Background: an optimization exercise with open tools, aiming at small area. Do not read the settings as production practice. RTL that was checked went through simulation tests only; none was proved equivalent to the original. Not every run is shown, and edits may drop behaviour that the tests do not exercise. No functional check of the RTL was part of runs 2 and 3. Power and IR drop assume default switching activity.

===== flow/design.v =====
package core_pkg;
  parameter    INSTR_WIDTH    = 32;  
  parameter    DATA_WIDTH     = 32;  
  parameter    REG_WIDTH      = 32;  
  parameter    ADDR_WIDTH     = 32;  
endpackage
package alu_control_pkg;
  parameter ALU_WIDTH_CODE = 4;
  parameter alu_none       = 4'b0000;
  parameter alu_add        = 4'b0000;
  parameter alu_sub        = 4'b0001;
  parameter alu_and        = 4'b0010;
  parameter alu_or         = 4'b0011;
  parameter alu_slt        = 4'b0101;
  parameter alu_xor        = 4'b1000;
  parameter alu_sltu       = 4'b1101;
endpackage
package shift_control_pkg;
  parameter SHIFT_WIDTH_CODE = 2;
  parameter shift_none       = 2'b10;
  parameter shift_sll        = 2'b00;
  parameter shift_srl        = 2'b01;
  parameter shift_sra        = 2'b11;
endpackage
package comparator_control_pkg;
  parameter COMPARATOR_WIDTH_CODE = 3;
  parameter comparator_none       = 3'b000;
  parameter comparator_beq        = 3'b000;
  parameter comparator_bne        = 3'b001;
  parameter comparator_blt        = 3'b010;
  parameter comparator_bge        = 3'b011;
  parameter comparator_bltu       = 3'b100;
  parameter comparator_bgeu       = 3'b101;
endpackage
package mem_control_pkg;
    parameter MEM_WIDTH_CODE    = 3;
    parameter mem_lb            = 3'b000;
    parameter mem_lbu           = 3'b001;
    parameter mem_lh            = 3'b010;
    parameter mem_lhu           = 3'b011;
    parameter mem_lw            = 3'b100;
    parameter mem_sb            = 3'b101;
    parameter mem_sh            = 3'b110;
    parameter mem_sw            = 3'b111;
endpackage
package imm_types_pkg;
  parameter IMM_WIDTH_CODE = 4;
  parameter imm_i_use      = 3'b000;
  parameter imm_s_use      = 3'b001;
  parameter imm_b_use      = 3'b010;
  parameter imm_u_use      = 3'b011;
  parameter imm_j_use      = 3'b100;
  parameter imm_none       = 3'b000;
endpackage
import core_pkg::*;  
module instruction_fetch_unit 
(
    input  logic                     clk,           
    input  logic                     rst,           
    input  logic  [ADDR_WIDTH - 1: 0]new_pc,         
    input  logic                     is_branch,
    input  logic                     fetch_stall,
    input  logic  [ADDR_WIDTH-1:0]   pc_write,
    input  logic                     pc_write_en,
    input  logic                     RVALID,
    output logic  [ADDR_WIDTH - 1: 0]pc_value        
);
    logic [ADDR_WIDTH-1:0] pc;  
    typedef enum logic [1:0] {
        State_zero            = 2'b00,     
        State_wait            = 2'b01,     
        State_free_pipe       = 2'b10,     
        State_is_branch       = 2'b11
    } statetype;
    statetype state, nextstate;
    always_comb      
    begin
        nextstate = state;
        case(state)
            State_zero:                                             nextstate = State_free_pipe;
            State_wait:      if(RVALID)                             nextstate = State_free_pipe;
            State_is_branch:                                        nextstate = State_wait;
            State_free_pipe:                                        nextstate = is_branch ? State_is_branch : State_wait;
            default:                                                nextstate = State_zero;
        endcase
    end
    always_ff @(posedge clk)  
    begin
        case(state)
            State_zero:      pc <= pc_write_en ? pc_write : 32'b0;
            State_wait:      pc <= pc_write_en ? pc_write : pc;
            State_is_branch: pc <= pc_write_en ? pc_write : pc + 4;
            State_free_pipe: pc <= pc_write_en ? pc_write : (is_branch ? new_pc : pc + 4);  
            default:         pc <= 32'b0;                               
        endcase
    end
    always_ff @(posedge clk)  
    begin
        if     (!rst) state <= State_zero;
        else           state <= nextstate;
    end
    assign pc_value = pc;
endmodule
import core_pkg::*;
module core_fetch_stage
(
    input  logic                            clk,           
    input  logic                            rst,           
    input  logic                            fetch_stall,   
    input  logic  [ADDR_WIDTH  - 1: 0]      new_pc,        
    input  logic                            is_branch,     
    output logic  [INSTR_WIDTH  - 1: 0]     instr,         
    output logic  [DATA_WIDTH     - 1: 0]   cur_pc,        
    input  logic  [DATA_WIDTH-1:0]     RDATA,
    input  logic                       RVALID,
    output logic                       RREADY,
    input  logic                       ARREADY,
    output logic  [ADDR_WIDTH-1:0]     ARADDR,
    output logic                       ARVALID
);
    logic [31:0] pc_value;
    logic                       memory_stall;
    logic [ADDR_WIDTH-1:0]      pc_write;
    logic                       pc_write_en;
    instruction_fetch_unit IFU0(
        .clk          (clk         ),
        .rst          (rst         ),
        .is_branch    (is_branch   ),
        .fetch_stall  (fetch_stall ),
        .pc_write     (pc_write    ),
        .pc_write_en  (pc_write_en ),
        .RVALID       (RVALID      ),
        .new_pc       (new_pc      ),
        .pc_value     (pc_value    )
    );
    always_ff @(posedge clk) 
    begin
        if(!rst) begin
            ARVALID <= 'b0;
            ARADDR  <= 'b0;
            RREADY  <= 'b0;
            memory_stall <= 1'b0;
            pc_write_en  <= 1'b0;
            cur_pc  <= 'b0;
        end
        else if(fetch_stall) begin
            ARVALID         <= 'b0;
            ARADDR          <= cur_pc >> 2;
            RREADY          <= 'b0;
            pc_write        <= cur_pc + 4;
            pc_write_en     <= 1'b1;
            memory_stall    <= 1;
        end
        else if(memory_stall) begin
            memory_stall    <= 1'b0;
            pc_write        <= pc_value + 4;
            cur_pc          <= pc_value + 4;
            pc_write_en     <= 1'b1;
        end
        else if(ARREADY & ARVALID) begin
            RREADY          <= 1'b1;
            ARVALID         <= 1'b0;
            pc_write_en     <= 1'b0;
        end
        else if(RREADY & RVALID) begin
            RREADY          <= 1'b0;
            pc_write_en     <= 1'b0;
        end
        else if(is_branch) begin
            ARVALID         <= 'b0;
            pc_write_en     <= 1'b0;
        end
        else if(ARREADY & !memory_stall) begin
            ARVALID         <= 1'b1;
            ARADDR          <= pc_value >> 2;
            cur_pc          <= pc_value;
            pc_write_en     <= 1'b0;
        end
    end
    assign instr        = RDATA;
endmodule
import core_pkg::*;           
import alu_control_pkg::*;    
import shift_control_pkg::*;  
import imm_types_pkg::*;      
import comparator_control_pkg::*;
import mem_control_pkg::*;
module instruction_decode_unit
(
    input logic  [   INSTR_WIDTH-1:0]           instr,               
    output logic                                mem_op,              
    output logic                                alu_op,              
    output logic                               shift_op,            
    output logic                               comparator_op,       
    output logic [ALU_WIDTH_CODE  -1:0]         alu_control,         
    output logic [SHIFT_WIDTH_CODE-1:0]         shift_control,       
    output logic [COMPARATOR_WIDTH_CODE-1:0] comparator_control,  
    output logic [MEM_WIDTH_CODE-1:0]         mem_control,          
    output logic                                rs1_use,                
    output logic                               rs2_use,             
    output logic                               rd_use,                 
    output logic                               imm_use,             
    output logic                               is_branch,           
    output logic  [   DATA_WIDTH-1:0]  imm,                         
    output logic  [   4:0]             rs1_addr,                    
    output logic  [   4:0]             rs2_addr,                    
    output logic  [   4:0]             rd_addr                      
);
    logic [6:0] funct7;
    logic [6:0] opcode;
    logic [2:0] funct3;
    logic [IMM_WIDTH_CODE-1:0]       imm_use_code;
    logic [11:0]                     imm_i_type;
    logic [11:0]                     imm_s_type;
    logic [12:0]                     imm_b_type;
    logic [31:0]                     imm_u_type;
    logic [20:0]                     imm_j_type; 
    logic                            imm_sign_ext;
    assign imm_i_type = instr[31:20];
    assign imm_s_type = {instr[31:25], instr[11:7]};
    assign imm_b_type = {instr[31], instr[7], instr[30:25], instr[11:8], 1'b0};
    assign imm_u_type = {instr[31:12], 12'b0};
    assign imm_j_type = {instr[31], instr[19:12], instr[20], instr[30:21], 1'b0};
    assign rs1_addr = instr[19:15];
    assign rs2_addr = instr[24:20];
    assign rd_addr  = instr[11: 7];
    assign opcode = instr[6:0  ];
    assign funct3 = instr[14:12];
    assign funct7 = instr[31:25];     
    always_comb  
    begin
        imm = 32'b0;
        case(imm_use_code)
            imm_i_use: imm = (imm_sign_ext & imm_i_type[11]) ? (32'hfffff000 | imm_i_type) : (32'h00000fff & imm_i_type); 
            imm_s_use: imm = (imm_sign_ext & imm_s_type[11]) ? (32'hfffff000 | imm_s_type) : {20'b0, imm_s_type}; 
            imm_b_use: imm = (imm_sign_ext & imm_b_type[12]) ? (32'hffffe000 | imm_b_type) : {19'b0, imm_b_type}; 
            imm_u_use: imm = imm_u_type; 
            imm_j_use: imm = (imm_sign_ext & imm_j_type[20]) ? (32'hffe00000 | imm_j_type) : {11'b0, imm_j_type}; 
        endcase
    end
    always_comb  
    begin
        mem_op                  = 0;    
        alu_op                  = 0;
        shift_op                = 0;          
        comparator_op           = 0;          
        imm_use                 = 0; 
        imm_use_code            = imm_none;
        imm_sign_ext            = 0;
        rs1_use                 = 0;
        rs2_use                 = 0;
        rd_use                  = 0;
        is_branch               = 0;
        alu_control             = alu_none;
        shift_control           = shift_none;
        comparator_control      = comparator_none;
        mem_control             = 0;
        case(opcode)
                7'b0110011:    
                begin                    
                    imm_use     = 0; 
                    rs1_use     = 1;
                    rs2_use     = 1;
                    rd_use      = 1;
                    is_branch   = 0;
                    case(funct3)
                        3'b000:
                            begin
                                case(funct7)
                                    7'b0000000:              
                                        begin
                                            alu_control     = alu_add; 
                                            alu_op          = 1; 
                                            shift_op        = 0; 
                                            shift_control   = shift_none;
                                        end
                                    7'b0100000:              
                                        begin
                                            alu_control     = alu_sub; 
                                            alu_op          = 1; 
                                            shift_op        = 0; 
                                            shift_control   = shift_none;
                                        end         
                                endcase
                            end
                        3'b001:
                            begin
                                case(funct7)
                                    7'b0000000:              
                                    begin
                                        shift_control      = shift_sll; 
                                        alu_op             = 0; 
                                        shift_op           = 1; 
                                        alu_control        = alu_none;
                                    end
                                endcase
                            end
                        3'b010:
                            begin
                                case(funct7)
                                    7'b0000000:              
                                    begin
                                        alu_control         = alu_slt; 
                                        alu_op                 = 1; 
                                        shift_op             = 0; 
                                        shift_control         = shift_none;
                                    end
                                endcase
                            end
                        3'b011:
                            begin
                                case(funct7)
                                    7'b0000000:              
                                    begin
                                        alu_control         = alu_sltu; 
                                        alu_op                 = 1; 
                                        shift_op             = 0; 
                                        shift_control         = shift_none;
                                    end
                                endcase
                            end
                        3'b100:
                            begin
                                case(funct7)
                                    7'b0000000:              
                                    begin
                                        alu_control             = alu_xor; 
                                        alu_op                  = 1; 
                                        shift_op                = 0; 
                                        shift_control           = shift_none;
                                    end
                                endcase
                            end
                        3'b101:
                            begin
                                case(funct7)
                                    7'b0000000:              
                                    begin
                                        shift_control           = shift_srl; 
                                        alu_op                  = 0; 
                                        shift_op                = 1; 
                                        alu_control             = alu_none;
                                    end
                                    7'b0100000:              
                                    begin
                                        shift_control           = shift_sra;
                                        alu_op                  = 0;
                                        shift_op                = 1;
                                        alu_control             = alu_none;
                                    end
                                endcase
                            end
                        3'b110:
                            begin
                                case(funct7)
                                    7'b0000000:              
                                    begin
                                        alu_control             = alu_or;
                                        alu_op                  = 1;
                                        shift_op                = 0;
                                        shift_control           = shift_none;
                                    end
                                endcase
                            end
                        3'b111:
                            begin
                                case(funct7)
                                    7'b0000000:              
                                    begin 
                                        alu_control             = alu_and;
                                        alu_op                  = 1;
                                        shift_op                = 0;
                                        shift_control           = shift_none;
                                    end
                                endcase
                            end
                    endcase
                end
            7'b0010011:     
            begin                     
                imm_use         = 1; 
                imm_use_code    = imm_i_use;
                rs1_use         = 1;
                rs2_use         = 0;
                rd_use          = 1;
                is_branch       = 0;
                case(funct3)
                    3'b000:                                     
                        begin 
                                        alu_control             = alu_add; 
                                        alu_op                  = 1;
                                        imm_sign_ext            = 1;
                                        shift_op                = 0; 
                                        shift_control           = shift_none;
                        end
                    3'b001:
                        begin
                                case(funct7)
                                    7'b0000000:             
                                    begin
                                        shift_control           = shift_sll; 
                                        alu_op                  = 0; 
                                        imm_sign_ext            = 0;
                                        shift_op                = 1; 
                                        alu_control             = alu_none;
                                    end
                                endcase
                        end
                    3'b010:                             
                        begin
                                        alu_control     = alu_slt; 
                                        alu_op             = 1; 
                                        imm_sign_ext    = 1;
                                        shift_op         = 0; 
                                        shift_control     = shift_none;
                        end
                    3'b011:                             
                        begin
                                        alu_control        = alu_sltu; 
                                        alu_op             = 1; 
                                        imm_sign_ext     = 1;
                                        shift_op         = 0; 
                                        shift_control     = shift_none;
                        end
                    3'b100:                             
                        begin
                                        alu_control     = alu_xor; 
                                        alu_op             = 1;
                                        imm_sign_ext     = 1; 
                                        shift_op         = 0; 
                                        shift_control     = shift_none;
                        end
                    3'b101:
                        begin
                                case(funct7)
                                    7'b0000000:            
                                    begin
                                        shift_control         = shift_srl; 
                                        alu_op                 = 0; 
                                        imm_sign_ext         = 0;
                                        shift_op             = 1; 
                                        alu_control         = alu_none;
                                    end
                                    7'b0100000:          
                                    begin
                                        shift_control         = shift_sra;
                                        alu_op                 = 0;
                                        imm_sign_ext         = 0;
                                        shift_op             = 1;
                                        alu_control         = alu_none;
                                    end
                                endcase
                        end
                    3'b110:                            
                        begin
                                        alu_control         = alu_or;
                                        alu_op                 = 1;
                                        imm_sign_ext         = 1;
                                        shift_op             = 0;
                                        shift_control         = shift_none;
                        end
                    3'b111:                           
                        begin
                                        alu_control         = alu_and;
                                        alu_op                 = 1;
                                        imm_sign_ext         = 1;
                                        shift_op             = 0;
                                        shift_control         = shift_none;
                        end
                endcase
            end
            7'b0110111:               
                begin                 
                    alu_op              = 1;              
                    imm_use             = 1; 
                    imm_use_code        = imm_u_use;
                    imm_sign_ext        = 1;
                    rs1_use             = 0;
                    rs2_use             = 0;
                    rd_use              = 1;
                    is_branch           = 0;
                    alu_control         = alu_add;
                end
                7'b1100011:             
                begin
                    mem_op        = 0;
                    alu_op        = 1;
                    alu_control   = alu_add;
                    shift_op      = 0;
                    comparator_op = 1;
                    rs1_use       = 1;
                    rs2_use       = 1;
                    rd_use        = 0;
                    imm_use       = 1;
                    imm_use_code  = imm_b_use;
                    imm_sign_ext  = 1;
                    is_branch     = 1;
                    case(funct3)
                        3'b000: comparator_control = comparator_beq;   
                        3'b001: comparator_control = comparator_bne;   
                        3'b100: comparator_control = comparator_blt;   
                        3'b101: comparator_control = comparator_bge;   
                        3'b110: comparator_control = comparator_bltu;  
                        3'b111: comparator_control = comparator_bgeu;  
                    endcase
                end
                7'b0010111:          
                begin                  
                    alu_op          = 1;              
                    imm_use         = 1; 
                    imm_use_code    = imm_u_use;
                    imm_sign_ext    = 1;
                    rs1_use         = 0;
                    rs2_use         = 0;
                    rd_use          = 1;
                    is_branch       = 0;
                    alu_control     = alu_add;
                end
                7'b0000011:                 
                begin
                    mem_op            = 1;
                    alu_op            = 1;
                    alu_control       = alu_add;
                    shift_op          = 0;
                    comparator_op     = 0;
                    rs1_use           = 1;
                    rs2_use           = 0;
                    rd_use            = 1;    
                    imm_use           = 1;
                    imm_use_code      = imm_i_use;
                    imm_sign_ext      = 1;
                    is_branch         = 0;
                    case(funct3)
                        3'b000: mem_control = mem_lb;   
                        3'b001: mem_control = mem_lh;   
                        3'b010: mem_control = mem_lw;   
                        3'b100: mem_control = mem_lbu;  
                        3'b101: mem_control = mem_lhu;  
                    endcase
                end
                7'b0100011:          
                begin    
                    mem_op            = 1;
                    alu_op            = 1;
                    alu_control       = alu_add;
                    shift_op          = 0;
                    comparator_op     = 0;
                    rs1_use           = 1;
                    rs2_use           = 2;
                    rd_use            = 1;    
                    imm_use           = 1;
                    imm_use_code      = imm_s_use;
                    imm_sign_ext      = 1;
                    is_branch         = 0;
                    case(funct3)
                        3'b000: mem_control = mem_sb;   
                        3'b001: mem_control = mem_sh;   
                        3'b010: mem_control = mem_sw;   
                    endcase
                end
                7'b1100111:          
                begin                 
                    case(funct3)
                        3'b000:
                            begin
                                mem_op        = 0;
                                alu_op        = 1;
                                alu_control   = alu_add;
                                shift_op      = 0;
                                comparator_op = 0;
                                rs1_use       = 1;
                                rs2_use       = 0;
                                rd_use        = 1;
                                imm_use       = 1;
                                imm_use_code  = imm_i_use;
                                imm_sign_ext  = 1;
                                is_branch     = 1;
                            end
                    endcase
                end
                7'b1101111:          
                begin                 
                    mem_op        = 0;
                    alu_op        = 1;
                    alu_control   = alu_add;
                    shift_op      = 0;
                    comparator_op = 0;
                    rs1_use       = 0;
                    rs2_use       = 0;
                    rd_use        = 1;
                    imm_use       = 1;
                    imm_use_code  = imm_j_use;
                    imm_sign_ext  = 1;
                    is_branch     = 1;
                end
        endcase
    end
endmodule
import core_pkg::*;
module core_register_file (
    input logic                   clk,               
    input  logic [ 4:0]           read_addr0,        
    input  logic [ 4:0]           read_addr1,        
    output logic [DATA_WIDTH-1:0] read_data0,        
    output logic [DATA_WIDTH-1:0] read_data1,        
    input  logic [DATA_WIDTH-1:0] write_data,        
    input  logic [ 4:0]           write_addr,        
    input logic                   we                 
);
    logic [31:0] register_memory[31:0];
    always_ff @(posedge clk)
        if (we) register_memory[write_addr] <= write_data;
    assign read_data0 = (read_addr0 != 0) ? register_memory[read_addr0] : 0;
    assign read_data1 = (read_addr1 != 0) ? register_memory[read_addr1] : 0;
endmodule
import core_pkg::*;                 
import alu_control_pkg::*;          
import shift_control_pkg::*;        
import comparator_control_pkg::*;   
import mem_control_pkg::*;		    
module core_decode_stage
(
	input  logic                       		clk,
	input  logic [INSTR_WIDTH-1:0]    		instr,           	 
	input  logic                       		rf_we,           	 
	input  logic [DATA_WIDTH-1:0]      		rf_data,         	 
	input  logic [4:0]      				rf_addr,         	 
	output logic                       		mem_op,         	 
	output logic                       		alu_op,         	 
	output logic                       		shift_op,	    	 
	output logic                       		comparator_op,  	 
	output logic [ALU_WIDTH_CODE  -1:0]		alu_control,    	 
	output logic [SHIFT_WIDTH_CODE-1:0]		shift_control,  	 
	output logic [MEM_WIDTH_CODE-1:0]		mem_control,		 
	output logic [COMPARATOR_WIDTH_CODE-1:0]comparator_control,  
	output logic                      	 	rs1_use,        	 
	output logic                       		rs2_use,	      	 
	output logic                       		rd_use,         	 
	output logic                       		imm_use,        	 
	output logic                       		is_branch,      	 
	output logic  [DATA_WIDTH-1:0]  imm,           				 
	output logic  [DATA_WIDTH-1:0]  rs1_value,      			 
	output logic  [DATA_WIDTH-1:0]  rs2_value,      			 
	output logic  [4:0]             rd_addr         			 
);
	logic [4:0] rs1_addr;
	logic [4:0] rs2_addr;
	instruction_decode_unit IDU0(
		.instr        		(instr        		), 
		.mem_op       		(mem_op       		),
		.alu_op       		(alu_op       		),
		.shift_op     		(shift_op     		),
		.comparator_op		(comparator_op		),
		.alu_control  		(alu_control  		),
		.shift_control		(shift_control		),
		.comparator_control	(comparator_control ),
		.mem_control		(mem_control		),
		.rs1_use      		(rs1_use     	 	),
		.rs2_use     		(rs2_use      		),
		.rd_use       		(rd_use       		),
		.imm_use      		(imm_use      		),
		.is_branch    		(is_branch    		),
		.imm         	 	(imm          		),
		.rs1_addr     		(rs1_addr     		),
		.rs2_addr     		(rs2_addr     		),
		.rd_addr      		(rd_addr      		)
	);
	core_register_file GPR(
		.clk       (clk      ), 
		.read_addr0(rs1_addr ),
		.read_addr1(rs2_addr ),
		.read_data0(rs1_value),
		.read_data1(rs2_value),
		.write_data(rf_data  ),
		.write_addr(rf_addr  ),
		.we        (rf_we    )
	);
endmodule
import core_pkg::*; 
import alu_control_pkg::*;  
module core_alu 
(
    input  logic [ALU_WIDTH_CODE-1: 0] alu_control,
	input  logic unsigned     	[DATA_WIDTH-1:0] alu_in_a,
	input  logic unsigned     	[DATA_WIDTH-1:0] alu_in_b,
	output logic      			[DATA_WIDTH-1:0] alu_out
);
    logic [DATA_WIDTH-1:0] alu_add_res;
	logic [DATA_WIDTH-1:0] alu_sub_res;
	logic [DATA_WIDTH-1:0] alu_and_res;
	logic [DATA_WIDTH-1:0] alu_xor_res;
	logic [DATA_WIDTH-1:0] alu_or_res;
	logic [DATA_WIDTH-1:0] alu_slt_res;
	logic [DATA_WIDTH-1:0] alu_sltu_res;
	assign alu_add_res     = alu_in_a + alu_in_b;
	assign alu_sub_res     = alu_in_a - alu_in_b;
	assign alu_and_res     = alu_in_a & alu_in_b;
	assign alu_or_res      = alu_in_a | alu_in_b;
	assign alu_xor_res     = alu_in_a ^ alu_in_b;
	assign alu_sltu_res    = alu_in_a < alu_in_b;
	assign alu_slt_res     = alu_sub_res[DATA_WIDTH-1];
	always_comb
	begin
		alu_out = 'b0;
		case(alu_control)
			alu_add : alu_out = alu_add_res;
			alu_sub : alu_out = alu_sub_res;
			alu_and : alu_out = alu_and_res;
			alu_xor : alu_out = alu_xor_res;
			alu_or  : alu_out = alu_or_res;
			alu_slt : alu_out = alu_slt_res;
			alu_sltu: alu_out = alu_sltu_res;
			default : alu_out = alu_none;
		endcase
	end
endmodule
import core_pkg::*;
import shift_control_pkg::*;  
module core_shift
(
    input  logic [ SHIFT_WIDTH_CODE-1:0] shift_control,
	input  logic signed [DATA_WIDTH-1:0] shift_in_a,
	input  logic signed [DATA_WIDTH-1:0] shift_in_b,
	output logic        [DATA_WIDTH-1:0] shift_out
);
	logic [DATA_WIDTH-1:0] shift_sll_res;
	logic [DATA_WIDTH-1:0] shift_srl_res;
	logic [DATA_WIDTH-1:0] shift_sra_res;
	assign shift_sll_res = shift_in_a <<  shift_in_b[4:0];
	assign shift_srl_res = shift_in_a >>  shift_in_b[4:0];
	assign shift_sra_res = shift_in_a >>> shift_in_b[4:0];
	always_comb
	begin
		shift_out = 'b0;
	    case(shift_control)
			shift_sll: shift_out = shift_sll_res;
			shift_srl: shift_out = shift_srl_res;
			shift_sra: shift_out = shift_sra_res;
			default  : shift_out = shift_none;
		endcase
	end
endmodule
import core_pkg::*;
import alu_control_pkg::*;
import shift_control_pkg::*;
module core_execution_stage 
(
    input  logic                                alu_op,
    input  logic                                shift_op,
    input  logic [ALU_WIDTH_CODE  -1:0]          alu_control,
    input  logic [SHIFT_WIDTH_CODE-1:0]          shift_control,
    input  logic [DATA_WIDTH-1:0]                 ex_in_a,
    input  logic [DATA_WIDTH-1:0]                 ex_in_b,
    output logic [DATA_WIDTH-1:0]                 ex_out
);
    logic [31:0] alu_out;
    logic [31:0] shift_out;
    core_alu alu0 (
    .alu_control(alu_control),
    .alu_in_a   (ex_in_a    ),
    .alu_in_b   (ex_in_b    ),
    .alu_out    (alu_out    )
    );
    core_shift shift0 (
    .shift_control(shift_control),
    .shift_in_a   (ex_in_a      ),
    .shift_in_b   (ex_in_b      ),
    .shift_out    (shift_out    )
    );
    always_comb
    begin
        ex_out = 'b0;
        if     (alu_op  ) ex_out = alu_out;
        else if(shift_op) ex_out = shift_out;
    end
endmodule
import core_pkg::*;
import comparator_control_pkg::*;
module core_comparator
(
    input  logic [COMPARATOR_WIDTH_CODE-1:0] comparator_control,
	input  logic [DATA_WIDTH-1:           0] comparator_in_a,
	input  logic [DATA_WIDTH-1:           0] comparator_in_b,
	output logic                             comparator_out
);
    logic  comparator_beq_res;
	logic  comparator_bne_res;
	logic  comparator_blt_res;
	logic  comparator_bge_res;
	logic  comparator_bltu_res;
	logic  comparator_bgeu_res; 
	assign comparator_beq_res  = (comparator_in_a == comparator_in_b);
	assign comparator_bne_res  = !(comparator_beq_res);
	assign comparator_blt_res  = (comparator_in_a - comparator_in_b) >>> 31;
	assign comparator_bge_res  = !(comparator_blt_res);
	assign comparator_bltu_res = (comparator_in_a < comparator_in_b);
	assign comparator_bgeu_res = !(comparator_bltu_res);
	always_comb
	begin
		case(comparator_control)
			comparator_beq: comparator_out = comparator_beq_res;
			comparator_bne: comparator_out = comparator_bne_res;
			comparator_blt: comparator_out = comparator_blt_res;
			comparator_bge: comparator_out = comparator_bge_res;
			comparator_bltu:comparator_out = comparator_bltu_res;
			comparator_bgeu:comparator_out = comparator_bgeu_res;
			default:        comparator_out = comparator_none;
		endcase
	end 
endmodule
import core_pkg::*;
import mem_control_pkg::*;
module load_store_unit
(
   	input  logic							clk,
	input  logic							rst,
	input  logic                 			mem_op,
    output logic                            mem_op_read,
	input  logic [ADDR_WIDTH-1:0]			mem_addr,		 
	input  logic [MEM_WIDTH_CODE-1:0]		mem_control,
	output logic 							mem_op_valid,    
	input  logic [DATA_WIDTH-1:0]			mem_write_data,
    output logic                            mem_op_read_sync,
    output logic                            mem_op_sync,
	output logic [DATA_WIDTH-1:0]			mem_read_data,
    output logic                            fetch_stall,
    input  logic [4:0]                      rd_addr,
    output logic [4:0]                      rd_addr_sync,      
	output  logic [ADDR_WIDTH-1:0]			ARADDR,
	output  logic							ARVALID,
	input 	logic 							ARREADY,
	output logic 							RREADY,
	input  logic [DATA_WIDTH-1:0]			RDATA,
	input  logic 							RVALID,
	output logic [ADDR_WIDTH-1:0]			AWADDR,
	output logic 							AWVALID,
	input  logic							AWREADY,
	output  logic [DATA_WIDTH-1:0]			WDATA,
	output  logic 							WVALID,
	input 	logic 							WREADY
);
    logic [DATA_WIDTH-1:0] mem_write_data_wdata;
    logic [DATA_WIDTH-1:0] mem_write_data_wdata_sync;
    logic [ADDR_WIDTH-1:0] mem_addr_sync;
    logic [MEM_WIDTH_CODE-1:0] mem_control_sync;
    typedef enum logic [1:0] {               
        State_zero            = 2'b00,       
        State_wait_rd         = 2'b01,
        State_wait_wr         = 2'b10     
    } statetype;
    statetype state, nextstate;
    always_comb      
    begin
        nextstate = state;
        case(state)
            State_zero:         if(mem_op )             nextstate = mem_op_read ? State_wait_rd : State_wait_wr;
            State_wait_rd:      if(RVALID )             nextstate = State_zero;
            State_wait_wr:      if(WVALID )             nextstate = State_zero;
            default:                                    nextstate = State_zero;
        endcase
    end
    always_ff @(posedge clk)  
    begin
        case(state)
            State_zero: begin
                mem_write_data_wdata_sync   <= mem_write_data_wdata;
                mem_op_read_sync            <= mem_op_read;
                mem_addr_sync               <= mem_addr;
                mem_op_sync                 <= mem_op;
                rd_addr_sync                <= rd_addr;
                mem_control_sync            <= mem_control;
            end
            State_wait_rd: begin 
                mem_write_data_wdata_sync   <= 'b0;
                mem_op_read_sync            <= mem_op_read_sync;
                mem_control_sync            <= mem_control_sync;
                mem_addr_sync               <= mem_addr_sync;
                mem_op_sync                 <= mem_op_sync;
                rd_addr_sync                <= rd_addr_sync;
            end
            State_wait_wr: begin
                mem_write_data_wdata_sync   <= mem_write_data_wdata_sync;
                mem_op_read_sync            <= mem_op_read_sync;
                mem_addr_sync               <= mem_addr_sync;
                mem_op_sync                 <= mem_op_sync;
                rd_addr_sync                <= rd_addr_sync;
            end
            default: begin
                mem_write_data_wdata_sync   <= mem_write_data_wdata_sync;
                mem_op_read_sync            <= mem_op_read_sync;
                mem_addr_sync               <= mem_addr_sync;
                mem_op_sync                 <= mem_op_sync;
                rd_addr_sync                <= rd_addr_sync;
            end                       
        endcase
    end
    assign fetch_stall = mem_op | mem_op_sync;
    always_ff @(posedge clk)  
    begin
        if(!rst)        state <= State_zero;
        else            state <= nextstate;
    end
	always_ff @(posedge clk)
    begin
        if(!rst) begin
            ARVALID <= 'b0;
            ARADDR  <= 'b0;
            RREADY  <= 'b0;
			ARADDR  <= 'b0;
        end
        else if(ARREADY & ARVALID & mem_op_read_sync & mem_op_sync) begin
            RREADY  <= 1'b1;
            ARVALID <= 1'b0;
        end
        else if(RREADY & RVALID & mem_op_read_sync & mem_op_sync) begin
            RREADY  <= 1'b0;
        end
        else if(ARREADY & mem_op_read_sync & mem_op_sync) begin
            ARVALID <= 1'b1;
            ARADDR  <= mem_addr_sync >> 2;
        end
        else begin
            ARVALID <= 'b0;
        end
    end
	always_ff @(posedge clk)
    begin
        if(!rst) begin
            AWVALID <= 'b0;
            AWADDR  <= 'b0;
            WVALID  <= 'b0;
            WDATA   <= 'b0;
        end
        else if(AWREADY & AWVALID & !mem_op_read_sync & mem_op_sync) begin
            WVALID  <= 1'b1;
            AWVALID <= 1'b0;
        end
        else if(WREADY & WVALID & !mem_op_read_sync & mem_op_sync) begin
            WVALID  <= 1'b0;
            WDATA   <= mem_write_data_wdata_sync;
        end
        else if(AWREADY & !mem_op_read_sync & mem_op_sync) begin
            AWVALID <= 1'b1;
            AWADDR  <= mem_addr_sync >> 2;
        end
        else begin
            AWVALID <= 'b0;
            AWADDR  <= 'b0;
            WVALID  <= 'b0;
            WDATA   <= 'b0;
        end
    end
    assign mem_op_read = (mem_control == mem_lb  | 
                        mem_control == mem_lbu |
                        mem_control == mem_lh  |
                        mem_control == mem_lhu |
                        mem_control == mem_lw);
    assign mem_op_valid = mem_op_read_sync ? RVALID : WVALID;
    always_comb
    begin
        mem_read_data           = 'b0;
        case(mem_control_sync)   
			mem_lb:
				begin
					case(mem_addr_sync[1:0])
						2'b00: mem_read_data = RDATA[7]  ? (32'hffffff00 | RDATA[7:0])   : (32'h000000ff & RDATA[7:0]);    
						2'b01: mem_read_data = RDATA[15] ? (32'hffffff00 | RDATA[15:8])  : (32'h000000ff & RDATA[15:8]);   
						2'b10: mem_read_data = RDATA[23] ? (32'hffffff00 | RDATA[23:16]) : (32'h000000ff & RDATA[23:16]);  
						2'b11: mem_read_data = RDATA[31] ? (32'hffffff00 | RDATA[31:24]) : (32'h000000ff & RDATA[31:24]);  
					endcase
				end
			mem_lh:
				begin
					case(mem_addr_sync[1:0])
						2'b00: mem_read_data = RDATA[15] ? (32'hffff0000 | RDATA[15:0])  : (32'h0000ffff & RDATA[15:0]);   
						2'b01: mem_read_data = RDATA[23] ? (32'hffff0000 | RDATA[23:8])  : (32'h0000ffff & RDATA[23:8]);   
						2'b10: mem_read_data = RDATA[31] ? (32'hffff0000 | RDATA[31:16]) : (32'h0000ffff & RDATA[31:16]);  
						2'b11: mem_read_data = RDATA[31] ? (32'hffffff00 | RDATA[31:24]) : (32'h000000ff & RDATA[31:24]);  
					endcase
				end
			mem_lw:
				begin
					case(mem_addr_sync[1:0])
						2'b00: mem_read_data = RDATA[31:0];
						2'b01: mem_read_data = RDATA[31:8];
						2'b10: mem_read_data = RDATA[31:16];
						2'b11: mem_read_data = RDATA[31:24];
					endcase
				end
			mem_lbu:
				begin
					case(mem_addr_sync[1:0])
						2'b00: mem_read_data = 32'h000000ff & RDATA[7:0]; 		 
						2'b01: mem_read_data = 32'h000000ff & RDATA[15:8];  	 
						2'b10: mem_read_data = 32'h000000ff & RDATA[23:16]; 	 
						2'b11: mem_read_data = 32'h000000ff & RDATA[31:24]; 	 
					endcase
				end
			mem_lhu:
				begin
					case(mem_addr_sync[1:0])
						2'b00: mem_read_data = 32'h0000ffff & RDATA[15:0];   
						2'b01: mem_read_data = 32'h0000ffff & RDATA[23:8];   
						2'b10: mem_read_data = 32'h0000ffff & RDATA[31:16];  
						2'b11: mem_read_data = 32'h000000ff & RDATA[31:24];  
					endcase
				end
        endcase
    end
	always_comb
	begin
		mem_write_data_wdata    = 'b0;
		case(mem_control)
			mem_sb:
				begin
					casez(mem_addr[1:0])
						2'b00: mem_write_data_wdata = {24'h000000, mem_write_data[7:0]}; 
						2'b01: mem_write_data_wdata = {16'h0000, mem_write_data[7:0], 8'h00};
						2'b10: mem_write_data_wdata = {8'h00, mem_write_data[7:0], 16'h0000};
						2'b11: mem_write_data_wdata = {mem_write_data[7:0], 24'h000000};
					endcase
				end
			mem_sh:
				begin
					casez(mem_addr[1:0])
						2'b00: mem_write_data_wdata = {16'h0000, mem_write_data[15:0]}; 
						2'b01: mem_write_data_wdata = {8'h00, mem_write_data[15:0], 8'h00};
						2'b10: mem_write_data_wdata = {mem_write_data[15:0], 16'h0000};
						2'b11: mem_write_data_wdata = {mem_write_data[7:0], 24'h000000};
					endcase
				end
			mem_sw:
				begin
					casez(mem_addr[1:0])
						2'b00: mem_write_data_wdata = mem_write_data[31:0]; 
						2'b01: mem_write_data_wdata = {mem_write_data[31:8], 8'h00};
						2'b10: mem_write_data_wdata = {mem_write_data[31:16], 16'h0000};
						2'b11: mem_write_data_wdata = {mem_write_data[31:24], 24'h000000};
					endcase
				end
		endcase
	end
endmodule
import core_pkg::*;
import alu_control_pkg::*;
import shift_control_pkg::*;
import comparator_control_pkg::*;
import mem_control_pkg::*;
module soc_riscv_core
(
    input  logic                     clk,           
    input  logic                     rst,           
    input  logic  [DATA_WIDTH-1:0]    core_instr_RDATA, 
    input  logic                      core_instr_RVALID,
    output logic                      core_instr_RREADY,
    input  logic                     core_instr_ARREADY,
    output logic  [ADDR_WIDTH-1:0]   core_instr_ARADDR,
    output logic                     core_instr_ARVALID,
    output  logic [ADDR_WIDTH-1:0]     core_data_ARADDR,
    output  logic                     core_data_ARVALID,
    input     logic                      core_data_ARREADY,
    output logic                       core_data_RREADY,
    input  logic [DATA_WIDTH-1:0]     core_data_RDATA,
    input  logic                      core_data_RVALID,
    output logic [ADDR_WIDTH-1:0]      core_data_AWADDR,
    output logic                      core_data_AWVALID,
    input  logic                     core_data_AWREADY,
    output logic [DATA_WIDTH-1:0]     core_data_WDATA,
    input  logic                      core_data_WREADY,
    output logic                      core_data_WVALID
);
    logic                           fetch_stall;    
    logic                           is_branch;             
    logic [DATA_WIDTH-1:0]          fetched_instr;
    logic [DATA_WIDTH-1:0]          new_pc;                  
    logic [REG_WIDTH-1:0]           cur_pc;                  
    logic                           new_pc_valid;
    logic                           rf_we;            
    logic [DATA_WIDTH-1:0]          rf_data;          
    logic [4:0]                     rf_addr;          
    logic                           mem_op;           
    logic                           alu_op;           
    logic                           mdu_op;           
    logic                           shift_op;         
    logic [ALU_WIDTH_CODE  -1:0]    alu_control;      
    logic [SHIFT_WIDTH_CODE-1:0]    shift_control;    
    logic                           mdu_control;      
    logic [MEM_WIDTH_CODE-1:0]      mem_control;      
    logic                           rs1_use;          
    logic                           rs2_use;          
    logic                           rd_use;           
    logic                           imm_use;          
    logic  [DATA_WIDTH-1:0]         imm;              
    logic  [DATA_WIDTH-1:0]         rs1_value;        
    logic  [DATA_WIDTH-1:0]         rs2_value;        
    logic  [4:0]                    rd_addr;          
    logic  [DATA_WIDTH-1:0]         ex_in_a;
    logic  [DATA_WIDTH-1:0]         ex_in_b;
    logic  [DATA_WIDTH-1:0]         ex_out;
    logic                                  comparator_out;
    logic  [COMPARATOR_WIDTH_CODE-1:0]     comparator_control;
    logic                                  comparator_op;
    logic                           mem_op_valid;
    logic [DATA_WIDTH-1:0]          mem_read_data;
    logic                           mem_op_read;
    logic                           mem_op_read_sync;
    logic                           mem_op_sync;
    logic [4:0]                     rd_addr_memory_read;
    core_fetch_stage IF
    (
        .clk        (clk                ),
        .rst        (rst                ),
        .fetch_stall(fetch_stall        ),
        .new_pc     (new_pc             ),
        .is_branch  (is_branch          ),
        .instr      (fetched_instr      ),
        .cur_pc     (cur_pc             ),
        .RDATA      (core_instr_RDATA   ),
        .RVALID     (core_instr_RVALID  ),
        .RREADY     (core_instr_RREADY  ),
        .ARREADY    (core_instr_ARREADY ),
        .ARADDR     (core_instr_ARADDR  ),
        .ARVALID    (core_instr_ARVALID )
    );
    core_decode_stage ID
    (
        .clk               (clk               ),
        .instr             (fetched_instr     ),
        .rf_we             (rf_we             ),
        .rf_data           (rf_data           ),
        .rf_addr           (rf_addr           ),
        .mem_op            (mem_op            ),
        .alu_op            (alu_op            ),
        .shift_op          (shift_op          ),
        .comparator_op     (comparator_op     ),
        .comparator_control(comparator_control),
        .alu_control       (alu_control       ),
        .shift_control     (shift_control     ),
        .mem_control       (mem_control       ),
        .rs1_use           (rs1_use           ),
        .rs2_use           (rs2_use           ),
        .rd_use            (rd_use            ),
        .imm_use           (imm_use           ),
        .is_branch         (is_branch         ),
        .imm               (imm               ),
        .rs1_value         (rs1_value         ),
        .rs2_value         (rs2_value         ),
        .rd_addr           (rd_addr           )
    );
    always_comb  
    begin
        ex_in_a         = '0;
        ex_in_b         = '0;
        if(rs1_use & rs2_use & !is_branch) begin          
            ex_in_a     = rs1_value;
            ex_in_b     = rs2_value;
        end
        else if(rs1_use & imm_use & !is_branch) begin      
            ex_in_a     = rs1_value;
            ex_in_b     = imm;
        end
        else if(!rs2_use & imm_use & is_branch) begin     
            ex_in_a     = rs1_use ? rs1_value : cur_pc;
            ex_in_b     = imm;
        end
        else if(!rs1_use & !rs2_use & !is_branch) begin  
            ex_in_a     = (fetched_instr[6:0] == 7'b0010111) ? cur_pc : 0;      
            ex_in_b     = imm;
        end
        else if(rs1_use & rs2_use & is_branch) begin      
            ex_in_a     = cur_pc;
            ex_in_b     = imm;
        end
    end
    core_execution_stage IE
    (
        .alu_op             (alu_op       ),
        .shift_op           (shift_op     ),
        .alu_control        (alu_control  ),
        .shift_control      (shift_control),
        .ex_in_a            (ex_in_a      ),
        .ex_in_b            (ex_in_b      ),
        .ex_out             (ex_out       )
    );
    always_comb  
    begin
        rf_we           = 'b0;
        rf_data         = 'b0;
        rf_addr         = 'b0;
        if(mem_op_valid & mem_op_read_sync) begin                    
            rf_we       = 1;
            rf_data     = mem_read_data;
            rf_addr     = rd_addr_memory_read;
        end
        if(rd_use & !is_branch & !(mem_op_sync | mem_op)) begin      
                rf_we   = 1;
                rf_data = ex_out;
                rf_addr = rd_addr;
        end
        else if(rd_use & is_branch) begin                            
            rf_we       = 1;
            rf_data     = cur_pc + 4;
            rf_addr     = rd_addr;
        end
    end
    always_comb
    begin
        new_pc_valid = 'b0;
        if(rs1_use & rs2_use & is_branch) begin  
            if(comparator_op) begin
                new_pc              = comparator_out ? ex_out : cur_pc + 4;
                new_pc_valid        = 1'b1;
            end else begin
                new_pc              = ex_out;
                new_pc_valid        = 1'b1;
            end
        end
        else if(!rs2_use & is_branch) begin  
            new_pc                  = ex_out;
            new_pc_valid            = 1'b1;
        end
        else begin
            new_pc                  = 0;
            new_pc_valid            = 0;
        end 
    end
    load_store_unit LSU(
        .clk                (clk                ),
        .rst                (rst                ),
        .mem_op             (mem_op             ),
        .mem_op_read        (mem_op_read        ),
        .mem_op_read_sync   (mem_op_read_sync  ),
        .mem_control        (mem_control        ),
        .mem_addr           (ex_out             ),
        .mem_op_valid       (mem_op_valid        ),
        .mem_op_sync        (mem_op_sync        ),
        .fetch_stall        (fetch_stall        ),
        .rd_addr            (rd_addr            ),
        .rd_addr_sync       (rd_addr_memory_read),
        .ARADDR             (core_data_ARADDR    ),
        .ARVALID            (core_data_ARVALID    ),
        .ARREADY            (core_data_ARREADY    ),
        .RREADY             (core_data_RREADY    ),
        .RDATA              (core_data_RDATA    ),
        .RVALID             (core_data_RVALID    ),
        .AWADDR             (core_data_AWADDR    ),
        .AWVALID            (core_data_AWVALID    ),
        .AWREADY            (core_data_AWREADY    ),
        .WDATA              (core_data_WDATA    ),
        .WREADY             (core_data_WREADY    ),
        .WVALID             (core_data_WVALID    ),
        .mem_read_data      (mem_read_data      ),
        .mem_write_data     (rs2_value            )
    );
    core_comparator comparator(
        .comparator_control     (comparator_control),
        .comparator_in_a        (rs1_value         ),
        .comparator_in_b        (rs2_value         ),
        .comparator_out         (comparator_out    )
    );
endmodule

===== flow/run.sh =====
#!/bin/bash
# synth_recipe.tcl (not shown) runs the flow's synth.tcl, then flattens the netlist and writes it again
# the make line also repeats each setting of config.mk as NAME=value (left out here)
make -C /OpenROAD-flow-scripts/flow DESIGN_CONFIG=/design/flow/config.mk WORK_HOME=/design/flow/orfs CLKGATE_MAP_FILE= SYNTH_SCRIPT=/design/flow/synth_recipe.tcl finish

===== flow/config.mk =====
export PLATFORM = sky130hd
export DESIGN_NAME = soc_riscv_core
export DESIGN_NICKNAME = soc_riscv_core
export VERILOG_FILES = /design/flow/design.v
export SDC_FILE = /design/flow/constraint.sdc
export NUM_CORES = 4
export LEC_CHECK = 0
export CAP_MARGIN = 20
export CORE_MARGIN = 2
export CORE_UTILIZATION = 40
export SLEW_MARGIN = 20

===== flow/constraint.sdc =====
create_clock -name core_clock -period 12.0 [get_ports {clk}]
set_input_delay 2.4000 -clock core_clock [delete_from_list [all_inputs] [get_ports {clk}]]
set_output_delay 2.4000 -clock core_clock [all_outputs]
set_load 0.01 [all_outputs]

==> results.py, run 1 <==
metrics = {
    "placed_design": {
        "dp_hpwl_um": 219100,
        "placed_area_um2": 79830,
        "gp_congestion": 1.063,
        "dp_slack_ns": 1.355,
        "io_buffers": 199,
        "dp.cells": 8322,
    },
    "worst_setup_path": {
        "crit_path_start_kind": "primary input",
        "timing.rr.start": "ID.GPR.register_memory[22][1]$_DFFE_PP_",
        "crit_start": "core_instr_RDATA[3]",
        "r2r_setup_slack_ns": 4.33,
        "timing.rr.end": "ID.GPR.register_memory[28][25]$_DFFE_PP_",
        "cp-end-kind": "flop",
        "path_class": "primary input to flop",
        "reg2reg_depth": 22,
        "cp.depth": 24,
        "critPathMaxStageDelay_ns": 0.82,
        "path_delay_family": "simple AND/OR/NAND/NOR gates",
        "crit_path_end": "ID.GPR.register_memory[28][25]$_DFFE_PP_",
        "cp_data_required_time_ns": 12.60,
        "path_buf_inv": 3,
        "cpMaxStageDelayCell": "a2111oi_0",
        "crit_arrival_ns": 10.81,
        "crit_chain": "clkdlybuf4s50_1, nand4bb_1, or3_1, inv_1, nor3_1, o31ai_1, nand3_1, nor2_1, a21oi_1, o21ai_0, ha_1, nor2b_1, o21a_1, o21bai_1, nor4b_1, a2111oi_0, o211ai_1, a21boi_0, nor3_1, or4b_2, a31o_2, o21ai_0, o21a_1, buf_4",
        "critPathMaxFanout": 32,
    },
    "timing": {
        "fmaxAchievable_mhz": 97.99,
        "clock_skew_ns": 0.07412,
        "fin_tns_setup_ns": 0,
        "tightest_slew_ns": 1.367,
        "min_period_ns": 10.20,
        "slew_headroom": 0.07897,
        "hold_ws_ns": 0.4608,
        "rsz0062_at_grt": "false",
        "slew_viol_final": 0,
        "period_share": 0.8504,
        "hold_viol": 0,
        "setup_slack_ns": 1.795,
        "setup_viol": 0,
    },
    "final_layout": {
        "antenna_cells": 23,
        "max_flop_register": "ID.GPR.register_memory",
        "largest_class": "flip-flops and latches",
        "clkbuf_count": 193,
        "nets": 6204,
        "final_cell_mix": "edfxtp_1 (1162), mux4_2 (532), nand2_1 (523), nor2_1 (339), a21oi_1 (266)",
        "multi_input_area_um2": 33890,
        "largest_reg_flops": 1024,
        "final_core_util": 0.4587,
        "fin_area_um2": 84880,
        "nMultiInputCombCells": 3892,
        "drive_above_1_share": 0.1930,
        "n_all_inverters": 170,
        "clkCellAreaFrac": 0.05800,
        "n_fill_cell": 16630,
        "seq_cells": 1328,
        "buf_share": 0.04766,
        "syn_to_final_growth_pct": 14.30,
        "regArea_um2": 38220,
        "signal_buffers": 454,
    },
    "drt": {
        "drc": 0,
        "drtIter0Drc": 8963,
        "firstDrtPassIters": 6,
        "highest_layer": "met5",
        "wl_met1_um": 113300,
        "ant_nets": 0,
        "vias_per_cell": 6.765,
        "met3WireLength_um": 35420,
        "wl_met2_um": 140000,
    },
    "power_and_ir_drop": {
        "p_clk_mw": 4.64,
        "pg_comb_mw": 1.63,
        "switching_share": 0.2760,
        "maxPowerGroup": "registers",
        "p_per_area_nw_per_um2": 136.1,
        "internal_power_mw": 8.365,
        "p_seq_frac": 0.457,
        "pg_seq_mw": 5.28,
        "power_frac_clock": 0.402,
        "p_leak_nw": 29.04,
        "switchingPower_mw": 3.189,
        "peakVddDrop_mv": 0.1063,
        "comb_power_share": 0.141,
        "total_power_mw": 11.55,
    },
    "yosys": {
        "muxShareOfSynthArea": 0.1862,
        "synth-compound-area-share": 0.1308,
        "ys_warn_count": 10,
        "synthTopCellsByArea": "edfxtp_1 (47%), mux4_2 (16%), dfxtp_1 (4.5%)",
        "yosysMostFrequentCell": "edfxtp_1",
        "syn_area_per_cell_um2": 12.73,
        "synth_seq_cells": 1328,
        "yosys.area_share.adder": 0.02328,
        "synthArstFlopShare": 0,
        "synthTopCellsByCount": "edfxtp_1 (1162), mux4_2 (532), nand2_1 (524)",
        "yosys.area_share.simple": 0.09654,
        "yosys.area.top_type": "edfxtp_1",
        "synth_area_um2": 74260,
        "synth_edf_count": 1162,
        "synth.top_cell.area_share": 0.4699,
        "netlist-cell-type-count": 107,
        "synth-main-ff-cell": "edfxtp_1",
        "netlist_instances": 5832,
        "synth_top_family_by_area": "multiplexers",
        "ys_seq_area_frac": 0.5146,
        "synth_xor_area_frac": 0.01179,
    },
    "clock_tree": {
        "tritoncts": "yes",
        "cts_setup_buffers": 0,
        "clock_latency_ns": 0.84,
        "h-tree-depth": 4,
        "clockBufferDepth": 3,
        "path_clk_slew_ns": 0.06,
        "hold_buffers": 0,
        "cts_buffers": 149,
        "cts_num_sinks": 1328,
        "cts-root-buf": "clkbuf_16",
        "cts_resized": 0,
    },
    "floorplan": {
        "initial_core_util": 0.4014,
        "io_pins": 206,
        "coreArea_um2": 185000,
        "taps": 2480,
        "dieHeight_um": 434.9,
        "die_w_um": 434.9,
        "die_area_um2": 189100,
    },
    "flow_run": {
        "drv_cap": 0,
    },
    "grt": {
        "first_global_vias": 55580,
        "grt_first_pass_wirelength_um": 437200,
        "antenna_found_initial": 24,
        "met2_usage": 0.4976,
        "gr-max-usage-layer": "met2",
        "grt_max_degree": 102,
        "use_met1": 0.4128,
        "grt.overflow.total": 0,
        "use_met3": 0.07581,
    },
    "min_path": {
        "hp-start": "LSU.ARADDR[5]$_SDFFE_PN0P_",
        "hp-class": "flop to flop",
        "hold_depth": 2,
        "hold_end": "LSU.ARADDR[5]$_SDFFE_PN0P_",
    },
    "outcome": {
        "status": "no timing/DRC/antenna violations",
    },
}
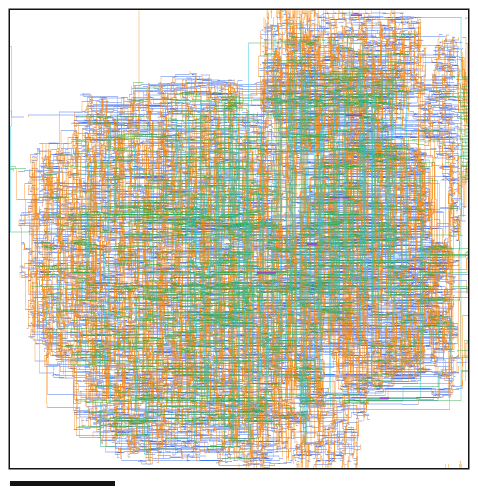
Fig. 1. Wiring by layer (run 1).
Bar = 100 µm.
legend:
  metal 4:
    colour: cyan
    wire_length: 25.9 mm
  metal 5:
    colour: purple
    wire_length: 86.2 µm
  metal 3:
    colour: green
    wire_length: 35.4 mm
  metal 2:
    colour: orange
    wire_length: 140 mm
  metal 1:
    colour: blue
    wire_length: 113 mm
total track usage: 0.3251
final WL: 314800 µm
DR WL/cell: 36.52 µm
DR vias: 58300

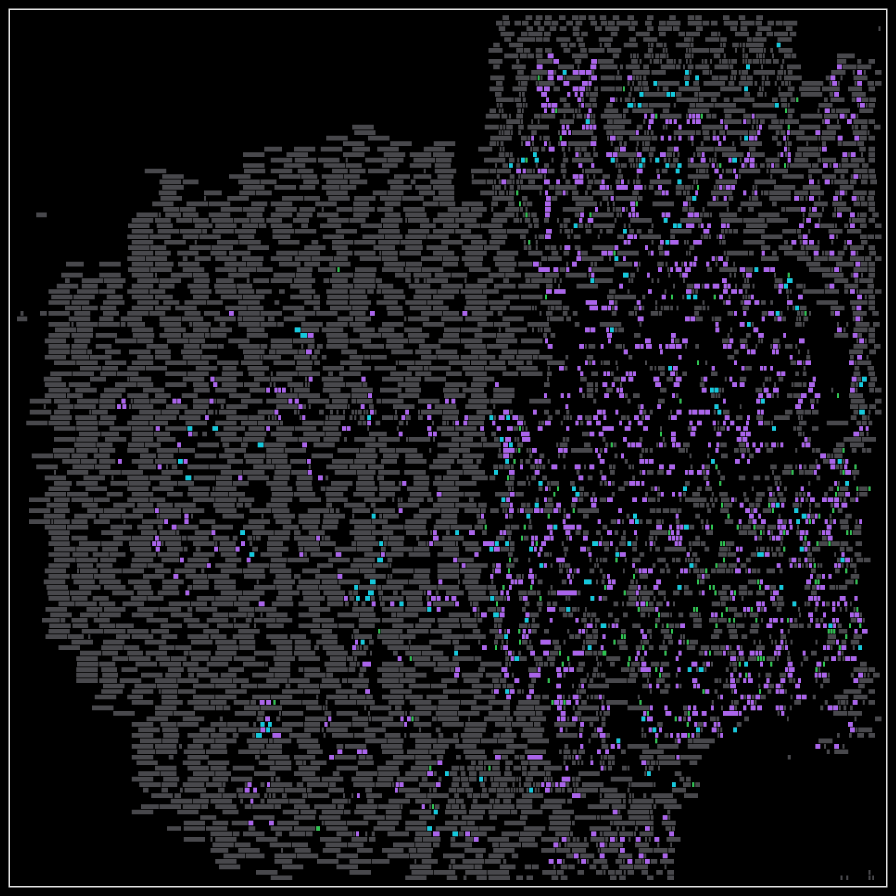
Fig. 2. Gate-type map (run 1).
legend:
  AND and OR gates:
    colour: cyan
    cells: 153
    most_used: and3_1
  inverting AOI/OAI gates:
    colour: purple
    cells: 1162
    most_used: a21oi_1
  inverters:
    colour: green
    cells: 170
    most_used: inv_1
commonest non-fill, non-tap cell in the layout: edfxtp_1
fraction of area in multi-input gates: 0.3993
final instance count without filler cells: 8618

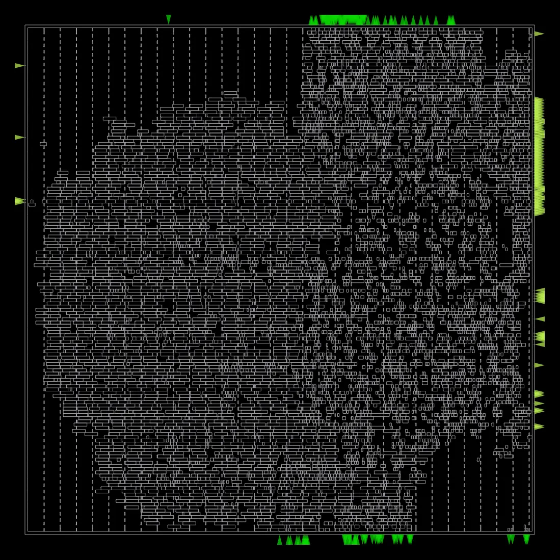
Fig. 3. Cell placement (run 1).
fraction of area in registers: 0.4502
cell row count: 158

Fig. 4: run 1, layout detail
Region (207, 207) to (227, 227) µm. Cells in grey, sequential cells in the stronger grey; small squares are vias.
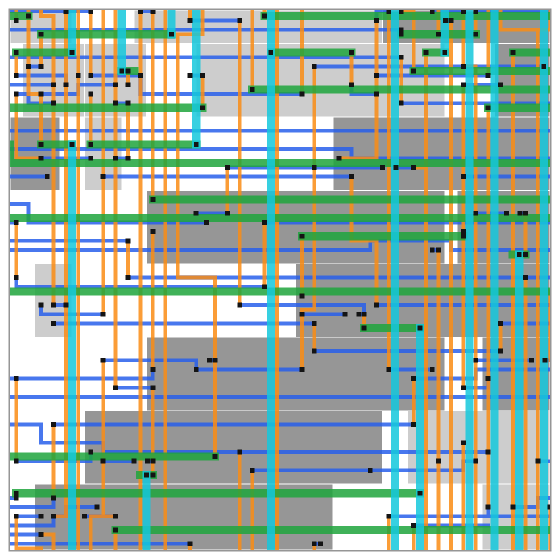

## Run 2: files that changed since run 1, shown whole
==> flow/design.v <==
module soc_riscv_core
(
    input  logic               clk,
    input  logic               rst,
    input  logic [31:0]        core_instr_RDATA,
    input  logic               core_instr_RVALID,
    output logic               core_instr_RREADY,
    input  logic               core_instr_ARREADY,
    output logic [31:0]        core_instr_ARADDR,
    output logic               core_instr_ARVALID,
    output logic [31:0]        core_data_ARADDR,
    output logic               core_data_ARVALID,
    input  logic               core_data_ARREADY,
    output logic               core_data_RREADY,
    input  logic [31:0]        core_data_RDATA,
    input  logic               core_data_RVALID,
    output logic [31:0]        core_data_AWADDR,
    output logic               core_data_AWVALID,
    input  logic               core_data_AWREADY,
    output logic [31:0]        core_data_WDATA,
    input  logic               core_data_WREADY,
    output logic               core_data_WVALID
);
    logic [31:0] instr;
    logic [6:0]  opc;
    logic [2:0]  f3;
    logic        f7z, f7s;
    assign instr = core_instr_RDATA;
    assign opc   = instr[6:0];
    assign f3    = instr[14:12];
    assign f7z   = (instr[31:25] == 7'b0000000);
    assign f7s   = (instr[31:25] == 7'b0100000);
    logic is_op, is_opimm, is_lui, is_auipc, is_br, is_load, is_store, is_jalr, is_jal;
    assign is_op    = (opc == 7'b0110011);
    assign is_opimm = (opc == 7'b0010011);
    assign is_lui   = (opc == 7'b0110111);
    assign is_auipc = (opc == 7'b0010111);
    assign is_br    = (opc == 7'b1100011);
    assign is_load  = (opc == 7'b0000011);
    assign is_store = (opc == 7'b0100011);
    assign is_jalr  = (opc == 7'b1100111) & (f3 == 3'b000);
    assign is_jal   = (opc == 7'b1101111);
    logic mem_op, is_branch, is_jump, reg_wr;
    assign mem_op    = is_load | is_store;
    assign is_branch = is_br | is_jalr | is_jal;
    assign is_jump   = is_jalr | is_jal;
    assign reg_wr    = is_op | is_opimm | is_lui | is_auipc;
    logic [31:0] imm_i, imm_s, imm_b, imm_u, imm_j;
    assign imm_i = {{20{instr[31]}}, instr[31:20]};
    assign imm_s = {{20{instr[31]}}, instr[31:25], instr[11:7]};
    assign imm_b = {{19{instr[31]}}, instr[31], instr[7], instr[30:25], instr[11:8], 1'b0};
    assign imm_u = {instr[31:12], 12'b0};
    assign imm_j = {{11{instr[31]}}, instr[31], instr[19:12], instr[20], instr[30:21], 1'b0};
    logic [31:0] rs1, rs2;
    logic        rf_we;
    logic [4:0]  rf_addr;
    logic [31:0] rf_data;
    logic        ph;
    always_ff @(posedge clk) ph <= ~ph;
    logic [31:0] wdp;
    assign wdp = rf_data ^ {32{ph}};
    logic [31:1] we, wen, s1, s2;
    logic [991:0] rq, rd;
    always_ff @(posedge clk) rq <= rd;
    logic ph1, ph2;
    assign ph1 = ph & (instr[19:15] != 5'd0);
    assign ph2 = ph & (instr[24:20] != 5'd0);
    genvar gi, gb;
    generate
        for (gi = 1; gi < 32; gi++) begin : g_row
            assign we[gi]  = rf_we & (rf_addr == gi);
            assign wen[gi] = ~we[gi];
            assign s1[gi]  = (instr[19:15] == gi);
            assign s2[gi]  = (instr[24:20] == gi);
            for (gb = 0; gb < 32; gb++) begin : g_bit
                rf_cell u_c (.a1(we[gi]), .a2(rq[(gi-1)*32+gb]), .b1(wen[gi]), .b2(wdp[gb]),
                             .y(rd[(gi-1)*32+gb]));
            end
        end
        for (gb = 0; gb < 32; gb++) begin : g_rd
            logic [10:0] t1, t2;
            for (gi = 0; gi < 10; gi++) begin : g_grp
                rd3 u_r1 (.a1(s1[3*gi+1]), .a2(rq[(3*gi)*32+gb]),
                          .b1(s1[3*gi+2]), .b2(rq[(3*gi+1)*32+gb]),
                          .c1(s1[3*gi+3]), .c2(rq[(3*gi+2)*32+gb]), .y(t1[gi]));
                rd3 u_r2 (.a1(s2[3*gi+1]), .a2(rq[(3*gi)*32+gb]),
                          .b1(s2[3*gi+2]), .b2(rq[(3*gi+1)*32+gb]),
                          .c1(s2[3*gi+3]), .c2(rq[(3*gi+2)*32+gb]), .y(t2[gi]));
            end
            assign t1[10] = ~(s1[31] & rq[30*32+gb]);
            assign t2[10] = ~(s2[31] & rq[30*32+gb]);
            assign rs1[gb] = ~(&t1) ^ ph1;
            assign rs2[gb] = ~(&t2) ^ ph2;
        end
    endgenerate
    logic        f_arvalid, f_rready, mstall, pwe;
    logic [29:0] f_araddr;
    logic [31:0] cur_pc, pc;
    logic [1:0]  ifu_state;
    logic [31:0] cur_pc4, pc4;
    assign cur_pc4 = cur_pc + 32'd4;
    assign pc4     = pc + 32'd4;
    logic [31:0] opa, opb, sum;
    always_comb begin
        opa = 32'd0;
        if (is_op | is_opimm | is_load | is_store | is_jalr) opa = rs1;
        else if (is_auipc | is_br | is_jal)                    opa = cur_pc;
        opb = imm_i;
        if (is_op)                  opb = rs2;
        else if (is_store)          opb = imm_s;
        else if (is_lui | is_auipc) opb = imm_u;
        else if (is_br)             opb = imm_b;
        else if (is_jal)            opb = imm_j;
    end
    assign sum = opa + opb;
    logic [31:0] xb;
    logic [32:0] diff;
    assign xb   = is_opimm ? imm_i : rs2;
    assign diff = {1'b0, rs1} - {1'b0, xb};
    logic lt, ltu, eq;
    assign lt  = diff[31];
    assign ltu = diff[32];
    assign eq  = (rs1 == rs2);
    logic [4:0] shamt;
    assign shamt = is_op ? rs2[4:0] : instr[24:20];
    logic sel_add, sel_sub, sel_slt, sel_sltu, sel_xor, sel_or, sel_and, sel_sll, sel_srl, sel_sra;
    logic rr;   
    assign rr       = (is_op & f7z) | is_opimm;
    assign sel_add  = (is_op & f7z & f3 == 3'd0) | (is_opimm & f3 == 3'd0) | is_lui | is_auipc
                    | is_br | is_load | is_store | is_jalr | is_jal;
    assign sel_sub  = is_op & f7s & (f3 == 3'd0);
    assign sel_slt  = rr & (f3 == 3'd2);
    assign sel_sltu = rr & (f3 == 3'd3);
    assign sel_xor  = rr & (f3 == 3'd4);
    assign sel_or   = rr & (f3 == 3'd6);
    assign sel_and  = rr & (f3 == 3'd7);
    assign sel_sll  = (is_op | is_opimm) & f7z & (f3 == 3'd1);
    assign sel_srl  = (is_op | is_opimm) & f7z & (f3 == 3'd5);
    assign sel_sra  = (is_op | is_opimm) & f7s & (f3 == 3'd5);
    logic [31:0] shin, shr, shl_out;
    logic        fill;
    assign fill = instr[30] & rs1[31];
    genvar gs;
    generate
        for (gs = 0; gs < 32; gs++) begin : g_rev
            assign shin[gs]    = instr[14] ? rs1[gs] : rs1[31-gs];
            assign shl_out[gs] = shr[31-gs];
        end
    endgenerate
    logic [63:0] shx;
    assign shx = {{32{fill}}, shin} >> shamt;
    assign shr = shx[31:0];
    logic [31:0] ex_out;
    always_comb begin
        ex_out = 32'd0;
        if (sel_add)  ex_out = sum;
        if (sel_sub)  ex_out = diff[31:0];
        if (sel_slt)  ex_out = {31'd0, lt};
        if (sel_sltu) ex_out = {31'd0, ltu};
        if (sel_xor)  ex_out = rs1 ^ opb;
        if (sel_or)   ex_out = rs1 | opb;
        if (sel_and)  ex_out = rs1 & opb;
        if (sel_sll)  ex_out = shl_out;
        if (sel_srl | sel_sra) ex_out = shr;
    end
    logic cmp;
    assign cmp = f3[2] ? ((f3[1] ? ltu : lt) ^ f3[0]) : (eq ^ (f3[0] & ~f3[1]));
    logic [31:0] new_pc;
    assign new_pc = (is_br & ~cmp) ? cur_pc4 : sum;
    logic [1:0]  ls_state;
    logic [31:0] wds, asy;
    logic        rsync, osync;
    assign rsync = ~(csync[2] & (csync[1] | csync[0]));
    logic [4:0]  rdsync;
    logic [2:0]  csync;
    logic        d_arvalid, d_rready, awvalid, wvalid;
    logic [29:0] d_araddr, awaddr;
    logic [31:0] wdata;
    logic [2:0] mem_control;
    always_comb begin
        mem_control = 3'd0;
        if (is_load) begin
            case (f3)
                3'b001: mem_control = 3'd2;
                3'b010: mem_control = 3'd4;
                3'b100: mem_control = 3'd1;
                3'b101: mem_control = 3'd3;
                default: mem_control = 3'd0;
            endcase
        end else if (is_store) begin
            case (f3)
                3'b000: mem_control = 3'd5;
                3'b001: mem_control = 3'd6;
                3'b010: mem_control = 3'd7;
                default: mem_control = 3'd0;
            endcase
        end
    end
    logic mem_read;
    assign mem_read = ~(mem_control[2] & (mem_control[1] | mem_control[0]));
    logic [31:0] st_data;
    logic [1:0]  sa;
    assign sa = sum[1:0];
    always_comb begin
        st_data = 32'd0;
        case (mem_control)
            3'd5: st_data = {24'd0, rs2[7:0]} << {sa, 3'b000};
            3'd6: case (sa)
                    2'd0: st_data = {16'd0, rs2[15:0]};
                    2'd1: st_data = {8'd0, rs2[15:0], 8'd0};
                    2'd2: st_data = {rs2[15:0], 16'd0};
                    default: st_data = {rs2[7:0], 24'd0};
                  endcase
            3'd7: case (sa)
                    2'd0: st_data = rs2;
                    2'd1: st_data = {rs2[31:8], 8'd0};
                    2'd2: st_data = {rs2[31:16], 16'd0};
                    default: st_data = {rs2[31:24], 24'd0};
                  endcase
            default: st_data = 32'd0;
        endcase
    end
    logic [31:0] sh_rd, ld_data;
    logic [1:0]  la;
    assign la    = asy[1:0];
    assign sh_rd = core_data_RDATA >> {la, 3'b000};
    always_comb begin
        ld_data = 32'd0;
        case (csync)
            3'd0: ld_data = {{24{sh_rd[7]}}, sh_rd[7:0]};
            3'd1: ld_data = {24'd0, sh_rd[7:0]};
            3'd2: ld_data = (la == 2'd3) ? {{24{sh_rd[7]}}, sh_rd[7:0]} : {{16{sh_rd[15]}}, sh_rd[15:0]};
            3'd3: ld_data = {16'd0, sh_rd[15:0]};
            3'd4: ld_data = sh_rd;
            default: ld_data = 32'd0;
        endcase
    end
    always_comb begin
        rf_we   = 1'b0;
        rf_data = 32'd0;
        rf_addr = 5'd0;
        if (rsync & core_data_RVALID) begin
            rf_we   = 1'b1;
            rf_data = ld_data;
            rf_addr = rdsync;
        end
        if (reg_wr & ~osync) begin
            rf_we   = 1'b1;
            rf_data = ex_out;
            rf_addr = instr[11:7];
        end else if (is_jump) begin
            rf_we   = 1'b1;
            rf_data = cur_pc4;
            rf_addr = instr[11:7];
        end
    end
    logic fetch_stall;
    assign fetch_stall = mem_op | osync;
    logic [31:0] pc_write;
    assign pc_write = mstall ? cur_pc4 : cur_pc;
    always_ff @(posedge clk) begin
        if (!rst) begin
            f_arvalid <= 1'b0;
            f_araddr  <= 30'd0;
            f_rready  <= 1'b0;
            mstall    <= 1'b0;
            pwe       <= 1'b0;
            cur_pc    <= 32'd0;
        end else if (fetch_stall) begin
            f_arvalid <= 1'b0;
            f_araddr  <= cur_pc[31:2];
            f_rready  <= 1'b0;
            pwe       <= 1'b1;
            mstall    <= 1'b1;
        end else if (mstall) begin
            mstall    <= 1'b0;
            cur_pc    <= pc4;
            pwe       <= 1'b1;
        end else if (core_instr_ARREADY & f_arvalid) begin
            f_rready  <= 1'b1;
            f_arvalid <= 1'b0;
            pwe       <= 1'b0;
        end else if (f_rready & core_instr_RVALID) begin
            f_rready  <= 1'b0;
            pwe       <= 1'b0;
        end else if (is_branch) begin
            f_arvalid <= 1'b0;
            pwe       <= 1'b0;
        end else if (core_instr_ARREADY) begin
            f_arvalid <= 1'b1;
            f_araddr  <= pc[31:2];
            cur_pc    <= pc;
            pwe       <= 1'b0;
        end
    end
    always_ff @(posedge clk) begin
        case (ifu_state)
            2'b00:   pc <= pwe ? pc_write : 32'd0;
            2'b01:   pc <= pwe ? pc_write : pc;
            2'b11:   pc <= pwe ? pc_write : pc4;
            default: pc <= pwe ? pc_write : (is_branch ? new_pc : pc4);
        endcase
    end
    always_ff @(posedge clk) begin
        if (!rst) ifu_state <= 2'b00;
        else case (ifu_state)
            2'b00:   ifu_state <= 2'b10;
            2'b01:   if (core_instr_RVALID) ifu_state <= 2'b10;
            2'b11:   ifu_state <= 2'b01;
            default: ifu_state <= is_branch ? 2'b11 : 2'b01;
        endcase
    end
    assign core_instr_ARADDR  = {2'b00, f_araddr};
    assign core_instr_ARVALID = f_arvalid;
    assign core_instr_RREADY  = f_rready;
    always_ff @(posedge clk) begin
        if (!rst) ls_state <= 2'b00;
        else case (ls_state)
            2'b00:   if (mem_op) ls_state <= mem_read ? 2'b01 : 2'b10;
            2'b01:   if (core_data_RVALID) ls_state <= 2'b00;
            2'b10:   if (wvalid) ls_state <= 2'b00;
            default: ls_state <= 2'b00;
        endcase
    end
    always_ff @(posedge clk) begin
        if (ls_state == 2'b00) begin
            wds    <= st_data;
            asy    <= {sum[31:2], ex_out[1:0]};
            osync  <= mem_op;
            rdsync <= instr[11:7];
            csync  <= mem_control;
        end
    end
    always_ff @(posedge clk) begin
        if (!rst) begin
            d_arvalid <= 1'b0;
            d_araddr  <= 30'd0;
            d_rready  <= 1'b0;
        end else if (core_data_ARREADY & d_arvalid & rsync & osync) begin
            d_rready  <= 1'b1;
            d_arvalid <= 1'b0;
        end else if (d_rready & core_data_RVALID & rsync & osync) begin
            d_rready  <= 1'b0;
        end else if (core_data_ARREADY & rsync & osync) begin
            d_arvalid <= 1'b1;
            d_araddr  <= asy[31:2];
        end else begin
            d_arvalid <= 1'b0;
        end
    end
    always_ff @(posedge clk) begin
        if (!rst) begin
            awvalid <= 1'b0;
            awaddr  <= 30'd0;
            wvalid  <= 1'b0;
            wdata   <= 32'd0;
        end else if (core_data_AWREADY & awvalid & ~rsync & osync) begin
            wvalid  <= 1'b1;
            awvalid <= 1'b0;
        end else if (core_data_WREADY & wvalid & ~rsync & osync) begin
            wvalid  <= 1'b0;
            wdata   <= wds;
        end else if (core_data_AWREADY & ~rsync & osync) begin
            awvalid <= 1'b1;
            awaddr  <= asy[31:2];
        end else begin
            awvalid <= 1'b0;
            awaddr  <= 30'd0;
            wvalid  <= 1'b0;
            wdata   <= 32'd0;
        end
    end
    assign core_data_ARADDR  = {2'b00, d_araddr};
    assign core_data_ARVALID = d_arvalid;
    assign core_data_RREADY  = d_rready;
    assign core_data_AWADDR  = {2'b00, awaddr};
    assign core_data_AWVALID = awvalid;
    assign core_data_WDATA   = wdata;
    assign core_data_WVALID  = wvalid;
endmodule
module rf_cell (input logic a1, a2, b1, b2, output logic y);
    assign y = ~((a1 | a2) & (b1 | b2));
endmodule
module rd3 (input logic a1, a2, b1, b2, c1, c2, output logic y);
    assign y = ~((a1 & a2) | (b1 & b2) | (c1 & c2));
endmodule
==> flow/config.mk <==
export PLATFORM = sky130hd
export DESIGN_NAME = soc_riscv_core
export DESIGN_NICKNAME = soc_riscv_core
export VERILOG_FILES = /design/flow/design.v
export SDC_FILE = /design/flow/constraint.sdc
export NUM_CORES = 4
export LEC_CHECK = 0
export CAP_MARGIN = 0
export CORE_MARGIN = 2
export CORE_UTILIZATION = 40
export CTS_CLUSTER_DIAMETER = 90
export CTS_CLUSTER_SIZE = 25
export GPL_TIMING_DRIVEN = 0
export SLEW_MARGIN = 0
export SYNTH_HIERARCHICAL = 1
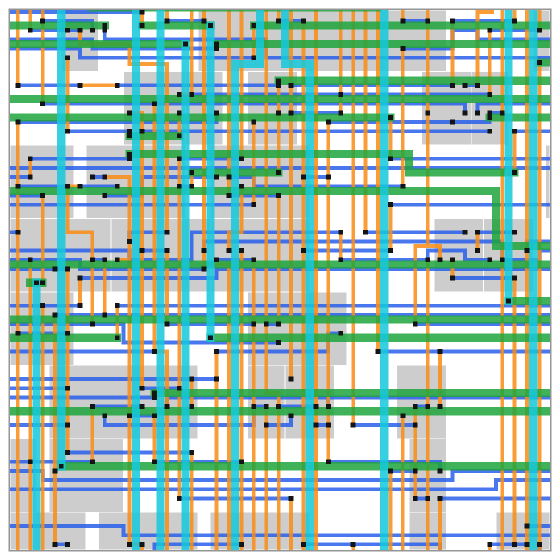
Fig. 5. Layout detail (run 2).
Region (189, 189) to (209, 209) µm. Cells in grey, sequential cells in the stronger grey; small squares are vias.
legend:
  metal 2:
    colour: orange
  metal 4:
    colour: cyan
  metal 3:
    colour: green
  metal 1:
    colour: blue
cells with their middle in the window: 29
sequential cells in the window: 0
most frequent: mux2i_1 (9), nand2_1 (4)

==> run 2 against run 1 <==
Now fails the layout checks on capacitance limit, slew limit, setup timing. Core utilization rose by 1.5 points. Power rose by 8.6%. Count of clock-buffer cells in the layout fell by 114. Critical path depth rose by 2. Wire length rose by 20%. Largest power group unchanged.
==> results.py, run 2 <==
metrics = {
    "outcome": {
        "status": "failed layout checks",
        "so_faults": "capacitance limit, slew limit, setup timing",
    },
    "drt": {
        "highest_layer": "met5",
        "ant_nets": 0,
        "wl_met2_um": 158400,
        "firstDrtPassIters": 17,
        "drc": 0,
        "vias": 70420,
        "wl_met1_um": 130900,
        "wl_per_cell_um": 40.60,
        "drt-total-wl_um": 378100,
        "drtIter0Drc": 14210,
    },
    "worst_setup_path": {
        "cp_data_required_time_ns": 12.57,
        "cp-end-kind": "flop",
        "crit_path_start_kind": "primary input",
        "path_delay_family": "simple AND/OR/NAND/NOR gates",
        "timing.rr.end": "rq[379]$_DFF_P_",
        "r2r_setup_slack_ns": 3.07,
        "critPathMaxStageDelay_ns": 1.38,
        "crit_path_end": "rq[379]$_DFF_P_",
        "cp.depth": 26,
        "reg2reg_depth": 23,
        "path_buf_inv": 5,
        "timing.rr.start": "ph$_DFF_P_",
        "crit_start": "core_instr_RDATA[20]",
        "cpMaxStageDelayCell": "nor3_1",
        "critPathMaxFanout": 19,
    },
    "clock_tree": {
        "clockBufferDepth": 3,
        "clock_latency_ns": 0.75,
        "cts_setup_buffers": 0,
        "cts_num_sinks": 1264,
        "cts-root-buf": "clkbuf_16",
        "cts_buffers": 68,
        "tritoncts": "yes",
        "cts_resized": 30,
        "path_clk_slew_ns": 0.10,
        "hold_buffers": 0,
    },
    "yosys": {
        "muxShareOfSynthArea": 0.02186,
        "yosysMostFrequentCell": "dfxtp_1",
        "synth_area_um2": 62200,
        "yosys.area_share.simple": 0.1395,
        "yosys.area_share.adder": 0.02659,
        "synthTopCellsByArea": "dfxtp_1 (37%), o22ai_1 (10%), a222oi_1 (10%)",
        "synth_edf_count": 105,
        "netlist_instances": 6801,
        "netlist-cell-type-count": 92,
        "synth_seq_cells": 1264,
        "ys_warn_count": 7,
        "synth-compound-area-share": 0.3285,
        "synth-main-ff-cell": "dfxtp_1",
        "syn_area_per_cell_um2": 9.146,
        "ys_seq_area_frac": 0.4237,
        "yosys.area.top_type": "dfxtp_1",
        "synthArstFlopShare": 0,
        "synthTopCellsByCount": "dfxtp_1 (1159), o22ai_1 (1032), a222oi_1 (642)",
    },
    "timing": {
        "clock_skew_ns": 0.04184,
        "hold_ws_ns": 0.4545,
        "period_share": 1.024,
        "fmaxAchievable_mhz": 81.38,
        "tightest_slew_ns": 1.641,
        "setup_viol": 122,
        "slew_viol_final": 34,
        "setup_slack_ns": -0.2879,
    },
    "final_layout": {
        "regArea_um2": 26360,
        "drive_above_1_share": 0.08382,
        "final_core_util": 0.4736,
        "antenna_cells": 15,
        "seq_area_frac": 0.3609,
        "final_cell_mix": "dfxtp_1 (1159), o22ai_1 (1032), a222oi_1 (642), nand2_1 (564), a21oi_1 (355)",
        "max_flop_register": "rq",
        "fin_area_um2": 73040,
        "largest_reg_flops": 992,
        "buf_share": 0.08733,
        "syn_to_final_growth_pct": 17.42,
        "n_all_inverters": 134,
        "multi_input_area_um2": 35120,
        "clkCellAreaFrac": 0.02857,
        "clkbuf_count": 79,
        "nets": 7431,
    },
    "min_path": {
        "hp-start": "wdata[24]$_SDFFE_PN0P_",
        "hold_end": "wdata[24]$_SDFFE_PN0P_",
        "hold_depth": 2,
        "hp-class": "flop to flop",
    },
    "floorplan": {
        "coreArea_um2": 154200,
        "taps": 2044,
        "num_rows": 144,
        "initial_core_util": 0.4033,
        "dieHeight_um": 398.3,
    },
    "placed_design": {
        "dp_slack_ns": -1.961,
        "dp.cells": 9197,
        "placed_area_um2": 70560,
    },
    "power_and_ir_drop": {
        "maxPowerGroup": "registers",
        "switching_share": 0.3968,
        "peakVddDrop_mv": 0.1203,
        "internal_power_mw": 7.568,
        "p_leak_nw": 26.32,
        "pg_seq_mw": 5.80,
        "pg_comb_mw": 4.04,
        "p_seq_frac": 0.462,
        "power_frac_clock": 0.216,
        "comb_power_share": 0.322,
        "p_per_area_nw_per_um2": 171.8,
        "switchingPower_mw": 4.978,
    },
    "grt": {
        "use_met1": 0.5295,
        "grt_max_degree": 37,
        "gr-usage-all-layers": 0.4554,
        "antenna_found_initial": 27,
        "grt.overflow.total": 0,
        "use_met3": 0.1403,
        "grt_first_pass_wirelength_um": 514300,
        "gr-max-usage-layer": "met2",
    },
    "flow_run": {
        "drv_cap": 9,
    },
}
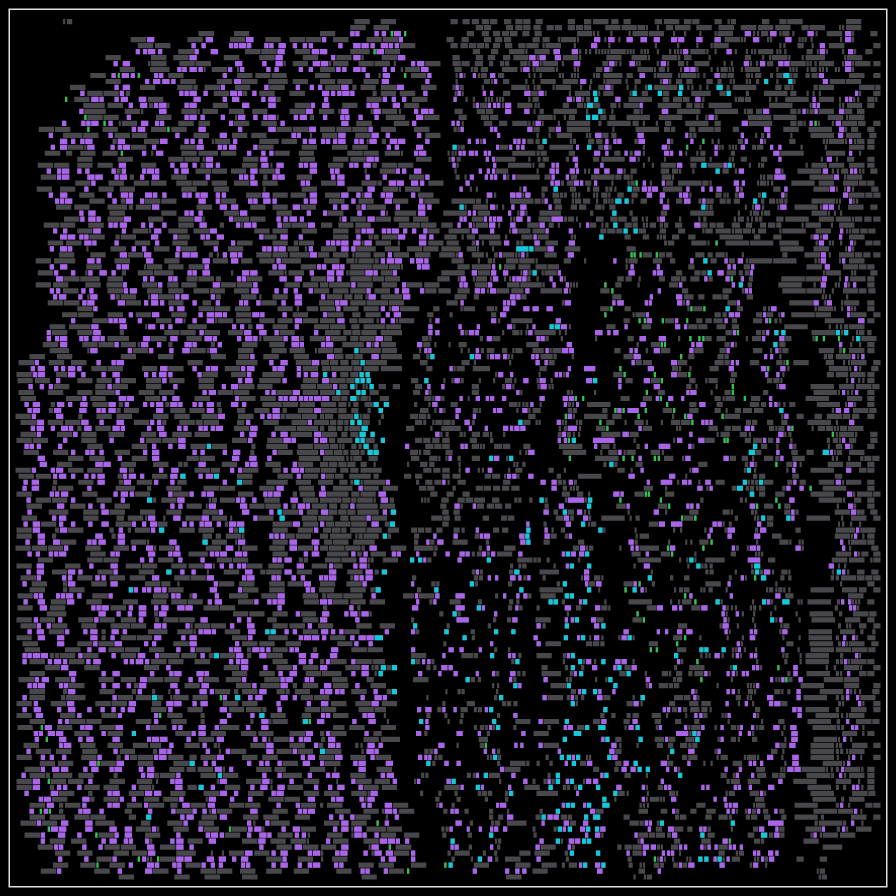
Fig. 6. Gate-type map (run 2).
legend:
  inverting AOI/OAI gates:
    colour: purple
    cells: 2649
    most_used: o22ai_1
    where: widely spread
  AND and OR gates:
    colour: cyan
    cells: 282
    most_used: and3_1
  inverters:
    colour: green
    cells: 134
    most_used: inv_1
    where: widely spread
final instance count without filler cells: 9313
commonest non-fill, non-tap cell in the layout: dfxtp_1

Fig. 7: run 2, cell placement
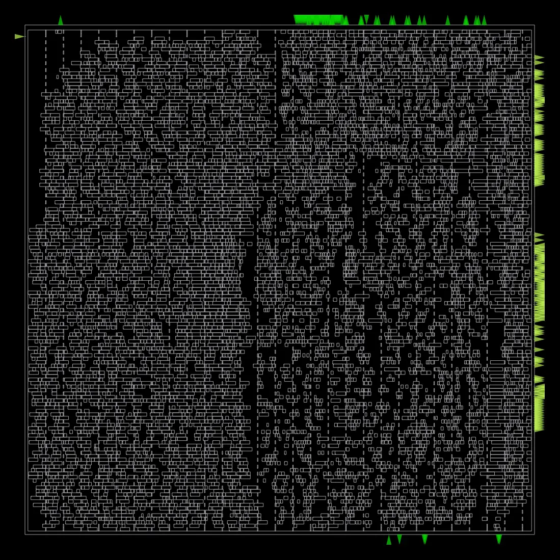

## Run 3: what changed since run 2
--- a/flow/config.mk
+++ b/flow/config.mk
@@ -5,11 +5,10 @@
 export SDC_FILE = /design/flow/constraint.sdc
 export NUM_CORES = 4
 export LEC_CHECK = 0
-export CAP_MARGIN = 0
+export CAP_MARGIN = 20
 export CORE_MARGIN = 2
 export CORE_UTILIZATION = 40
 export CTS_CLUSTER_DIAMETER = 90
 export CTS_CLUSTER_SIZE = 25
-export GPL_TIMING_DRIVEN = 0
-export SLEW_MARGIN = 0
+export SLEW_MARGIN = 20
 export SYNTH_HIERARCHICAL = 1
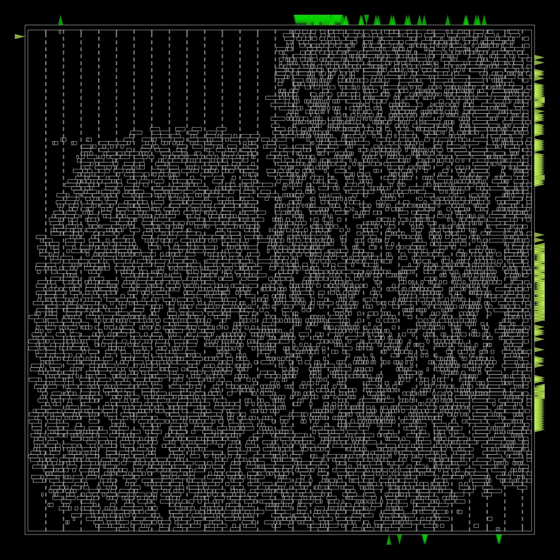
Fig. 8. Cell placement (run 3).
core area: 154200 µm²
tapcells inserted: 2044
cell row count: 144
Util after Layout: 0.4638

==> run 3 against run 2 <==
Critical endpoint is now rq[987]$_DFF_P_. Register-to-register slack better by 1.3 ns. Wire length decreased by 11%. The run now finishes clean. Die area did not move.
==> results.py, run 3 <==
metrics = {
    "yosys": {
        "synth_edf_count": 105,
        "yosysMostFrequentCell": "dfxtp_1",
        "synth-main-ff-cell": "dfxtp_1",
        "synthTopCellsByCount": "dfxtp_1 (1159), o22ai_1 (1032), a222oi_1 (642)",
        "synth-compound-area-share": 0.3285,
        "ys_warn_count": 7,
        "netlist_instances": 6801,
        "synth_seq_cells": 1264,
        "netlist-cell-type-count": 92,
        "yosys.area_share.simple": 0.1395,
        "muxShareOfSynthArea": 0.02186,
        "synthArstFlopShare": 0,
        "ys_seq_area_frac": 0.4237,
        "yosys.area_share.adder": 0.02659,
        "yosys.area.top_type": "dfxtp_1",
        "synth_area_um2": 62200,
    },
    "timing": {
        "period_share": 0.9315,
        "tightest_slew_ns": 1.274,
        "fmaxAchievable_mhz": 89.46,
        "min_period_ns": 11.18,
        "setup_viol": 0,
        "clock_skew_ns": 0.06761,
        "slew_viol_final": 0,
        "hold_ws_ns": 0.4547,
        "setup_slack_ns": 0.8219,
    },
    "worst_setup_path": {
        "cp_data_required_time_ns": 12.59,
        "critPathMostFrequentCell": "o21ai_0",
        "path_buf_inv": 4,
        "timing.rr.start": "rq[100]$_DFF_P_",
        "crit_path_end": "rq[987]$_DFF_P_",
        "critPathMaxFanout": 31,
        "r2r_setup_slack_ns": 4.39,
        "timing.rr.end": "rq[987]$_DFF_P_",
        "crit_path_start_kind": "primary input",
        "critPathMaxStageDelay_ns": 1.02,
        "path_delay_family": "simple AND/OR/NAND/NOR gates",
        "cpMaxStageDelayCell": "nand2b_1",
        "cp-end-kind": "flop",
        "crit_start": "core_instr_RDATA[20]",
        "reg2reg_depth": 22,
    },
    "clock_tree": {
        "cts_buffers": 68,
        "cts_resized": 0,
        "hold_buffers": 0,
        "cts_num_sinks": 1264,
        "path_clk_slew_ns": 0.10,
        "clock_latency_ns": 0.79,
        "clockBufferDepth": 3,
        "cts-root-buf": "clkbuf_16",
    },
    "final_layout": {
        "clkbuf_count": 78,
        "final_cell_mix": "dfxtp_1 (1157), o22ai_1 (1032), a222oi_1 (642), nand2_1 (566), a21oi_1 (356)",
        "seq_area_frac": 0.3685,
        "max_flop_register": "rq",
        "fin_area_um2": 71530,
        "n_all_inverters": 134,
        "largest_class": "multi-input gates",
        "regArea_um2": 26360,
        "clkCellAreaFrac": 0.03127,
        "antenna_cells": 23,
        "multi_input_area_um2": 34640,
        "largest_reg_flops": 992,
        "drive_above_1_share": 0.09817,
        "nets": 7333,
        "stdcell_count": 9228,
    },
    "power_and_ir_drop": {
        "p_seq_frac": 0.475,
        "pg_seq_mw": 5.85,
        "switching_share": 0.3757,
        "switchingPower_mw": 4.623,
        "peakVddDrop_mv": 0.1403,
        "comb_power_share": 0.299,
        "power_frac_clock": 0.226,
        "p_per_area_nw_per_um2": 172.0,
        "maxPowerGroup": "registers",
    },
    "grt": {
        "grt_max_degree": 88,
        "grt.overflow.total": 0,
        "use_met1": 0.4953,
        "antenna_found_initial": 30,
        "use_met3": 0.1493,
    },
    "drt": {
        "wl_met1_um": 118500,
        "drt-total-wl_um": 335200,
        "wl_per_cell_um": 36.32,
        "wl_met2_um": 134800,
        "drc": 0,
        "highest_layer": "met5",
        "drtIter0Drc": 14400,
        "firstDrtPassIters": 15,
    },
    "min_path": {
        "hp-class": "flop to flop",
        "hp-start": "wdata[1]$_SDFFE_PN0P_",
        "hold_depth": 2,
        "hold_end": "wdata[1]$_SDFFE_PN0P_",
    },
    "flow_run": {
        "drv_cap": 0,
    },
    "placed_design": {
        "dp.cells": 9104,
        "dp_slack_ns": 0.7475,
        "placed_area_um2": 69230,
    },
    "floorplan": {
        "initial_core_util": 0.4033,
        "dieHeight_um": 398.3,
    },
    "outcome": {
        "status": "no timing/DRC/antenna violations",
    },
}
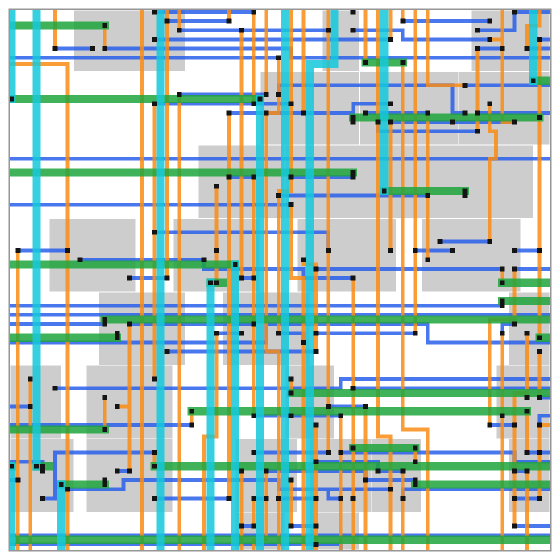
Fig. 9. Layout detail (run 3).
Region (189, 189) to (209, 209) µm. Cells in grey, sequential cells in the stronger grey; small squares are vias.
legend:
  metal 2:
    colour: orange
  metal 1:
    colour: blue
  metal 3:
    colour: green
  metal 4:
    colour: cyan
most frequent: xnor2_1 (7), mux2i_1 (6), a21oi_1 (4)
cells with their middle in the window: 27
sequential cells in the window: 0

Fig. 10: run 3, clock wires, drivers and flops
Bar = 100 µm.
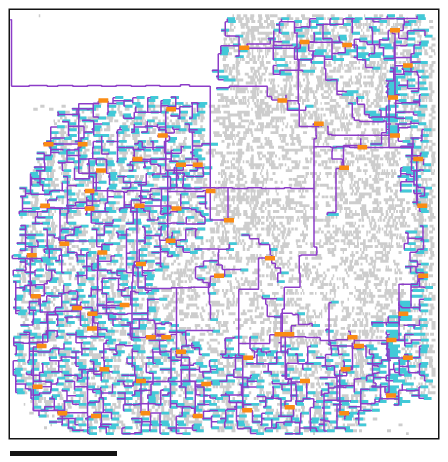

## Run 4: what changed since run 3
--- a/flow/design.v
+++ b/flow/design.v
@@ -137,20 +137,9 @@
     assign sel_sll  = (is_op | is_opimm) & f7z & (f3 == 3'd1);
     assign sel_srl  = (is_op | is_opimm) & f7z & (f3 == 3'd5);
     assign sel_sra  = (is_op | is_opimm) & f7s & (f3 == 3'd5);
-    logic [31:0] shin, shr, shl_out;
-    logic        fill;
-    assign fill = instr[30] & rs1[31];
-    genvar gs;
-    generate
-        for (gs = 0; gs < 32; gs++) begin : g_rev
-            assign shin[gs]    = instr[14] ? rs1[gs] : rs1[31-gs];
-            assign shl_out[gs] = shr[31-gs];
-        end
-    endgenerate
-    logic [63:0] shx;
-    assign shx = {{32{fill}}, shin} >> shamt;
-    assign shr = shx[31:0];
     logic [31:0] ex_out;
+    logic signed [31:0] rs1s;
+    assign rs1s = rs1;
     always_comb begin
         ex_out = 32'd0;
         if (sel_add)  ex_out = sum;
@@ -160,8 +149,9 @@
         if (sel_xor)  ex_out = rs1 ^ opb;
         if (sel_or)   ex_out = rs1 | opb;
         if (sel_and)  ex_out = rs1 & opb;
-        if (sel_sll)  ex_out = shl_out;
-        if (sel_srl | sel_sra) ex_out = shr;
+        if (sel_sll)  ex_out = rs1 << shamt;
+        if (sel_srl)  ex_out = rs1 >> shamt;
+        if (sel_sra)  ex_out = rs1s >>> shamt;
     end
     logic cmp;
     assign cmp = f3[2] ? ((f3[1] ? ltu : lt) ^ f3[0]) : (eq ^ (f3[0] & ~f3[1]));
@@ -170,7 +160,6 @@
     logic [1:0]  ls_state;
     logic [31:0] wds, asy;
     logic        rsync, osync;
-    assign rsync = ~(csync[2] & (csync[1] | csync[0]));
     logic [4:0]  rdsync;
     logic [2:0]  csync;
     logic        d_arvalid, d_rready, awvalid, wvalid;
@@ -325,6 +314,7 @@
     always_ff @(posedge clk) begin
         if (ls_state == 2'b00) begin
             wds    <= st_data;
+            rsync  <= mem_read;
             asy    <= {sum[31:2], ex_out[1:0]};
             osync  <= mem_op;
             rdsync <= instr[11:7];
--- a/flow/config.mk
+++ b/flow/config.mk
@@ -8,7 +8,5 @@
 export CAP_MARGIN = 20
 export CORE_MARGIN = 2
 export CORE_UTILIZATION = 40
-export CTS_CLUSTER_DIAMETER = 90
-export CTS_CLUSTER_SIZE = 25
 export SLEW_MARGIN = 20
 export SYNTH_HIERARCHICAL = 1
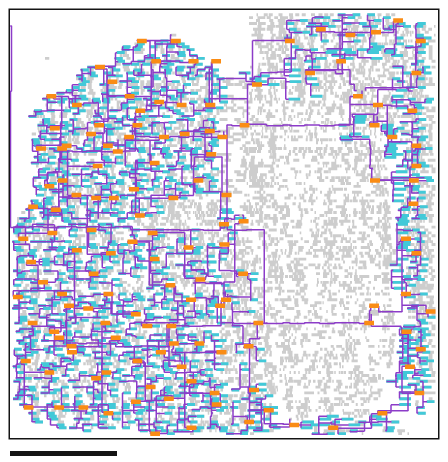
Fig. 11. Clock wires, drivers and flops (run 4).
Bar = 100 µm.
legend:
  clock drivers:
    colour: orange
    count: 140
  clock wires:
    colour: purple
    length: 16200 µm
  flip-flops:
    colour: cyan
    count: 1265
routed clock nets: 141

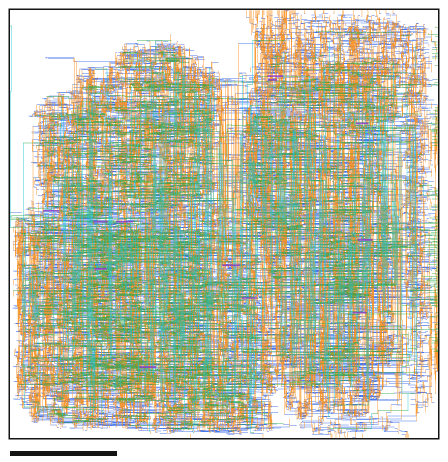
Fig. 12. Wiring by layer (run 4).
Bar = 100 µm.
legend:
  metal 2:
    colour: orange
    wire_length: 144 mm
  metal 5:
    colour: purple
    wire_length: 146 µm
  metal 4:
    colour: cyan
    wire_length: 34.1 mm
  metal 1:
    colour: blue
    wire_length: 122 mm
  metal 3:
    colour: green
    wire_length: 44.2 mm

==> run 4 against run 3 <==
Worst hold slack lost 0.021 ns. Power is 16% higher. Synthesized cell count barely moved. Sequential power is 0.9% higher. Flip-flop and latch count up 1. Count of clock-buffer cells in the layout grew 122. Register-to-register slack got worse by 0.69 ns. Via count grew 1.0%. Sequential share of layout area is 1.8 points lower. Combinational power rose by 7.6%. Critical path type unchanged.
==> results.py, run 4 <==
metrics = {
    "worst_setup_path": {
        "crit_path_start_kind": "primary input",
        "timing.rr.end": "rq[441]$_DFF_P_",
        "cp-end-kind": "flop",
        "cp_data_required_time_ns": 12.65,
        "reg2reg_depth": 22,
        "r2r_setup_slack_ns": 3.70,
        "crit_path_end": "rq[441]$_DFF_P_",
        "critPathMaxStageDelay_ns": 1.06,
        "critPathMaxFanout": 32,
        "cpMaxStageDelayCell": "clkdlybuf4s50_1",
        "crit_start": "core_instr_RDATA[21]",
    },
    "final_layout": {
        "clkbuf_count": 200,
        "antenna_cells": 30,
        "stdcell_count": 9445,
        "fin_area_um2": 75270,
        "drive_above_1_share": 0.1159,
        "largest_class": "multi-input gates",
        "n_all_inverters": 136,
        "nets": 7455,
        "multi_input_area_um2": 35330,
        "final_cell_mix": "dfxtp_1 (1157), o22ai_1 (1033), a222oi_1 (642), nand2_1 (538), buf_4 (403)",
        "final_core_util": 0.4824,
        "clkCellAreaFrac": 0.06335,
    },
    "clock_tree": {
        "clock_latency_ns": 0.84,
        "path_clk_slew_ns": 0.05,
        "clockBufferDepth": 3,
        "cts_num_sinks": 1265,
        "cts_buffers": 140,
        "cts-root-buf": "clkbuf_16",
        "hold_buffers": 0,
        "cts_resized": 0,
    },
    "timing": {
        "tightest_slew_ns": 1.350,
        "min_period_ns": 11.52,
        "period_share": 0.9599,
        "setup_viol": 0,
        "setup_slack_ns": 0.4815,
    },
    "min_path": {
        "hold_depth": 1,
        "hp-class": "flop to flop",
    },
    "floorplan": {
        "coreArea_um2": 156000,
        "num_rows": 145,
        "taps": 2058,
        "dieHeight_um": 400.2,
        "initial_core_util": 0.4024,
    },
    "yosys": {
        "ys_warn_count": 7,
        "ys_seq_area_frac": 0.4202,
        "yosys.area.top_type": "dfxtp_1",
        "synthTopCellsByCount": "dfxtp_1 (1159), o22ai_1 (1033), a222oi_1 (642)",
        "netlist_instances": 6797,
        "yosys.area_share.adder": 0.02634,
        "yosys.area_share.simple": 0.1294,
        "synth_seq_cells": 1265,
        "muxShareOfSynthArea": 0.03410,
        "synthArstFlopShare": 0,
        "yosysMostFrequentCell": "dfxtp_1",
        "synth-main-ff-cell": "dfxtp_1",
    },
    "power_and_ir_drop": {
        "maxPowerGroup": "registers",
        "peakVddDrop_mv": 0.1513,
        "pg_seq_mw": 5.90,
        "switching_share": 0.3609,
        "switchingPower_mw": 5.166,
    },
    "grt": {
        "grt_max_degree": 75,
        "use_met3": 0.1300,
        "grt.overflow.total": 0,
    },
    "drt": {
        "wl_met1_um": 121500,
        "drc": 0,
        "drtIter0Drc": 13730,
        "wl_met2_um": 143700,
        "wl_per_cell_um": 36.39,
        "firstDrtPassIters": 14,
    },
    "placed_design": {
        "placed_area_um2": 70380,
        "dp.cells": 9165,
        "dp_slack_ns": 0.4788,
    },
    "outcome": {
        "status": "no timing/DRC/antenna violations",
    },
    "flow_run": {
        "drv_cap": 0,
    },
}
Fig. 13: run 4, cell placement
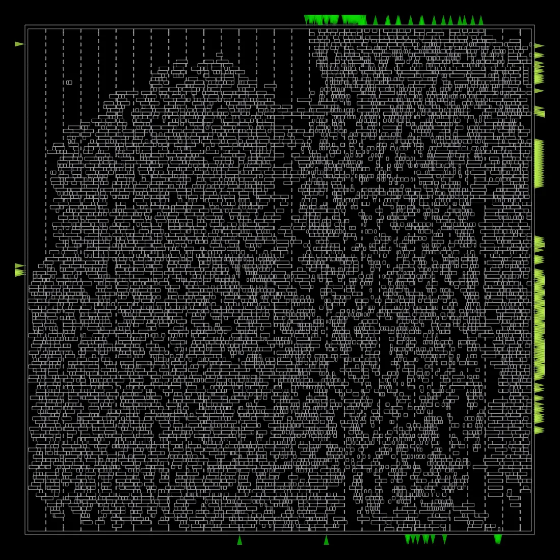

## Run 5: what changed since run 4
--- a/flow/design.v
+++ b/flow/design.v
@@ -100,58 +100,62 @@
     logic [31:0] cur_pc4, pc4;
     assign cur_pc4 = cur_pc + 32'd4;
     assign pc4     = pc + 32'd4;
+    logic [31:0] xb;
+    assign xb = is_opimm ? imm_i : rs2;
     logic [31:0] opa, opb, sum;
+    logic        cin;
+    assign cin = is_op & instr[30];
     always_comb begin
         opa = 32'd0;
         if (is_op | is_opimm | is_load | is_store | is_jalr) opa = rs1;
         else if (is_auipc | is_br | is_jal)                    opa = cur_pc;
         opb = imm_i;
-        if (is_op)                  opb = rs2;
+        if (is_op)                  opb = rs2 ^ {32{instr[30]}};
         else if (is_store)          opb = imm_s;
         else if (is_lui | is_auipc) opb = imm_u;
         else if (is_br)             opb = imm_b;
         else if (is_jal)            opb = imm_j;
     end
-    assign sum = opa + opb;
-    logic [31:0] xb;
-    logic [32:0] diff;
-    assign xb   = is_opimm ? imm_i : rs2;
-    assign diff = {1'b0, rs1} - {1'b0, xb};
+    logic sum_co;
+    bk_add32 u_add (.a(opa), .b(opb), .cin(cin), .s(sum), .cout(sum_co));
     logic lt, ltu, eq;
-    assign lt  = diff[31];
-    assign ltu = diff[32];
-    assign eq  = (rs1 == rs2);
+    cmp32 u_cmp (.a(rs1), .b(xb), .lt(lt), .ltu(ltu), .eq(eq));
     logic [4:0] shamt;
-    assign shamt = is_op ? rs2[4:0] : instr[24:20];
-    logic sel_add, sel_sub, sel_slt, sel_sltu, sel_xor, sel_or, sel_and, sel_sll, sel_srl, sel_sra;
+    assign shamt = xb[4:0];
+    logic sel_add, sel_slt, sel_sltu, sel_lg, sel_sll, sel_sr;
     logic rr;   
     assign rr       = (is_op & f7z) | is_opimm;
-    assign sel_add  = (is_op & f7z & f3 == 3'd0) | (is_opimm & f3 == 3'd0) | is_lui | is_auipc
+    assign sel_add  = (is_op & (f7z | f7s) & f3 == 3'd0) | (is_opimm & f3 == 3'd0) | is_lui | is_auipc
                     | is_br | is_load | is_store | is_jalr | is_jal;
-    assign sel_sub  = is_op & f7s & (f3 == 3'd0);
     assign sel_slt  = rr & (f3 == 3'd2);
     assign sel_sltu = rr & (f3 == 3'd3);
-    assign sel_xor  = rr & (f3 == 3'd4);
-    assign sel_or   = rr & (f3 == 3'd6);
-    assign sel_and  = rr & (f3 == 3'd7);
+    assign sel_lg   = rr & f3[2] & (f3[1] | ~f3[0]);
     assign sel_sll  = (is_op | is_opimm) & f7z & (f3 == 3'd1);
-    assign sel_srl  = (is_op | is_opimm) & f7z & (f3 == 3'd5);
-    assign sel_sra  = (is_op | is_opimm) & f7s & (f3 == 3'd5);
+    assign sel_sr   = (is_op | is_opimm) & (f7z | f7s) & (f3 == 3'd5);
+    logic [31:0] lg;
+    assign lg = f3[1] ? (f3[0] ? (rs1 & xb) : (rs1 | xb)) : (rs1 ^ xb);
+    logic [31:0] shin, shr, shl_out;
+    logic        fill;
+    assign fill = instr[30] & rs1[31];
+    genvar gs;
+    generate
+        for (gs = 0; gs < 32; gs++) begin : g_rev
+            assign shin[gs]    = instr[14] ? rs1[gs] : rs1[31-gs];
+            assign shl_out[gs] = shr[31-gs];
+        end
+    endgenerate
+    logic [63:0] shx;
+    assign shx = {{32{fill}}, shin} >> shamt;
+    assign shr = shx[31:0];
     logic [31:0] ex_out;
-    logic signed [31:0] rs1s;
-    assign rs1s = rs1;
     always_comb begin
         ex_out = 32'd0;
         if (sel_add)  ex_out = sum;
-        if (sel_sub)  ex_out = diff[31:0];
         if (sel_slt)  ex_out = {31'd0, lt};
         if (sel_sltu) ex_out = {31'd0, ltu};
-        if (sel_xor)  ex_out = rs1 ^ opb;
-        if (sel_or)   ex_out = rs1 | opb;
-        if (sel_and)  ex_out = rs1 & opb;
-        if (sel_sll)  ex_out = rs1 << shamt;
-        if (sel_srl)  ex_out = rs1 >> shamt;
-        if (sel_sra)  ex_out = rs1s >>> shamt;
+        if (sel_lg)   ex_out = lg;
+        if (sel_sll)  ex_out = shl_out;
+        if (sel_sr)   ex_out = shr;
     end
     logic cmp;
     assign cmp = f3[2] ? ((f3[1] ? ltu : lt) ^ f3[0]) : (eq ^ (f3[0] & ~f3[1]));
@@ -160,6 +164,7 @@
     logic [1:0]  ls_state;
     logic [31:0] wds, asy;
     logic        rsync, osync;
+    assign rsync = ~(csync[2] & (csync[1] | csync[0]));
     logic [4:0]  rdsync;
     logic [2:0]  csync;
     logic        d_arvalid, d_rready, awvalid, wvalid;
@@ -314,7 +319,6 @@
     always_ff @(posedge clk) begin
         if (ls_state == 2'b00) begin
             wds    <= st_data;
-            rsync  <= mem_read;
             asy    <= {sum[31:2], ex_out[1:0]};
             osync  <= mem_op;
             rdsync <= instr[11:7];
@@ -374,3 +378,116 @@
 module rd3 (input logic a1, a2, b1, b2, c1, c2, output logic y);
     assign y = ~((a1 & a2) | (b1 & b2) | (c1 & c2));
 endmodule
+module bk_add32 (input logic [31:0] a, b, input logic cin, output logic [31:0] s, output logic cout);
+    logic [31:0] g, p;
+    assign p = a ^ b;
+    assign g = {a[31:1] & b[31:1], (a[0] & b[0]) | (p[0] & cin)};
+    logic [31:0] G1, P1, G2, P2, G3, P3, G4, P4, G5, P5;
+    genvar i;
+    generate
+        for (i = 0; i < 32; i++) begin : l1
+            if (i % 2 == 1) begin : n
+                assign G1[i] = g[i] | (p[i] & g[i-1]);
+                assign P1[i] = p[i] & p[i-1];
+            end else begin : w
+                assign G1[i] = g[i];
+                assign P1[i] = p[i];
+            end
+        end
+        for (i = 0; i < 32; i++) begin : l2
+            if (i % 4 == 3) begin : n
+                assign G2[i] = G1[i] | (P1[i] & G1[i-2]);
+                assign P2[i] = P1[i] & P1[i-2];
+            end else begin : w
+                assign G2[i] = G1[i];
+                assign P2[i] = P1[i];
+            end
+        end
+        for (i = 0; i < 32; i++) begin : l3
+            if (i % 8 == 7) begin : n
+                assign G3[i] = G2[i] | (P2[i] & G2[i-4]);
+                assign P3[i] = P2[i] & P2[i-4];
+            end else begin : w
+                assign G3[i] = G2[i];
+                assign P3[i] = P2[i];
+            end
+        end
+        for (i = 0; i < 32; i++) begin : l4
+            if (i % 16 == 15) begin : n
+                assign G4[i] = G3[i] | (P3[i] & G3[i-8]);
+                assign P4[i] = P3[i] & P3[i-8];
+            end else begin : w
+                assign G4[i] = G3[i];
+                assign P4[i] = P3[i];
+            end
+        end
+        for (i = 0; i < 32; i++) begin : l5
+            if (i == 31) begin : n
+                assign G5[i] = G4[i] | (P4[i] & G4[15]);
+                assign P5[i] = P4[i] & P4[15];
+            end else begin : w
+                assign G5[i] = G4[i];
+                assign P5[i] = P4[i];
+            end
+        end
+    endgenerate
+    logic [31:0] C;
+    generate
+        for (i = 0; i < 32; i++) begin : ds
+            if (i == 0 || i == 1 || i == 3 || i == 7 || i == 15 || i == 31) begin : d0
+                assign C[i] = G5[i];
+            end else if (i == 23) begin : d1
+                assign C[i] = G5[i] | (P5[i] & C[15]);
+            end else if (i % 8 == 7) begin : d2
+                assign C[i] = G5[i] | (P5[i] & C[i-8]);
+            end else if (i % 4 == 3) begin : d3
+                assign C[i] = G5[i] | (P5[i] & C[i-4]);
+            end else if (i % 2 == 1) begin : d4
+                assign C[i] = G5[i] | (P5[i] & C[i-2]);
+            end else begin : d5
+                assign C[i] = G5[i] | (P5[i] & C[i-1]);
+            end
+        end
+    endgenerate
+    assign s    = p ^ {C[30:0], cin};
+    assign cout = C[31];
+endmodule
+module cmp32 (input logic [31:0] a, b, output logic lt, ltu, eq);
+    logic [31:0] g, p;
+    assign g = a & ~b;
+    assign p = ~(a ^ b);
+    logic [15:0] g1, p1;
+    logic [7:0]  g2, p2;
+    logic [3:0]  g3, p3;
+    logic [1:0]  g4, p4;
+    genvar i;
+    generate
+        for (i = 0; i < 16; i++) begin : t1
+            assign g1[i] = g[2*i+1] | (p[2*i+1] & g[2*i]);
+            assign p1[i] = p[2*i+1] & p[2*i];
+        end
+        for (i = 0; i < 8; i++) begin : t2
+            assign g2[i] = g1[2*i+1] | (p1[2*i+1] & g1[2*i]);
+            assign p2[i] = p1[2*i+1] & p1[2*i];
+        end
+        for (i = 0; i < 4; i++) begin : t3
+            assign g3[i] = g2[2*i+1] | (p2[2*i+1] & g2[2*i]);
+            assign p3[i] = p2[2*i+1] & p2[2*i];
+        end
+        for (i = 0; i < 2; i++) begin : t4
+            assign g4[i] = g3[2*i+1] | (p3[2*i+1] & g3[2*i]);
+            assign p4[i] = p3[2*i+1] & p3[2*i];
+        end
+    endgenerate
+    logic c32;
+    assign c32 = g4[1] | (p4[1] & (g4[0] | p4[0]));
+    assign eq  = p4[1] & p4[0];
+    logic [2:0] gx, px;
+    assign gx[0] = g3[2] | (p3[2] & (g4[0] | p4[0]));        
+    assign gx[1] = g2[6] | (p2[6] & gx[0]);                 
+    assign gx[2] = g1[14] | (p1[14] & gx[1]);               
+    logic c31;
+    assign c31 = g[30] | (p[30] & gx[2]);
+    assign ltu = ~c32;
+    assign lt  = ~(a[31] ^ b[31]) ^ c31;
+endmodule
==> flow/flow/run.sh (new file) <==
#!/bin/bash
set -euo pipefail
export BUFFER_PORTS_ARGS="-buffer_cell sky130_fd_sc_hd__buf_1"
export RECOVER_POWER=100
bash standard.sh > standard_flow.log 2>&1
==> flow/standard.sh (new file) <==
#!/bin/bash
# synth_recipe.tcl (not shown) runs the flow's synth.tcl, then flattens the netlist and writes it again
# the make line also repeats each setting of config.mk as NAME=value (left out here)
make -C /OpenROAD-flow-scripts/flow DESIGN_CONFIG=/design/flow/config.mk WORK_HOME=/design/flow/orfs CLKGATE_MAP_FILE= SYNTH_SCRIPT=/design/flow/synth_recipe.tcl "${@:-finish}"
--- a/flow/config.mk
+++ b/flow/config.mk
@@ -8,5 +8,7 @@
 export CAP_MARGIN = 20
 export CORE_MARGIN = 2
 export CORE_UTILIZATION = 40
+export CTS_CLUSTER_DIAMETER = 90
+export CTS_CLUSTER_SIZE = 25
 export SLEW_MARGIN = 20
 export SYNTH_HIERARCHICAL = 1
removed: flow/run.sh
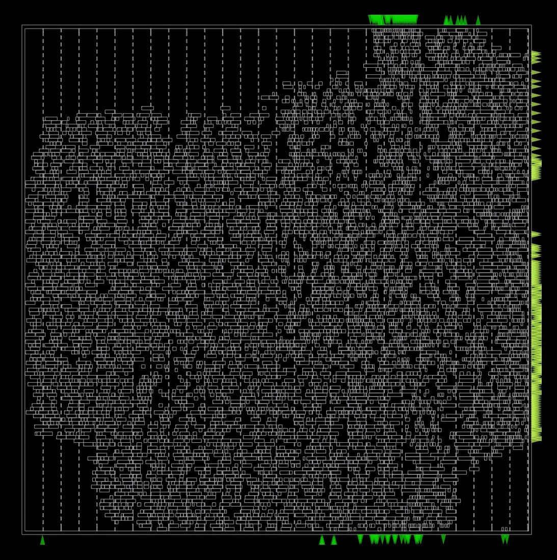
Fig. 14. Cell placement (run 5).
Fillers: 14720
core area: 149600 µm²

==> run 5 against run 4 <==
Largest power group unchanged. Clock skew is 0.035 ns lower. Area after synthesis is 4.2% lower. Worst setup slack better by 0.084 ns. Flip-flop and latch count is 1 lower. Critical path depth is 1 lower. Maximum frequency is 0.73% higher. Critical endpoint is now rq[304]$_DFF_P_. Now fails the layout checks on capacitance limit, slew limit. Synthesized cell count is 5.6% lower.
==> results.py, run 5 <==
metrics = {
    "grt": {
        "grt_first_pass_wirelength_um": 431100,
        "met2_usage": 0.5678,
        "grt_max_degree": 100,
        "use_met3": 0.1118,
        "first_global_vias": 58510,
        "use_met1": 0.4634,
        "grt.overflow.total": 0,
        "antenna_found_initial": 19,
        "gr-usage-all-layers": 0.3841,
        "gr-max-usage-layer": "met2",
    },
    "drt": {
        "drtIter0Drc": 12560,
        "drc": 0,
        "wl_per_cell_um": 35.30,
        "wl_met1_um": 110300,
        "wl_met2_um": 128400,
        "vias": 64210,
        "met3WireLength_um": 39290,
        "drt-total-wl_um": 308900,
        "vias_per_cell": 7.339,
        "firstDrtPassIters": 14,
        "highest_layer": "met5",
        "ant_nets": 0,
    },
    "worst_setup_path": {
        "path_buf_inv": 4,
        "cp.depth": 25,
        "timing.rr.end": "pc[5]$_DFFE_PP_",
        "r2r_setup_slack_ns": 3.44,
        "cp-end-kind": "flop",
        "timing.rr.start": "ph$_DFF_P_",
        "critPathMaxFanout": 31,
        "path_delay_family": "compound AO/OA/AOI/OAI gates",
        "critPathMaxStageDelay_ns": 1.07,
        "cpMaxStageDelayCell": "or2_0",
        "crit_start": "core_instr_RDATA[19]",
        "crit_path_start_kind": "primary input",
        "reg2reg_depth": 21,
        "crit_path_end": "rq[304]$_DFF_P_",
        "crit_arrival_ns": 12.01,
        "cp_data_required_time_ns": 12.58,
        "path_class": "primary input to flop",
        "critPathMostFrequentCell": "fa_1",
    },
    "timing": {
        "period_share": 0.9529,
        "hold_viol": 0,
        "hold_ws_ns": 0.4569,
        "fin_tns_setup_ns": 0,
        "setup_slack_ns": 0.5653,
        "slew_viol_final": 631,
        "setup_viol": 0,
        "fmaxAchievable_mhz": 87.45,
        "clock_skew_ns": 0.04999,
        "slew_headroom": -2.011,
        "min_period_ns": 11.43,
        "rsz0062_at_grt": "false",
        "tightest_slew_ns": 4.517,
    },
    "final_layout": {
        "clkCellAreaFrac": 0.03088,
        "layout_commonest_cell": "dfxtp_1",
        "multi_input_area_um2": 32520,
        "multi_input_area_share": 0.4849,
        "regArea_um2": 26360,
        "drive_above_1_share": 0.08099,
        "signal_buffers": 499,
        "nets": 6918,
        "final_cell_mix": "dfxtp_1 (1158), o22ai_1 (1088), a222oi_1 (641), nand2_1 (574), nor2_1 (285)",
        "buf_share": 0.04377,
        "largest_class": "multi-input gates",
        "seq_area_frac": 0.3930,
        "nMultiInputCombCells": 4698,
        "max_flop_register": "rq",
        "antenna_cells": 5,
        "final_core_util": 0.4483,
        "largest_reg_flops": 992,
        "seq_cells": 1264,
        "fin_area_um2": 67060,
        "clkbuf_count": 75,
        "n_all_inverters": 171,
        "syn_to_final_growth_pct": 11.50,
        "stdcell_count": 8750,
    },
    "floorplan": {
        "taps": 2016,
        "io_pins": 206,
        "initial_core_util": 0.4020,
        "die_w_um": 391.8,
        "num_rows": 142,
        "die_area_um2": 153500,
        "dieHeight_um": 391.8,
    },
    "power_and_ir_drop": {
        "maxPowerGroup": "registers",
        "switchingPower_mw": 4.460,
        "p_leak_nw": 23.71,
        "internal_power_mw": 7.468,
        "p_seq_frac": 0.498,
        "p_per_area_nw_per_um2": 177.9,
        "peakVddDrop_mv": 0.1432,
        "comb_power_share": 0.277,
        "total_power_mw": 11.93,
        "switching_share": 0.3739,
        "p_clk_mw": 2.68,
        "pg_seq_mw": 5.94,
        "pg_comb_mw": 3.31,
        "power_frac_clock": 0.225,
    },
    "placed_design": {
        "dp_hpwl_um": 214400,
        "gp_congestion": 1.055,
        "io_buffers": 199,
        "dp.cells": 8645,
        "placed_area_um2": 65190,
        "dp_slack_ns": 1.013,
    },
    "min_path": {
        "hp-start": "d_araddr[8]$_SDFFE_PN0P_",
        "hold_depth": 2,
        "hold_end": "d_araddr[8]$_SDFFE_PN0P_",
        "hp-class": "flop to flop",
    },
    "outcome": {
        "so_faults": "capacitance limit, slew limit",
        "status": "failed layout checks",
    },
    "flow_run": {
        "drv_cap": 13,
    },
    "yosys": {
        "ys_warn_count": 7,
        "syn_area_per_cell_um2": 9.369,
        "netlist_instances": 6419,
        "synth_area_um2": 60140,
    },
    "clock_tree": {
        "cts_resized": 0,
        "path_clk_slew_ns": 0.10,
        "cts_buffers": 68,
        "hold_buffers": 0,
        "cts-root-buf": "clkbuf_16",
        "tritoncts": "yes",
        "cts_setup_buffers": 0,
        "clock_latency_ns": 0.76,
        "clockBufferDepth": 3,
        "h-tree-depth": 3,
        "cts_num_sinks": 1264,
    },
}
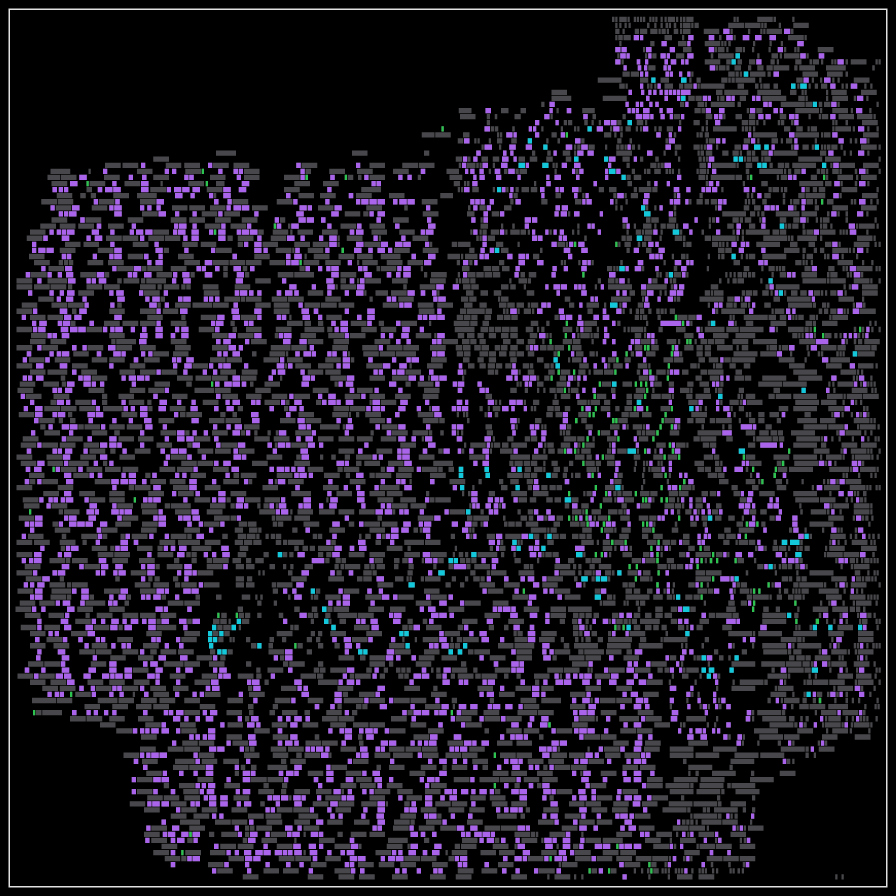
Fig. 15. Gate-type map (run 5).
legend:
  inverting AOI/OAI gates:
    colour: purple
    cells: 2547
    most_used: o22ai_1
    where: widely spread
  inverters:
    colour: green
    cells: 171
    most_used: inv_1
  AND and OR gates:
    colour: cyan
    cells: 125
    most_used: and3_1

Fig. 16: run 5, clock wires, drivers and flops
Bar = 100 µm.
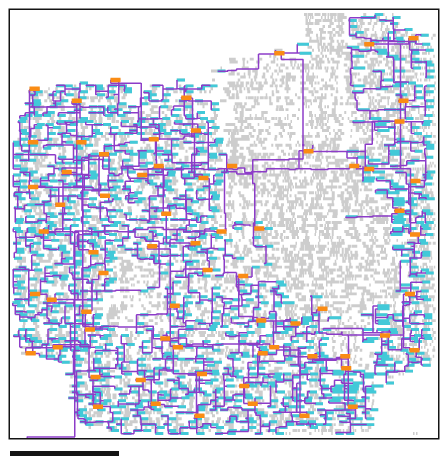

## Run 6: what changed since run 5
==> flow/flow/run.sh (replaced) <==
#!/bin/bash
# The standard layout (standard.sh), changed in two ways:
#  - ABC maps the logic with an area-oriented script (synth_relaxed.tcl),
#  - the port buffers are the smallest buffer cell.
set -euo pipefail
here=$(pwd)
export RELAXED_ABC_SCRIPT=$here/flow/abc_area_relaxed.script
export BUFFER_PORTS_ARGS="-buffer_cell sky130_fd_sc_hd__buf_1"
sed "s#SYNTH_SCRIPT=[^ ]*#SYNTH_SCRIPT=$here/flow/synth_relaxed.tcl#" standard.sh > standard_relaxed.sh
grep -q "SYNTH_SCRIPT=$here/flow/synth_relaxed.tcl" standard_relaxed.sh
bash standard_relaxed.sh > standard_flow.log 2>&1
==> flow/flow/abc_area_relaxed.script (new file) <==
&get -n
&st
&dch -f
&nf -R 1000 -p
&st
&dch -f
&nf -R 1000 -p
&st
&dch -f
&nf -R 1000 -p
&st
&dch -f
&nf -R 1000 -p
&st
&dch -f
&nf -R 1000 -p
&put
topo
==> flow/flow/synth_relaxed.tcl (new file) <==
# The standard flow's synthesis script (standard synthesis, -nofsm -noshare, then
# flattened and renamed the same way), with ABC's technology mapping run
# from an area-oriented script. Registers are mapped before ABC, so they
# are the standard synthesis's registers.
proc synth {args} { yosys synth -nofsm -noshare {*}$args }
proc abc {args} {
  set i [lsearch -exact $args -script]
  if {$i >= 0} { set args [lreplace $args [expr {$i+1}] [expr {$i+1}] $::env(RELAXED_ABC_SCRIPT)] }
  yosys abc {*}$args
}
source $::env(SCRIPTS_DIR)/synth.tcl
# left out here: clear keep_hierarchy, flatten, clean up, hide names made inside functions, write 1_2_yosys.v
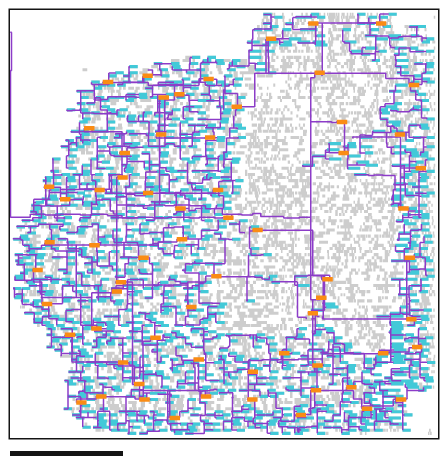
Fig. 17. Clock wires, drivers and flops (run 6).
Bar = 100 µm.
legend:
  clock drivers:
    colour: orange
    count: 66
  clock wires:
    colour: purple
    length: 14200 µm
  flip-flops:
    colour: cyan
    count: 1264
routed clock nets: 67
clock power share: 0.220
clk pwr: 2.65 mW
Clock Latency Late Sink: 0.79 ns

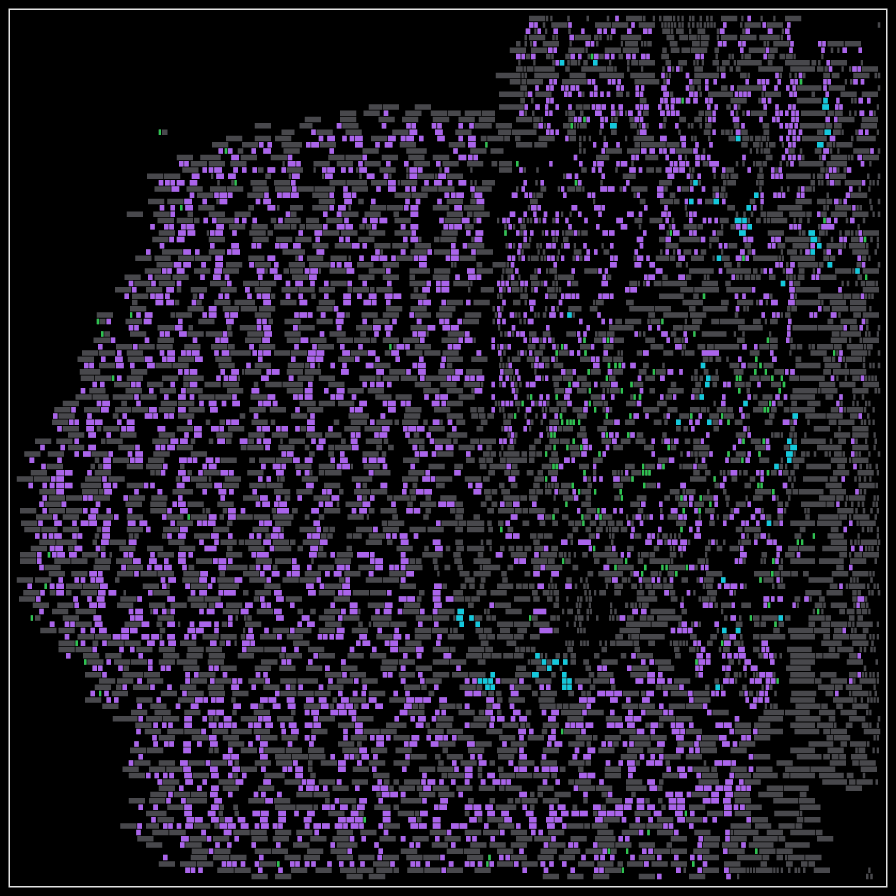
Fig. 18. Gate-type map (run 6).
legend:
  inverting AOI/OAI gates:
    colour: purple
    cells: 2628
    most_used: o22ai_1
    where: widely spread
  AND and OR gates:
    colour: cyan
    cells: 67
    most_used: and3_1
  inverters:
    colour: green
    cells: 169
    most_used: clkinv_1

==> run 6 against run 5 <==
The run now finishes clean. Die area shrank 7.0%. Critical path depth grew 2. Worst hold slack gained 0.0051 ns. Clock skew grew 0.054 ns. Critical endpoint is now rq[607]$_DFF_P_.
==> results.py, run 6 <==
metrics = {
    "clock_tree": {
        "clockBufferDepth": 3,
        "cts_resized": 0,
        "tritoncts": "yes",
        "cts-root-buf": "clkbuf_16",
        "h-tree-depth": 3,
        "hold_buffers": 0,
        "cts_buffers": 66,
        "cts_num_sinks": 1264,
    },
    "timing": {
        "hold_ws_ns": 0.4620,
        "hold_viol": 0,
        "setup_viol": 0,
        "tightest_slew_ns": 1.246,
        "rsz0062_at_grt": "false",
        "fin_tns_setup_ns": 0,
        "fmaxAchievable_mhz": 93.04,
        "slew_headroom": 0.1696,
        "setup_slack_ns": 1.252,
        "clock_skew_ns": 0.1043,
        "period_share": 0.8956,
        "min_period_ns": 10.75,
    },
    "final_layout": {
        "max_flop_register": "rq",
        "multi_input_area_um2": 29570,
        "largest_class": "multi-input gates",
        "layout_commonest_cell": "dfxtp_1",
        "largest_reg_flops": 992,
        "final_core_util": 0.4668,
        "fin_area_um2": 64890,
        "stdcell_count": 8215,
        "final_cell_mix": "dfxtp_1 (1157), o22ai_1 (1057), a222oi_1 (640), nand2_1 (438), o21ai_0 (355)",
        "nets": 6530,
        "drive_above_1_share": 0.08820,
        "buf_share": 0.06070,
        "syn_to_final_growth_pct": 16.15,
        "multi_input_area_share": 0.4557,
        "seq_area_frac": 0.4062,
        "clkCellAreaFrac": 0.03141,
        "nMultiInputCombCells": 4253,
        "signal_buffers": 560,
        "regArea_um2": 26360,
        "antenna_cells": 1,
    },
    "worst_setup_path": {
        "critPathMostFrequentCell": "buf_4",
        "critPathMaxFanout": 33,
        "path_delay_family": "compound AO/OA/AOI/OAI gates",
        "crit_path_end": "rq[607]$_DFF_P_",
        "reg2reg_depth": 23,
        "timing.rr.end": "rq[607]$_DFF_P_",
        "crit_start": "core_instr_RDATA[19]",
        "r2r_setup_slack_ns": 3.94,
        "path_buf_inv": 6,
        "cp-end-kind": "flop",
        "cp.depth": 27,
        "timing.rr.start": "ph$_DFF_P_",
        "crit_path_start_kind": "primary input",
        "cpMaxStageDelayCell": "and3_1",
        "crit_arrival_ns": 11.35,
        "cp_data_required_time_ns": 12.60,
        "critPathMaxStageDelay_ns": 0.74,
    },
    "yosys": {
        "ys_warn_count": 7,
        "netlist_instances": 5687,
    },
    "grt": {
        "met2_usage": 0.5608,
        "first_global_vias": 54850,
        "grt_max_degree": 88,
        "use_met3": 0.1181,
        "grt_first_pass_wirelength_um": 407500,
        "use_met1": 0.4879,
    },
    "power_and_ir_drop": {
        "pg_comb_mw": 3.22,
        "switching_share": 0.3668,
        "total_power_mw": 12.03,
        "comb_power_share": 0.268,
        "p_leak_nw": 22.95,
        "p_per_area_nw_per_um2": 185.3,
        "peakVddDrop_mv": 0.1141,
        "p_seq_frac": 0.511,
        "pg_seq_mw": 6.15,
        "internal_power_mw": 7.615,
    },
    "placed_design": {
        "gp_congestion": 1.045,
        "dp.cells": 8121,
        "dp_hpwl_um": 201700,
        "placed_area_um2": 62820,
        "io_buffers": 199,
    },
    "floorplan": {
        "coreArea_um2": 139000,
        "die_w_um": 377.7,
        "taps": 1876,
        "dieHeight_um": 377.7,
        "num_rows": 137,
        "die_area_um2": 142700,
        "initial_core_util": 0.4019,
    },
    "drt": {
        "vias_per_cell": 7.430,
        "vias": 61040,
        "highest_layer": "met5",
        "firstDrtPassIters": 15,
        "wl_met2_um": 117900,
        "drt-total-wl_um": 291100,
        "met3WireLength_um": 40060,
        "drtIter0Drc": 13070,
        "wl_met1_um": 105700,
        "wl_per_cell_um": 35.44,
    },
    "outcome": {
        "status": "no timing/DRC/antenna violations",
    },
    "min_path": {
        "hold_end": "wdata[29]$_SDFFE_PN0P_",
        "hp-class": "flop to flop",
        "hold_depth": 1,
    },
    "flow_run": {
        "drv_cap": 0,
    },
}

## Gallery

Wiring by layer.
Bar = 100 µm.
panel A
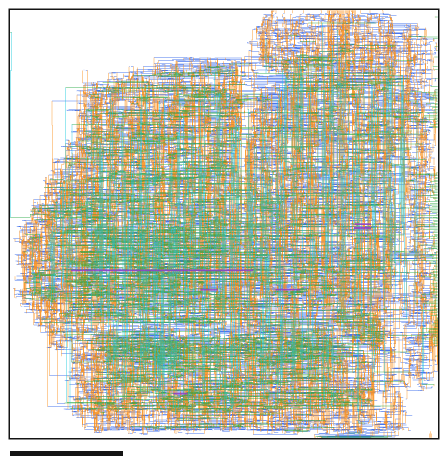
panel B
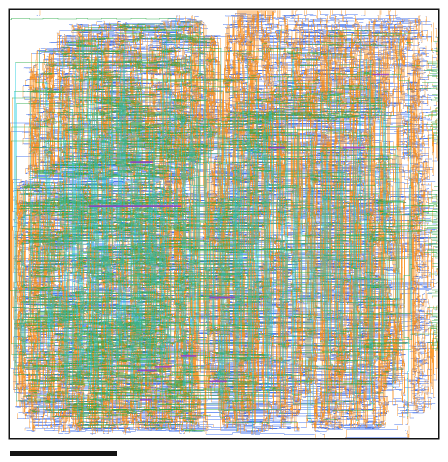
Panel A is run 6.
Panel B is run 2.


==> screenshots <==
Layout detail.
Plate I
Region (190, 190) to (210, 210) µm. Cells in grey, sequential cells in the stronger grey; small squares are vias.
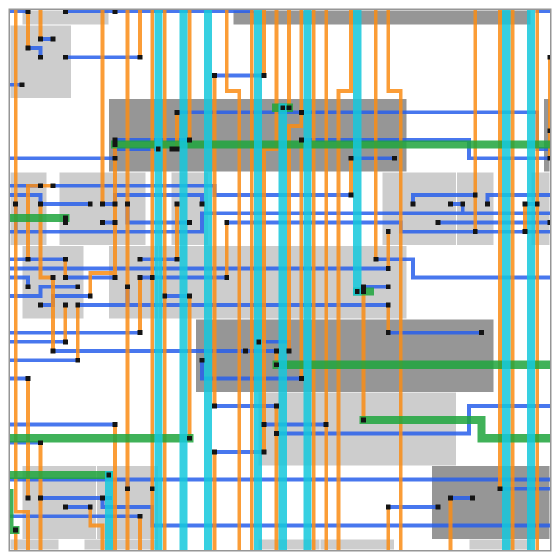
Plate II
Region (186, 186) to (206, 206) µm. Cells in grey, sequential cells in the stronger grey; small squares are vias.
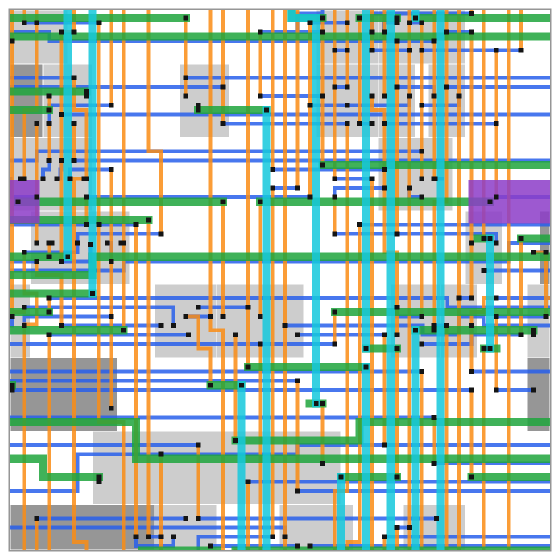
Plate III
Region (179, 179) to (199, 199) µm. Cells in grey, sequential cells in the stronger grey; small squares are vias.
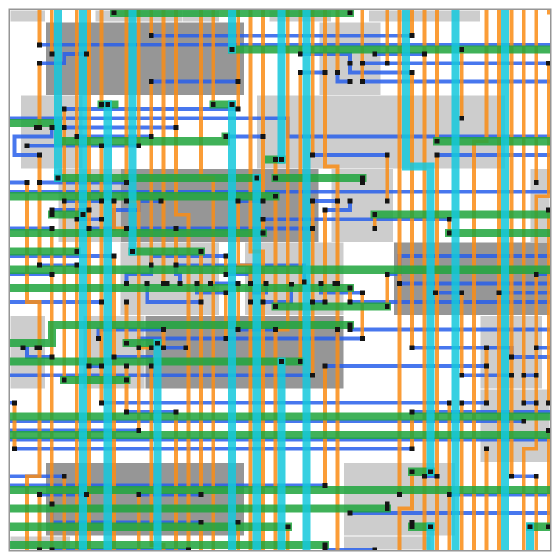
| picture | from |
|---|---|
| Plate II | run 5 |
| Plate III | run 6 |
| Plate I | run 4 |

Key to Plate I:
legend:
  metal 3:
    colour: green
  metal 1:
    colour: blue
  metal 2:
    colour: orange
  metal 4:
    colour: cyan
cells with their middle in the window: 15
most frequent: nand2_1 (3), edfxtp_1 (2)
netlist names of flops here include: rdsync (2), rq (1)
sequential cells in the window: 3

[what the ideal ports hide]
The results above use ideal ports. As a check the final layouts listed here were re-extracted and re-timed, cells and wires unchanged.
Step 1 sets driving cells, clkbuf_16 on the clock port and buf_2 on the other inputs (assumed; they add their load-dependent delay and slew).
Step 2, shift: input delay + t, output delay - t, t = (earliest + latest rising clock arrival at the registers) / 2. This alone moves slack from input paths to output paths.
a / b / c = no drivers / after step 1 / after step 2; a / b = the first two.
run | shift t [ns] | setup WS [ns] | hold WS [ns] | latest minus earliest clock arrival (ns)
run 1 | 0.886 | 1.795 / 1.761 / 0.875 | 0.461 / 0.461 / 0.461 | 0.074 / 0.074
run 2 | 0.814 | -0.288 / -0.238 / -1.052 | 0.454 / 0.454 / 0.454 | 0.043 / 0.042
run 3 | 0.829 | 0.822 / 0.864 / 0.035 | 0.455 / 0.455 / 0.455 | 0.068 / 0.068
run 4 | 0.878 | 0.482 / 0.534 / -0.344 | 0.434 / 0.434 / 0.434 | 0.086 / 0.086
run 5 | 0.825 | 0.565 / 0.611 / -0.214 | 0.457 / 0.457 / 0.457 | 0.050 / 0.050
run 6 | 0.811 | 1.252 / 1.298 / 0.487 | 0.462 / 0.462 / 0.462 | 0.104 / 0.104
For run 1, which loses most, drivers alone change the setup slack by -0.034 ns; drivers and shift together by -0.920 ns.
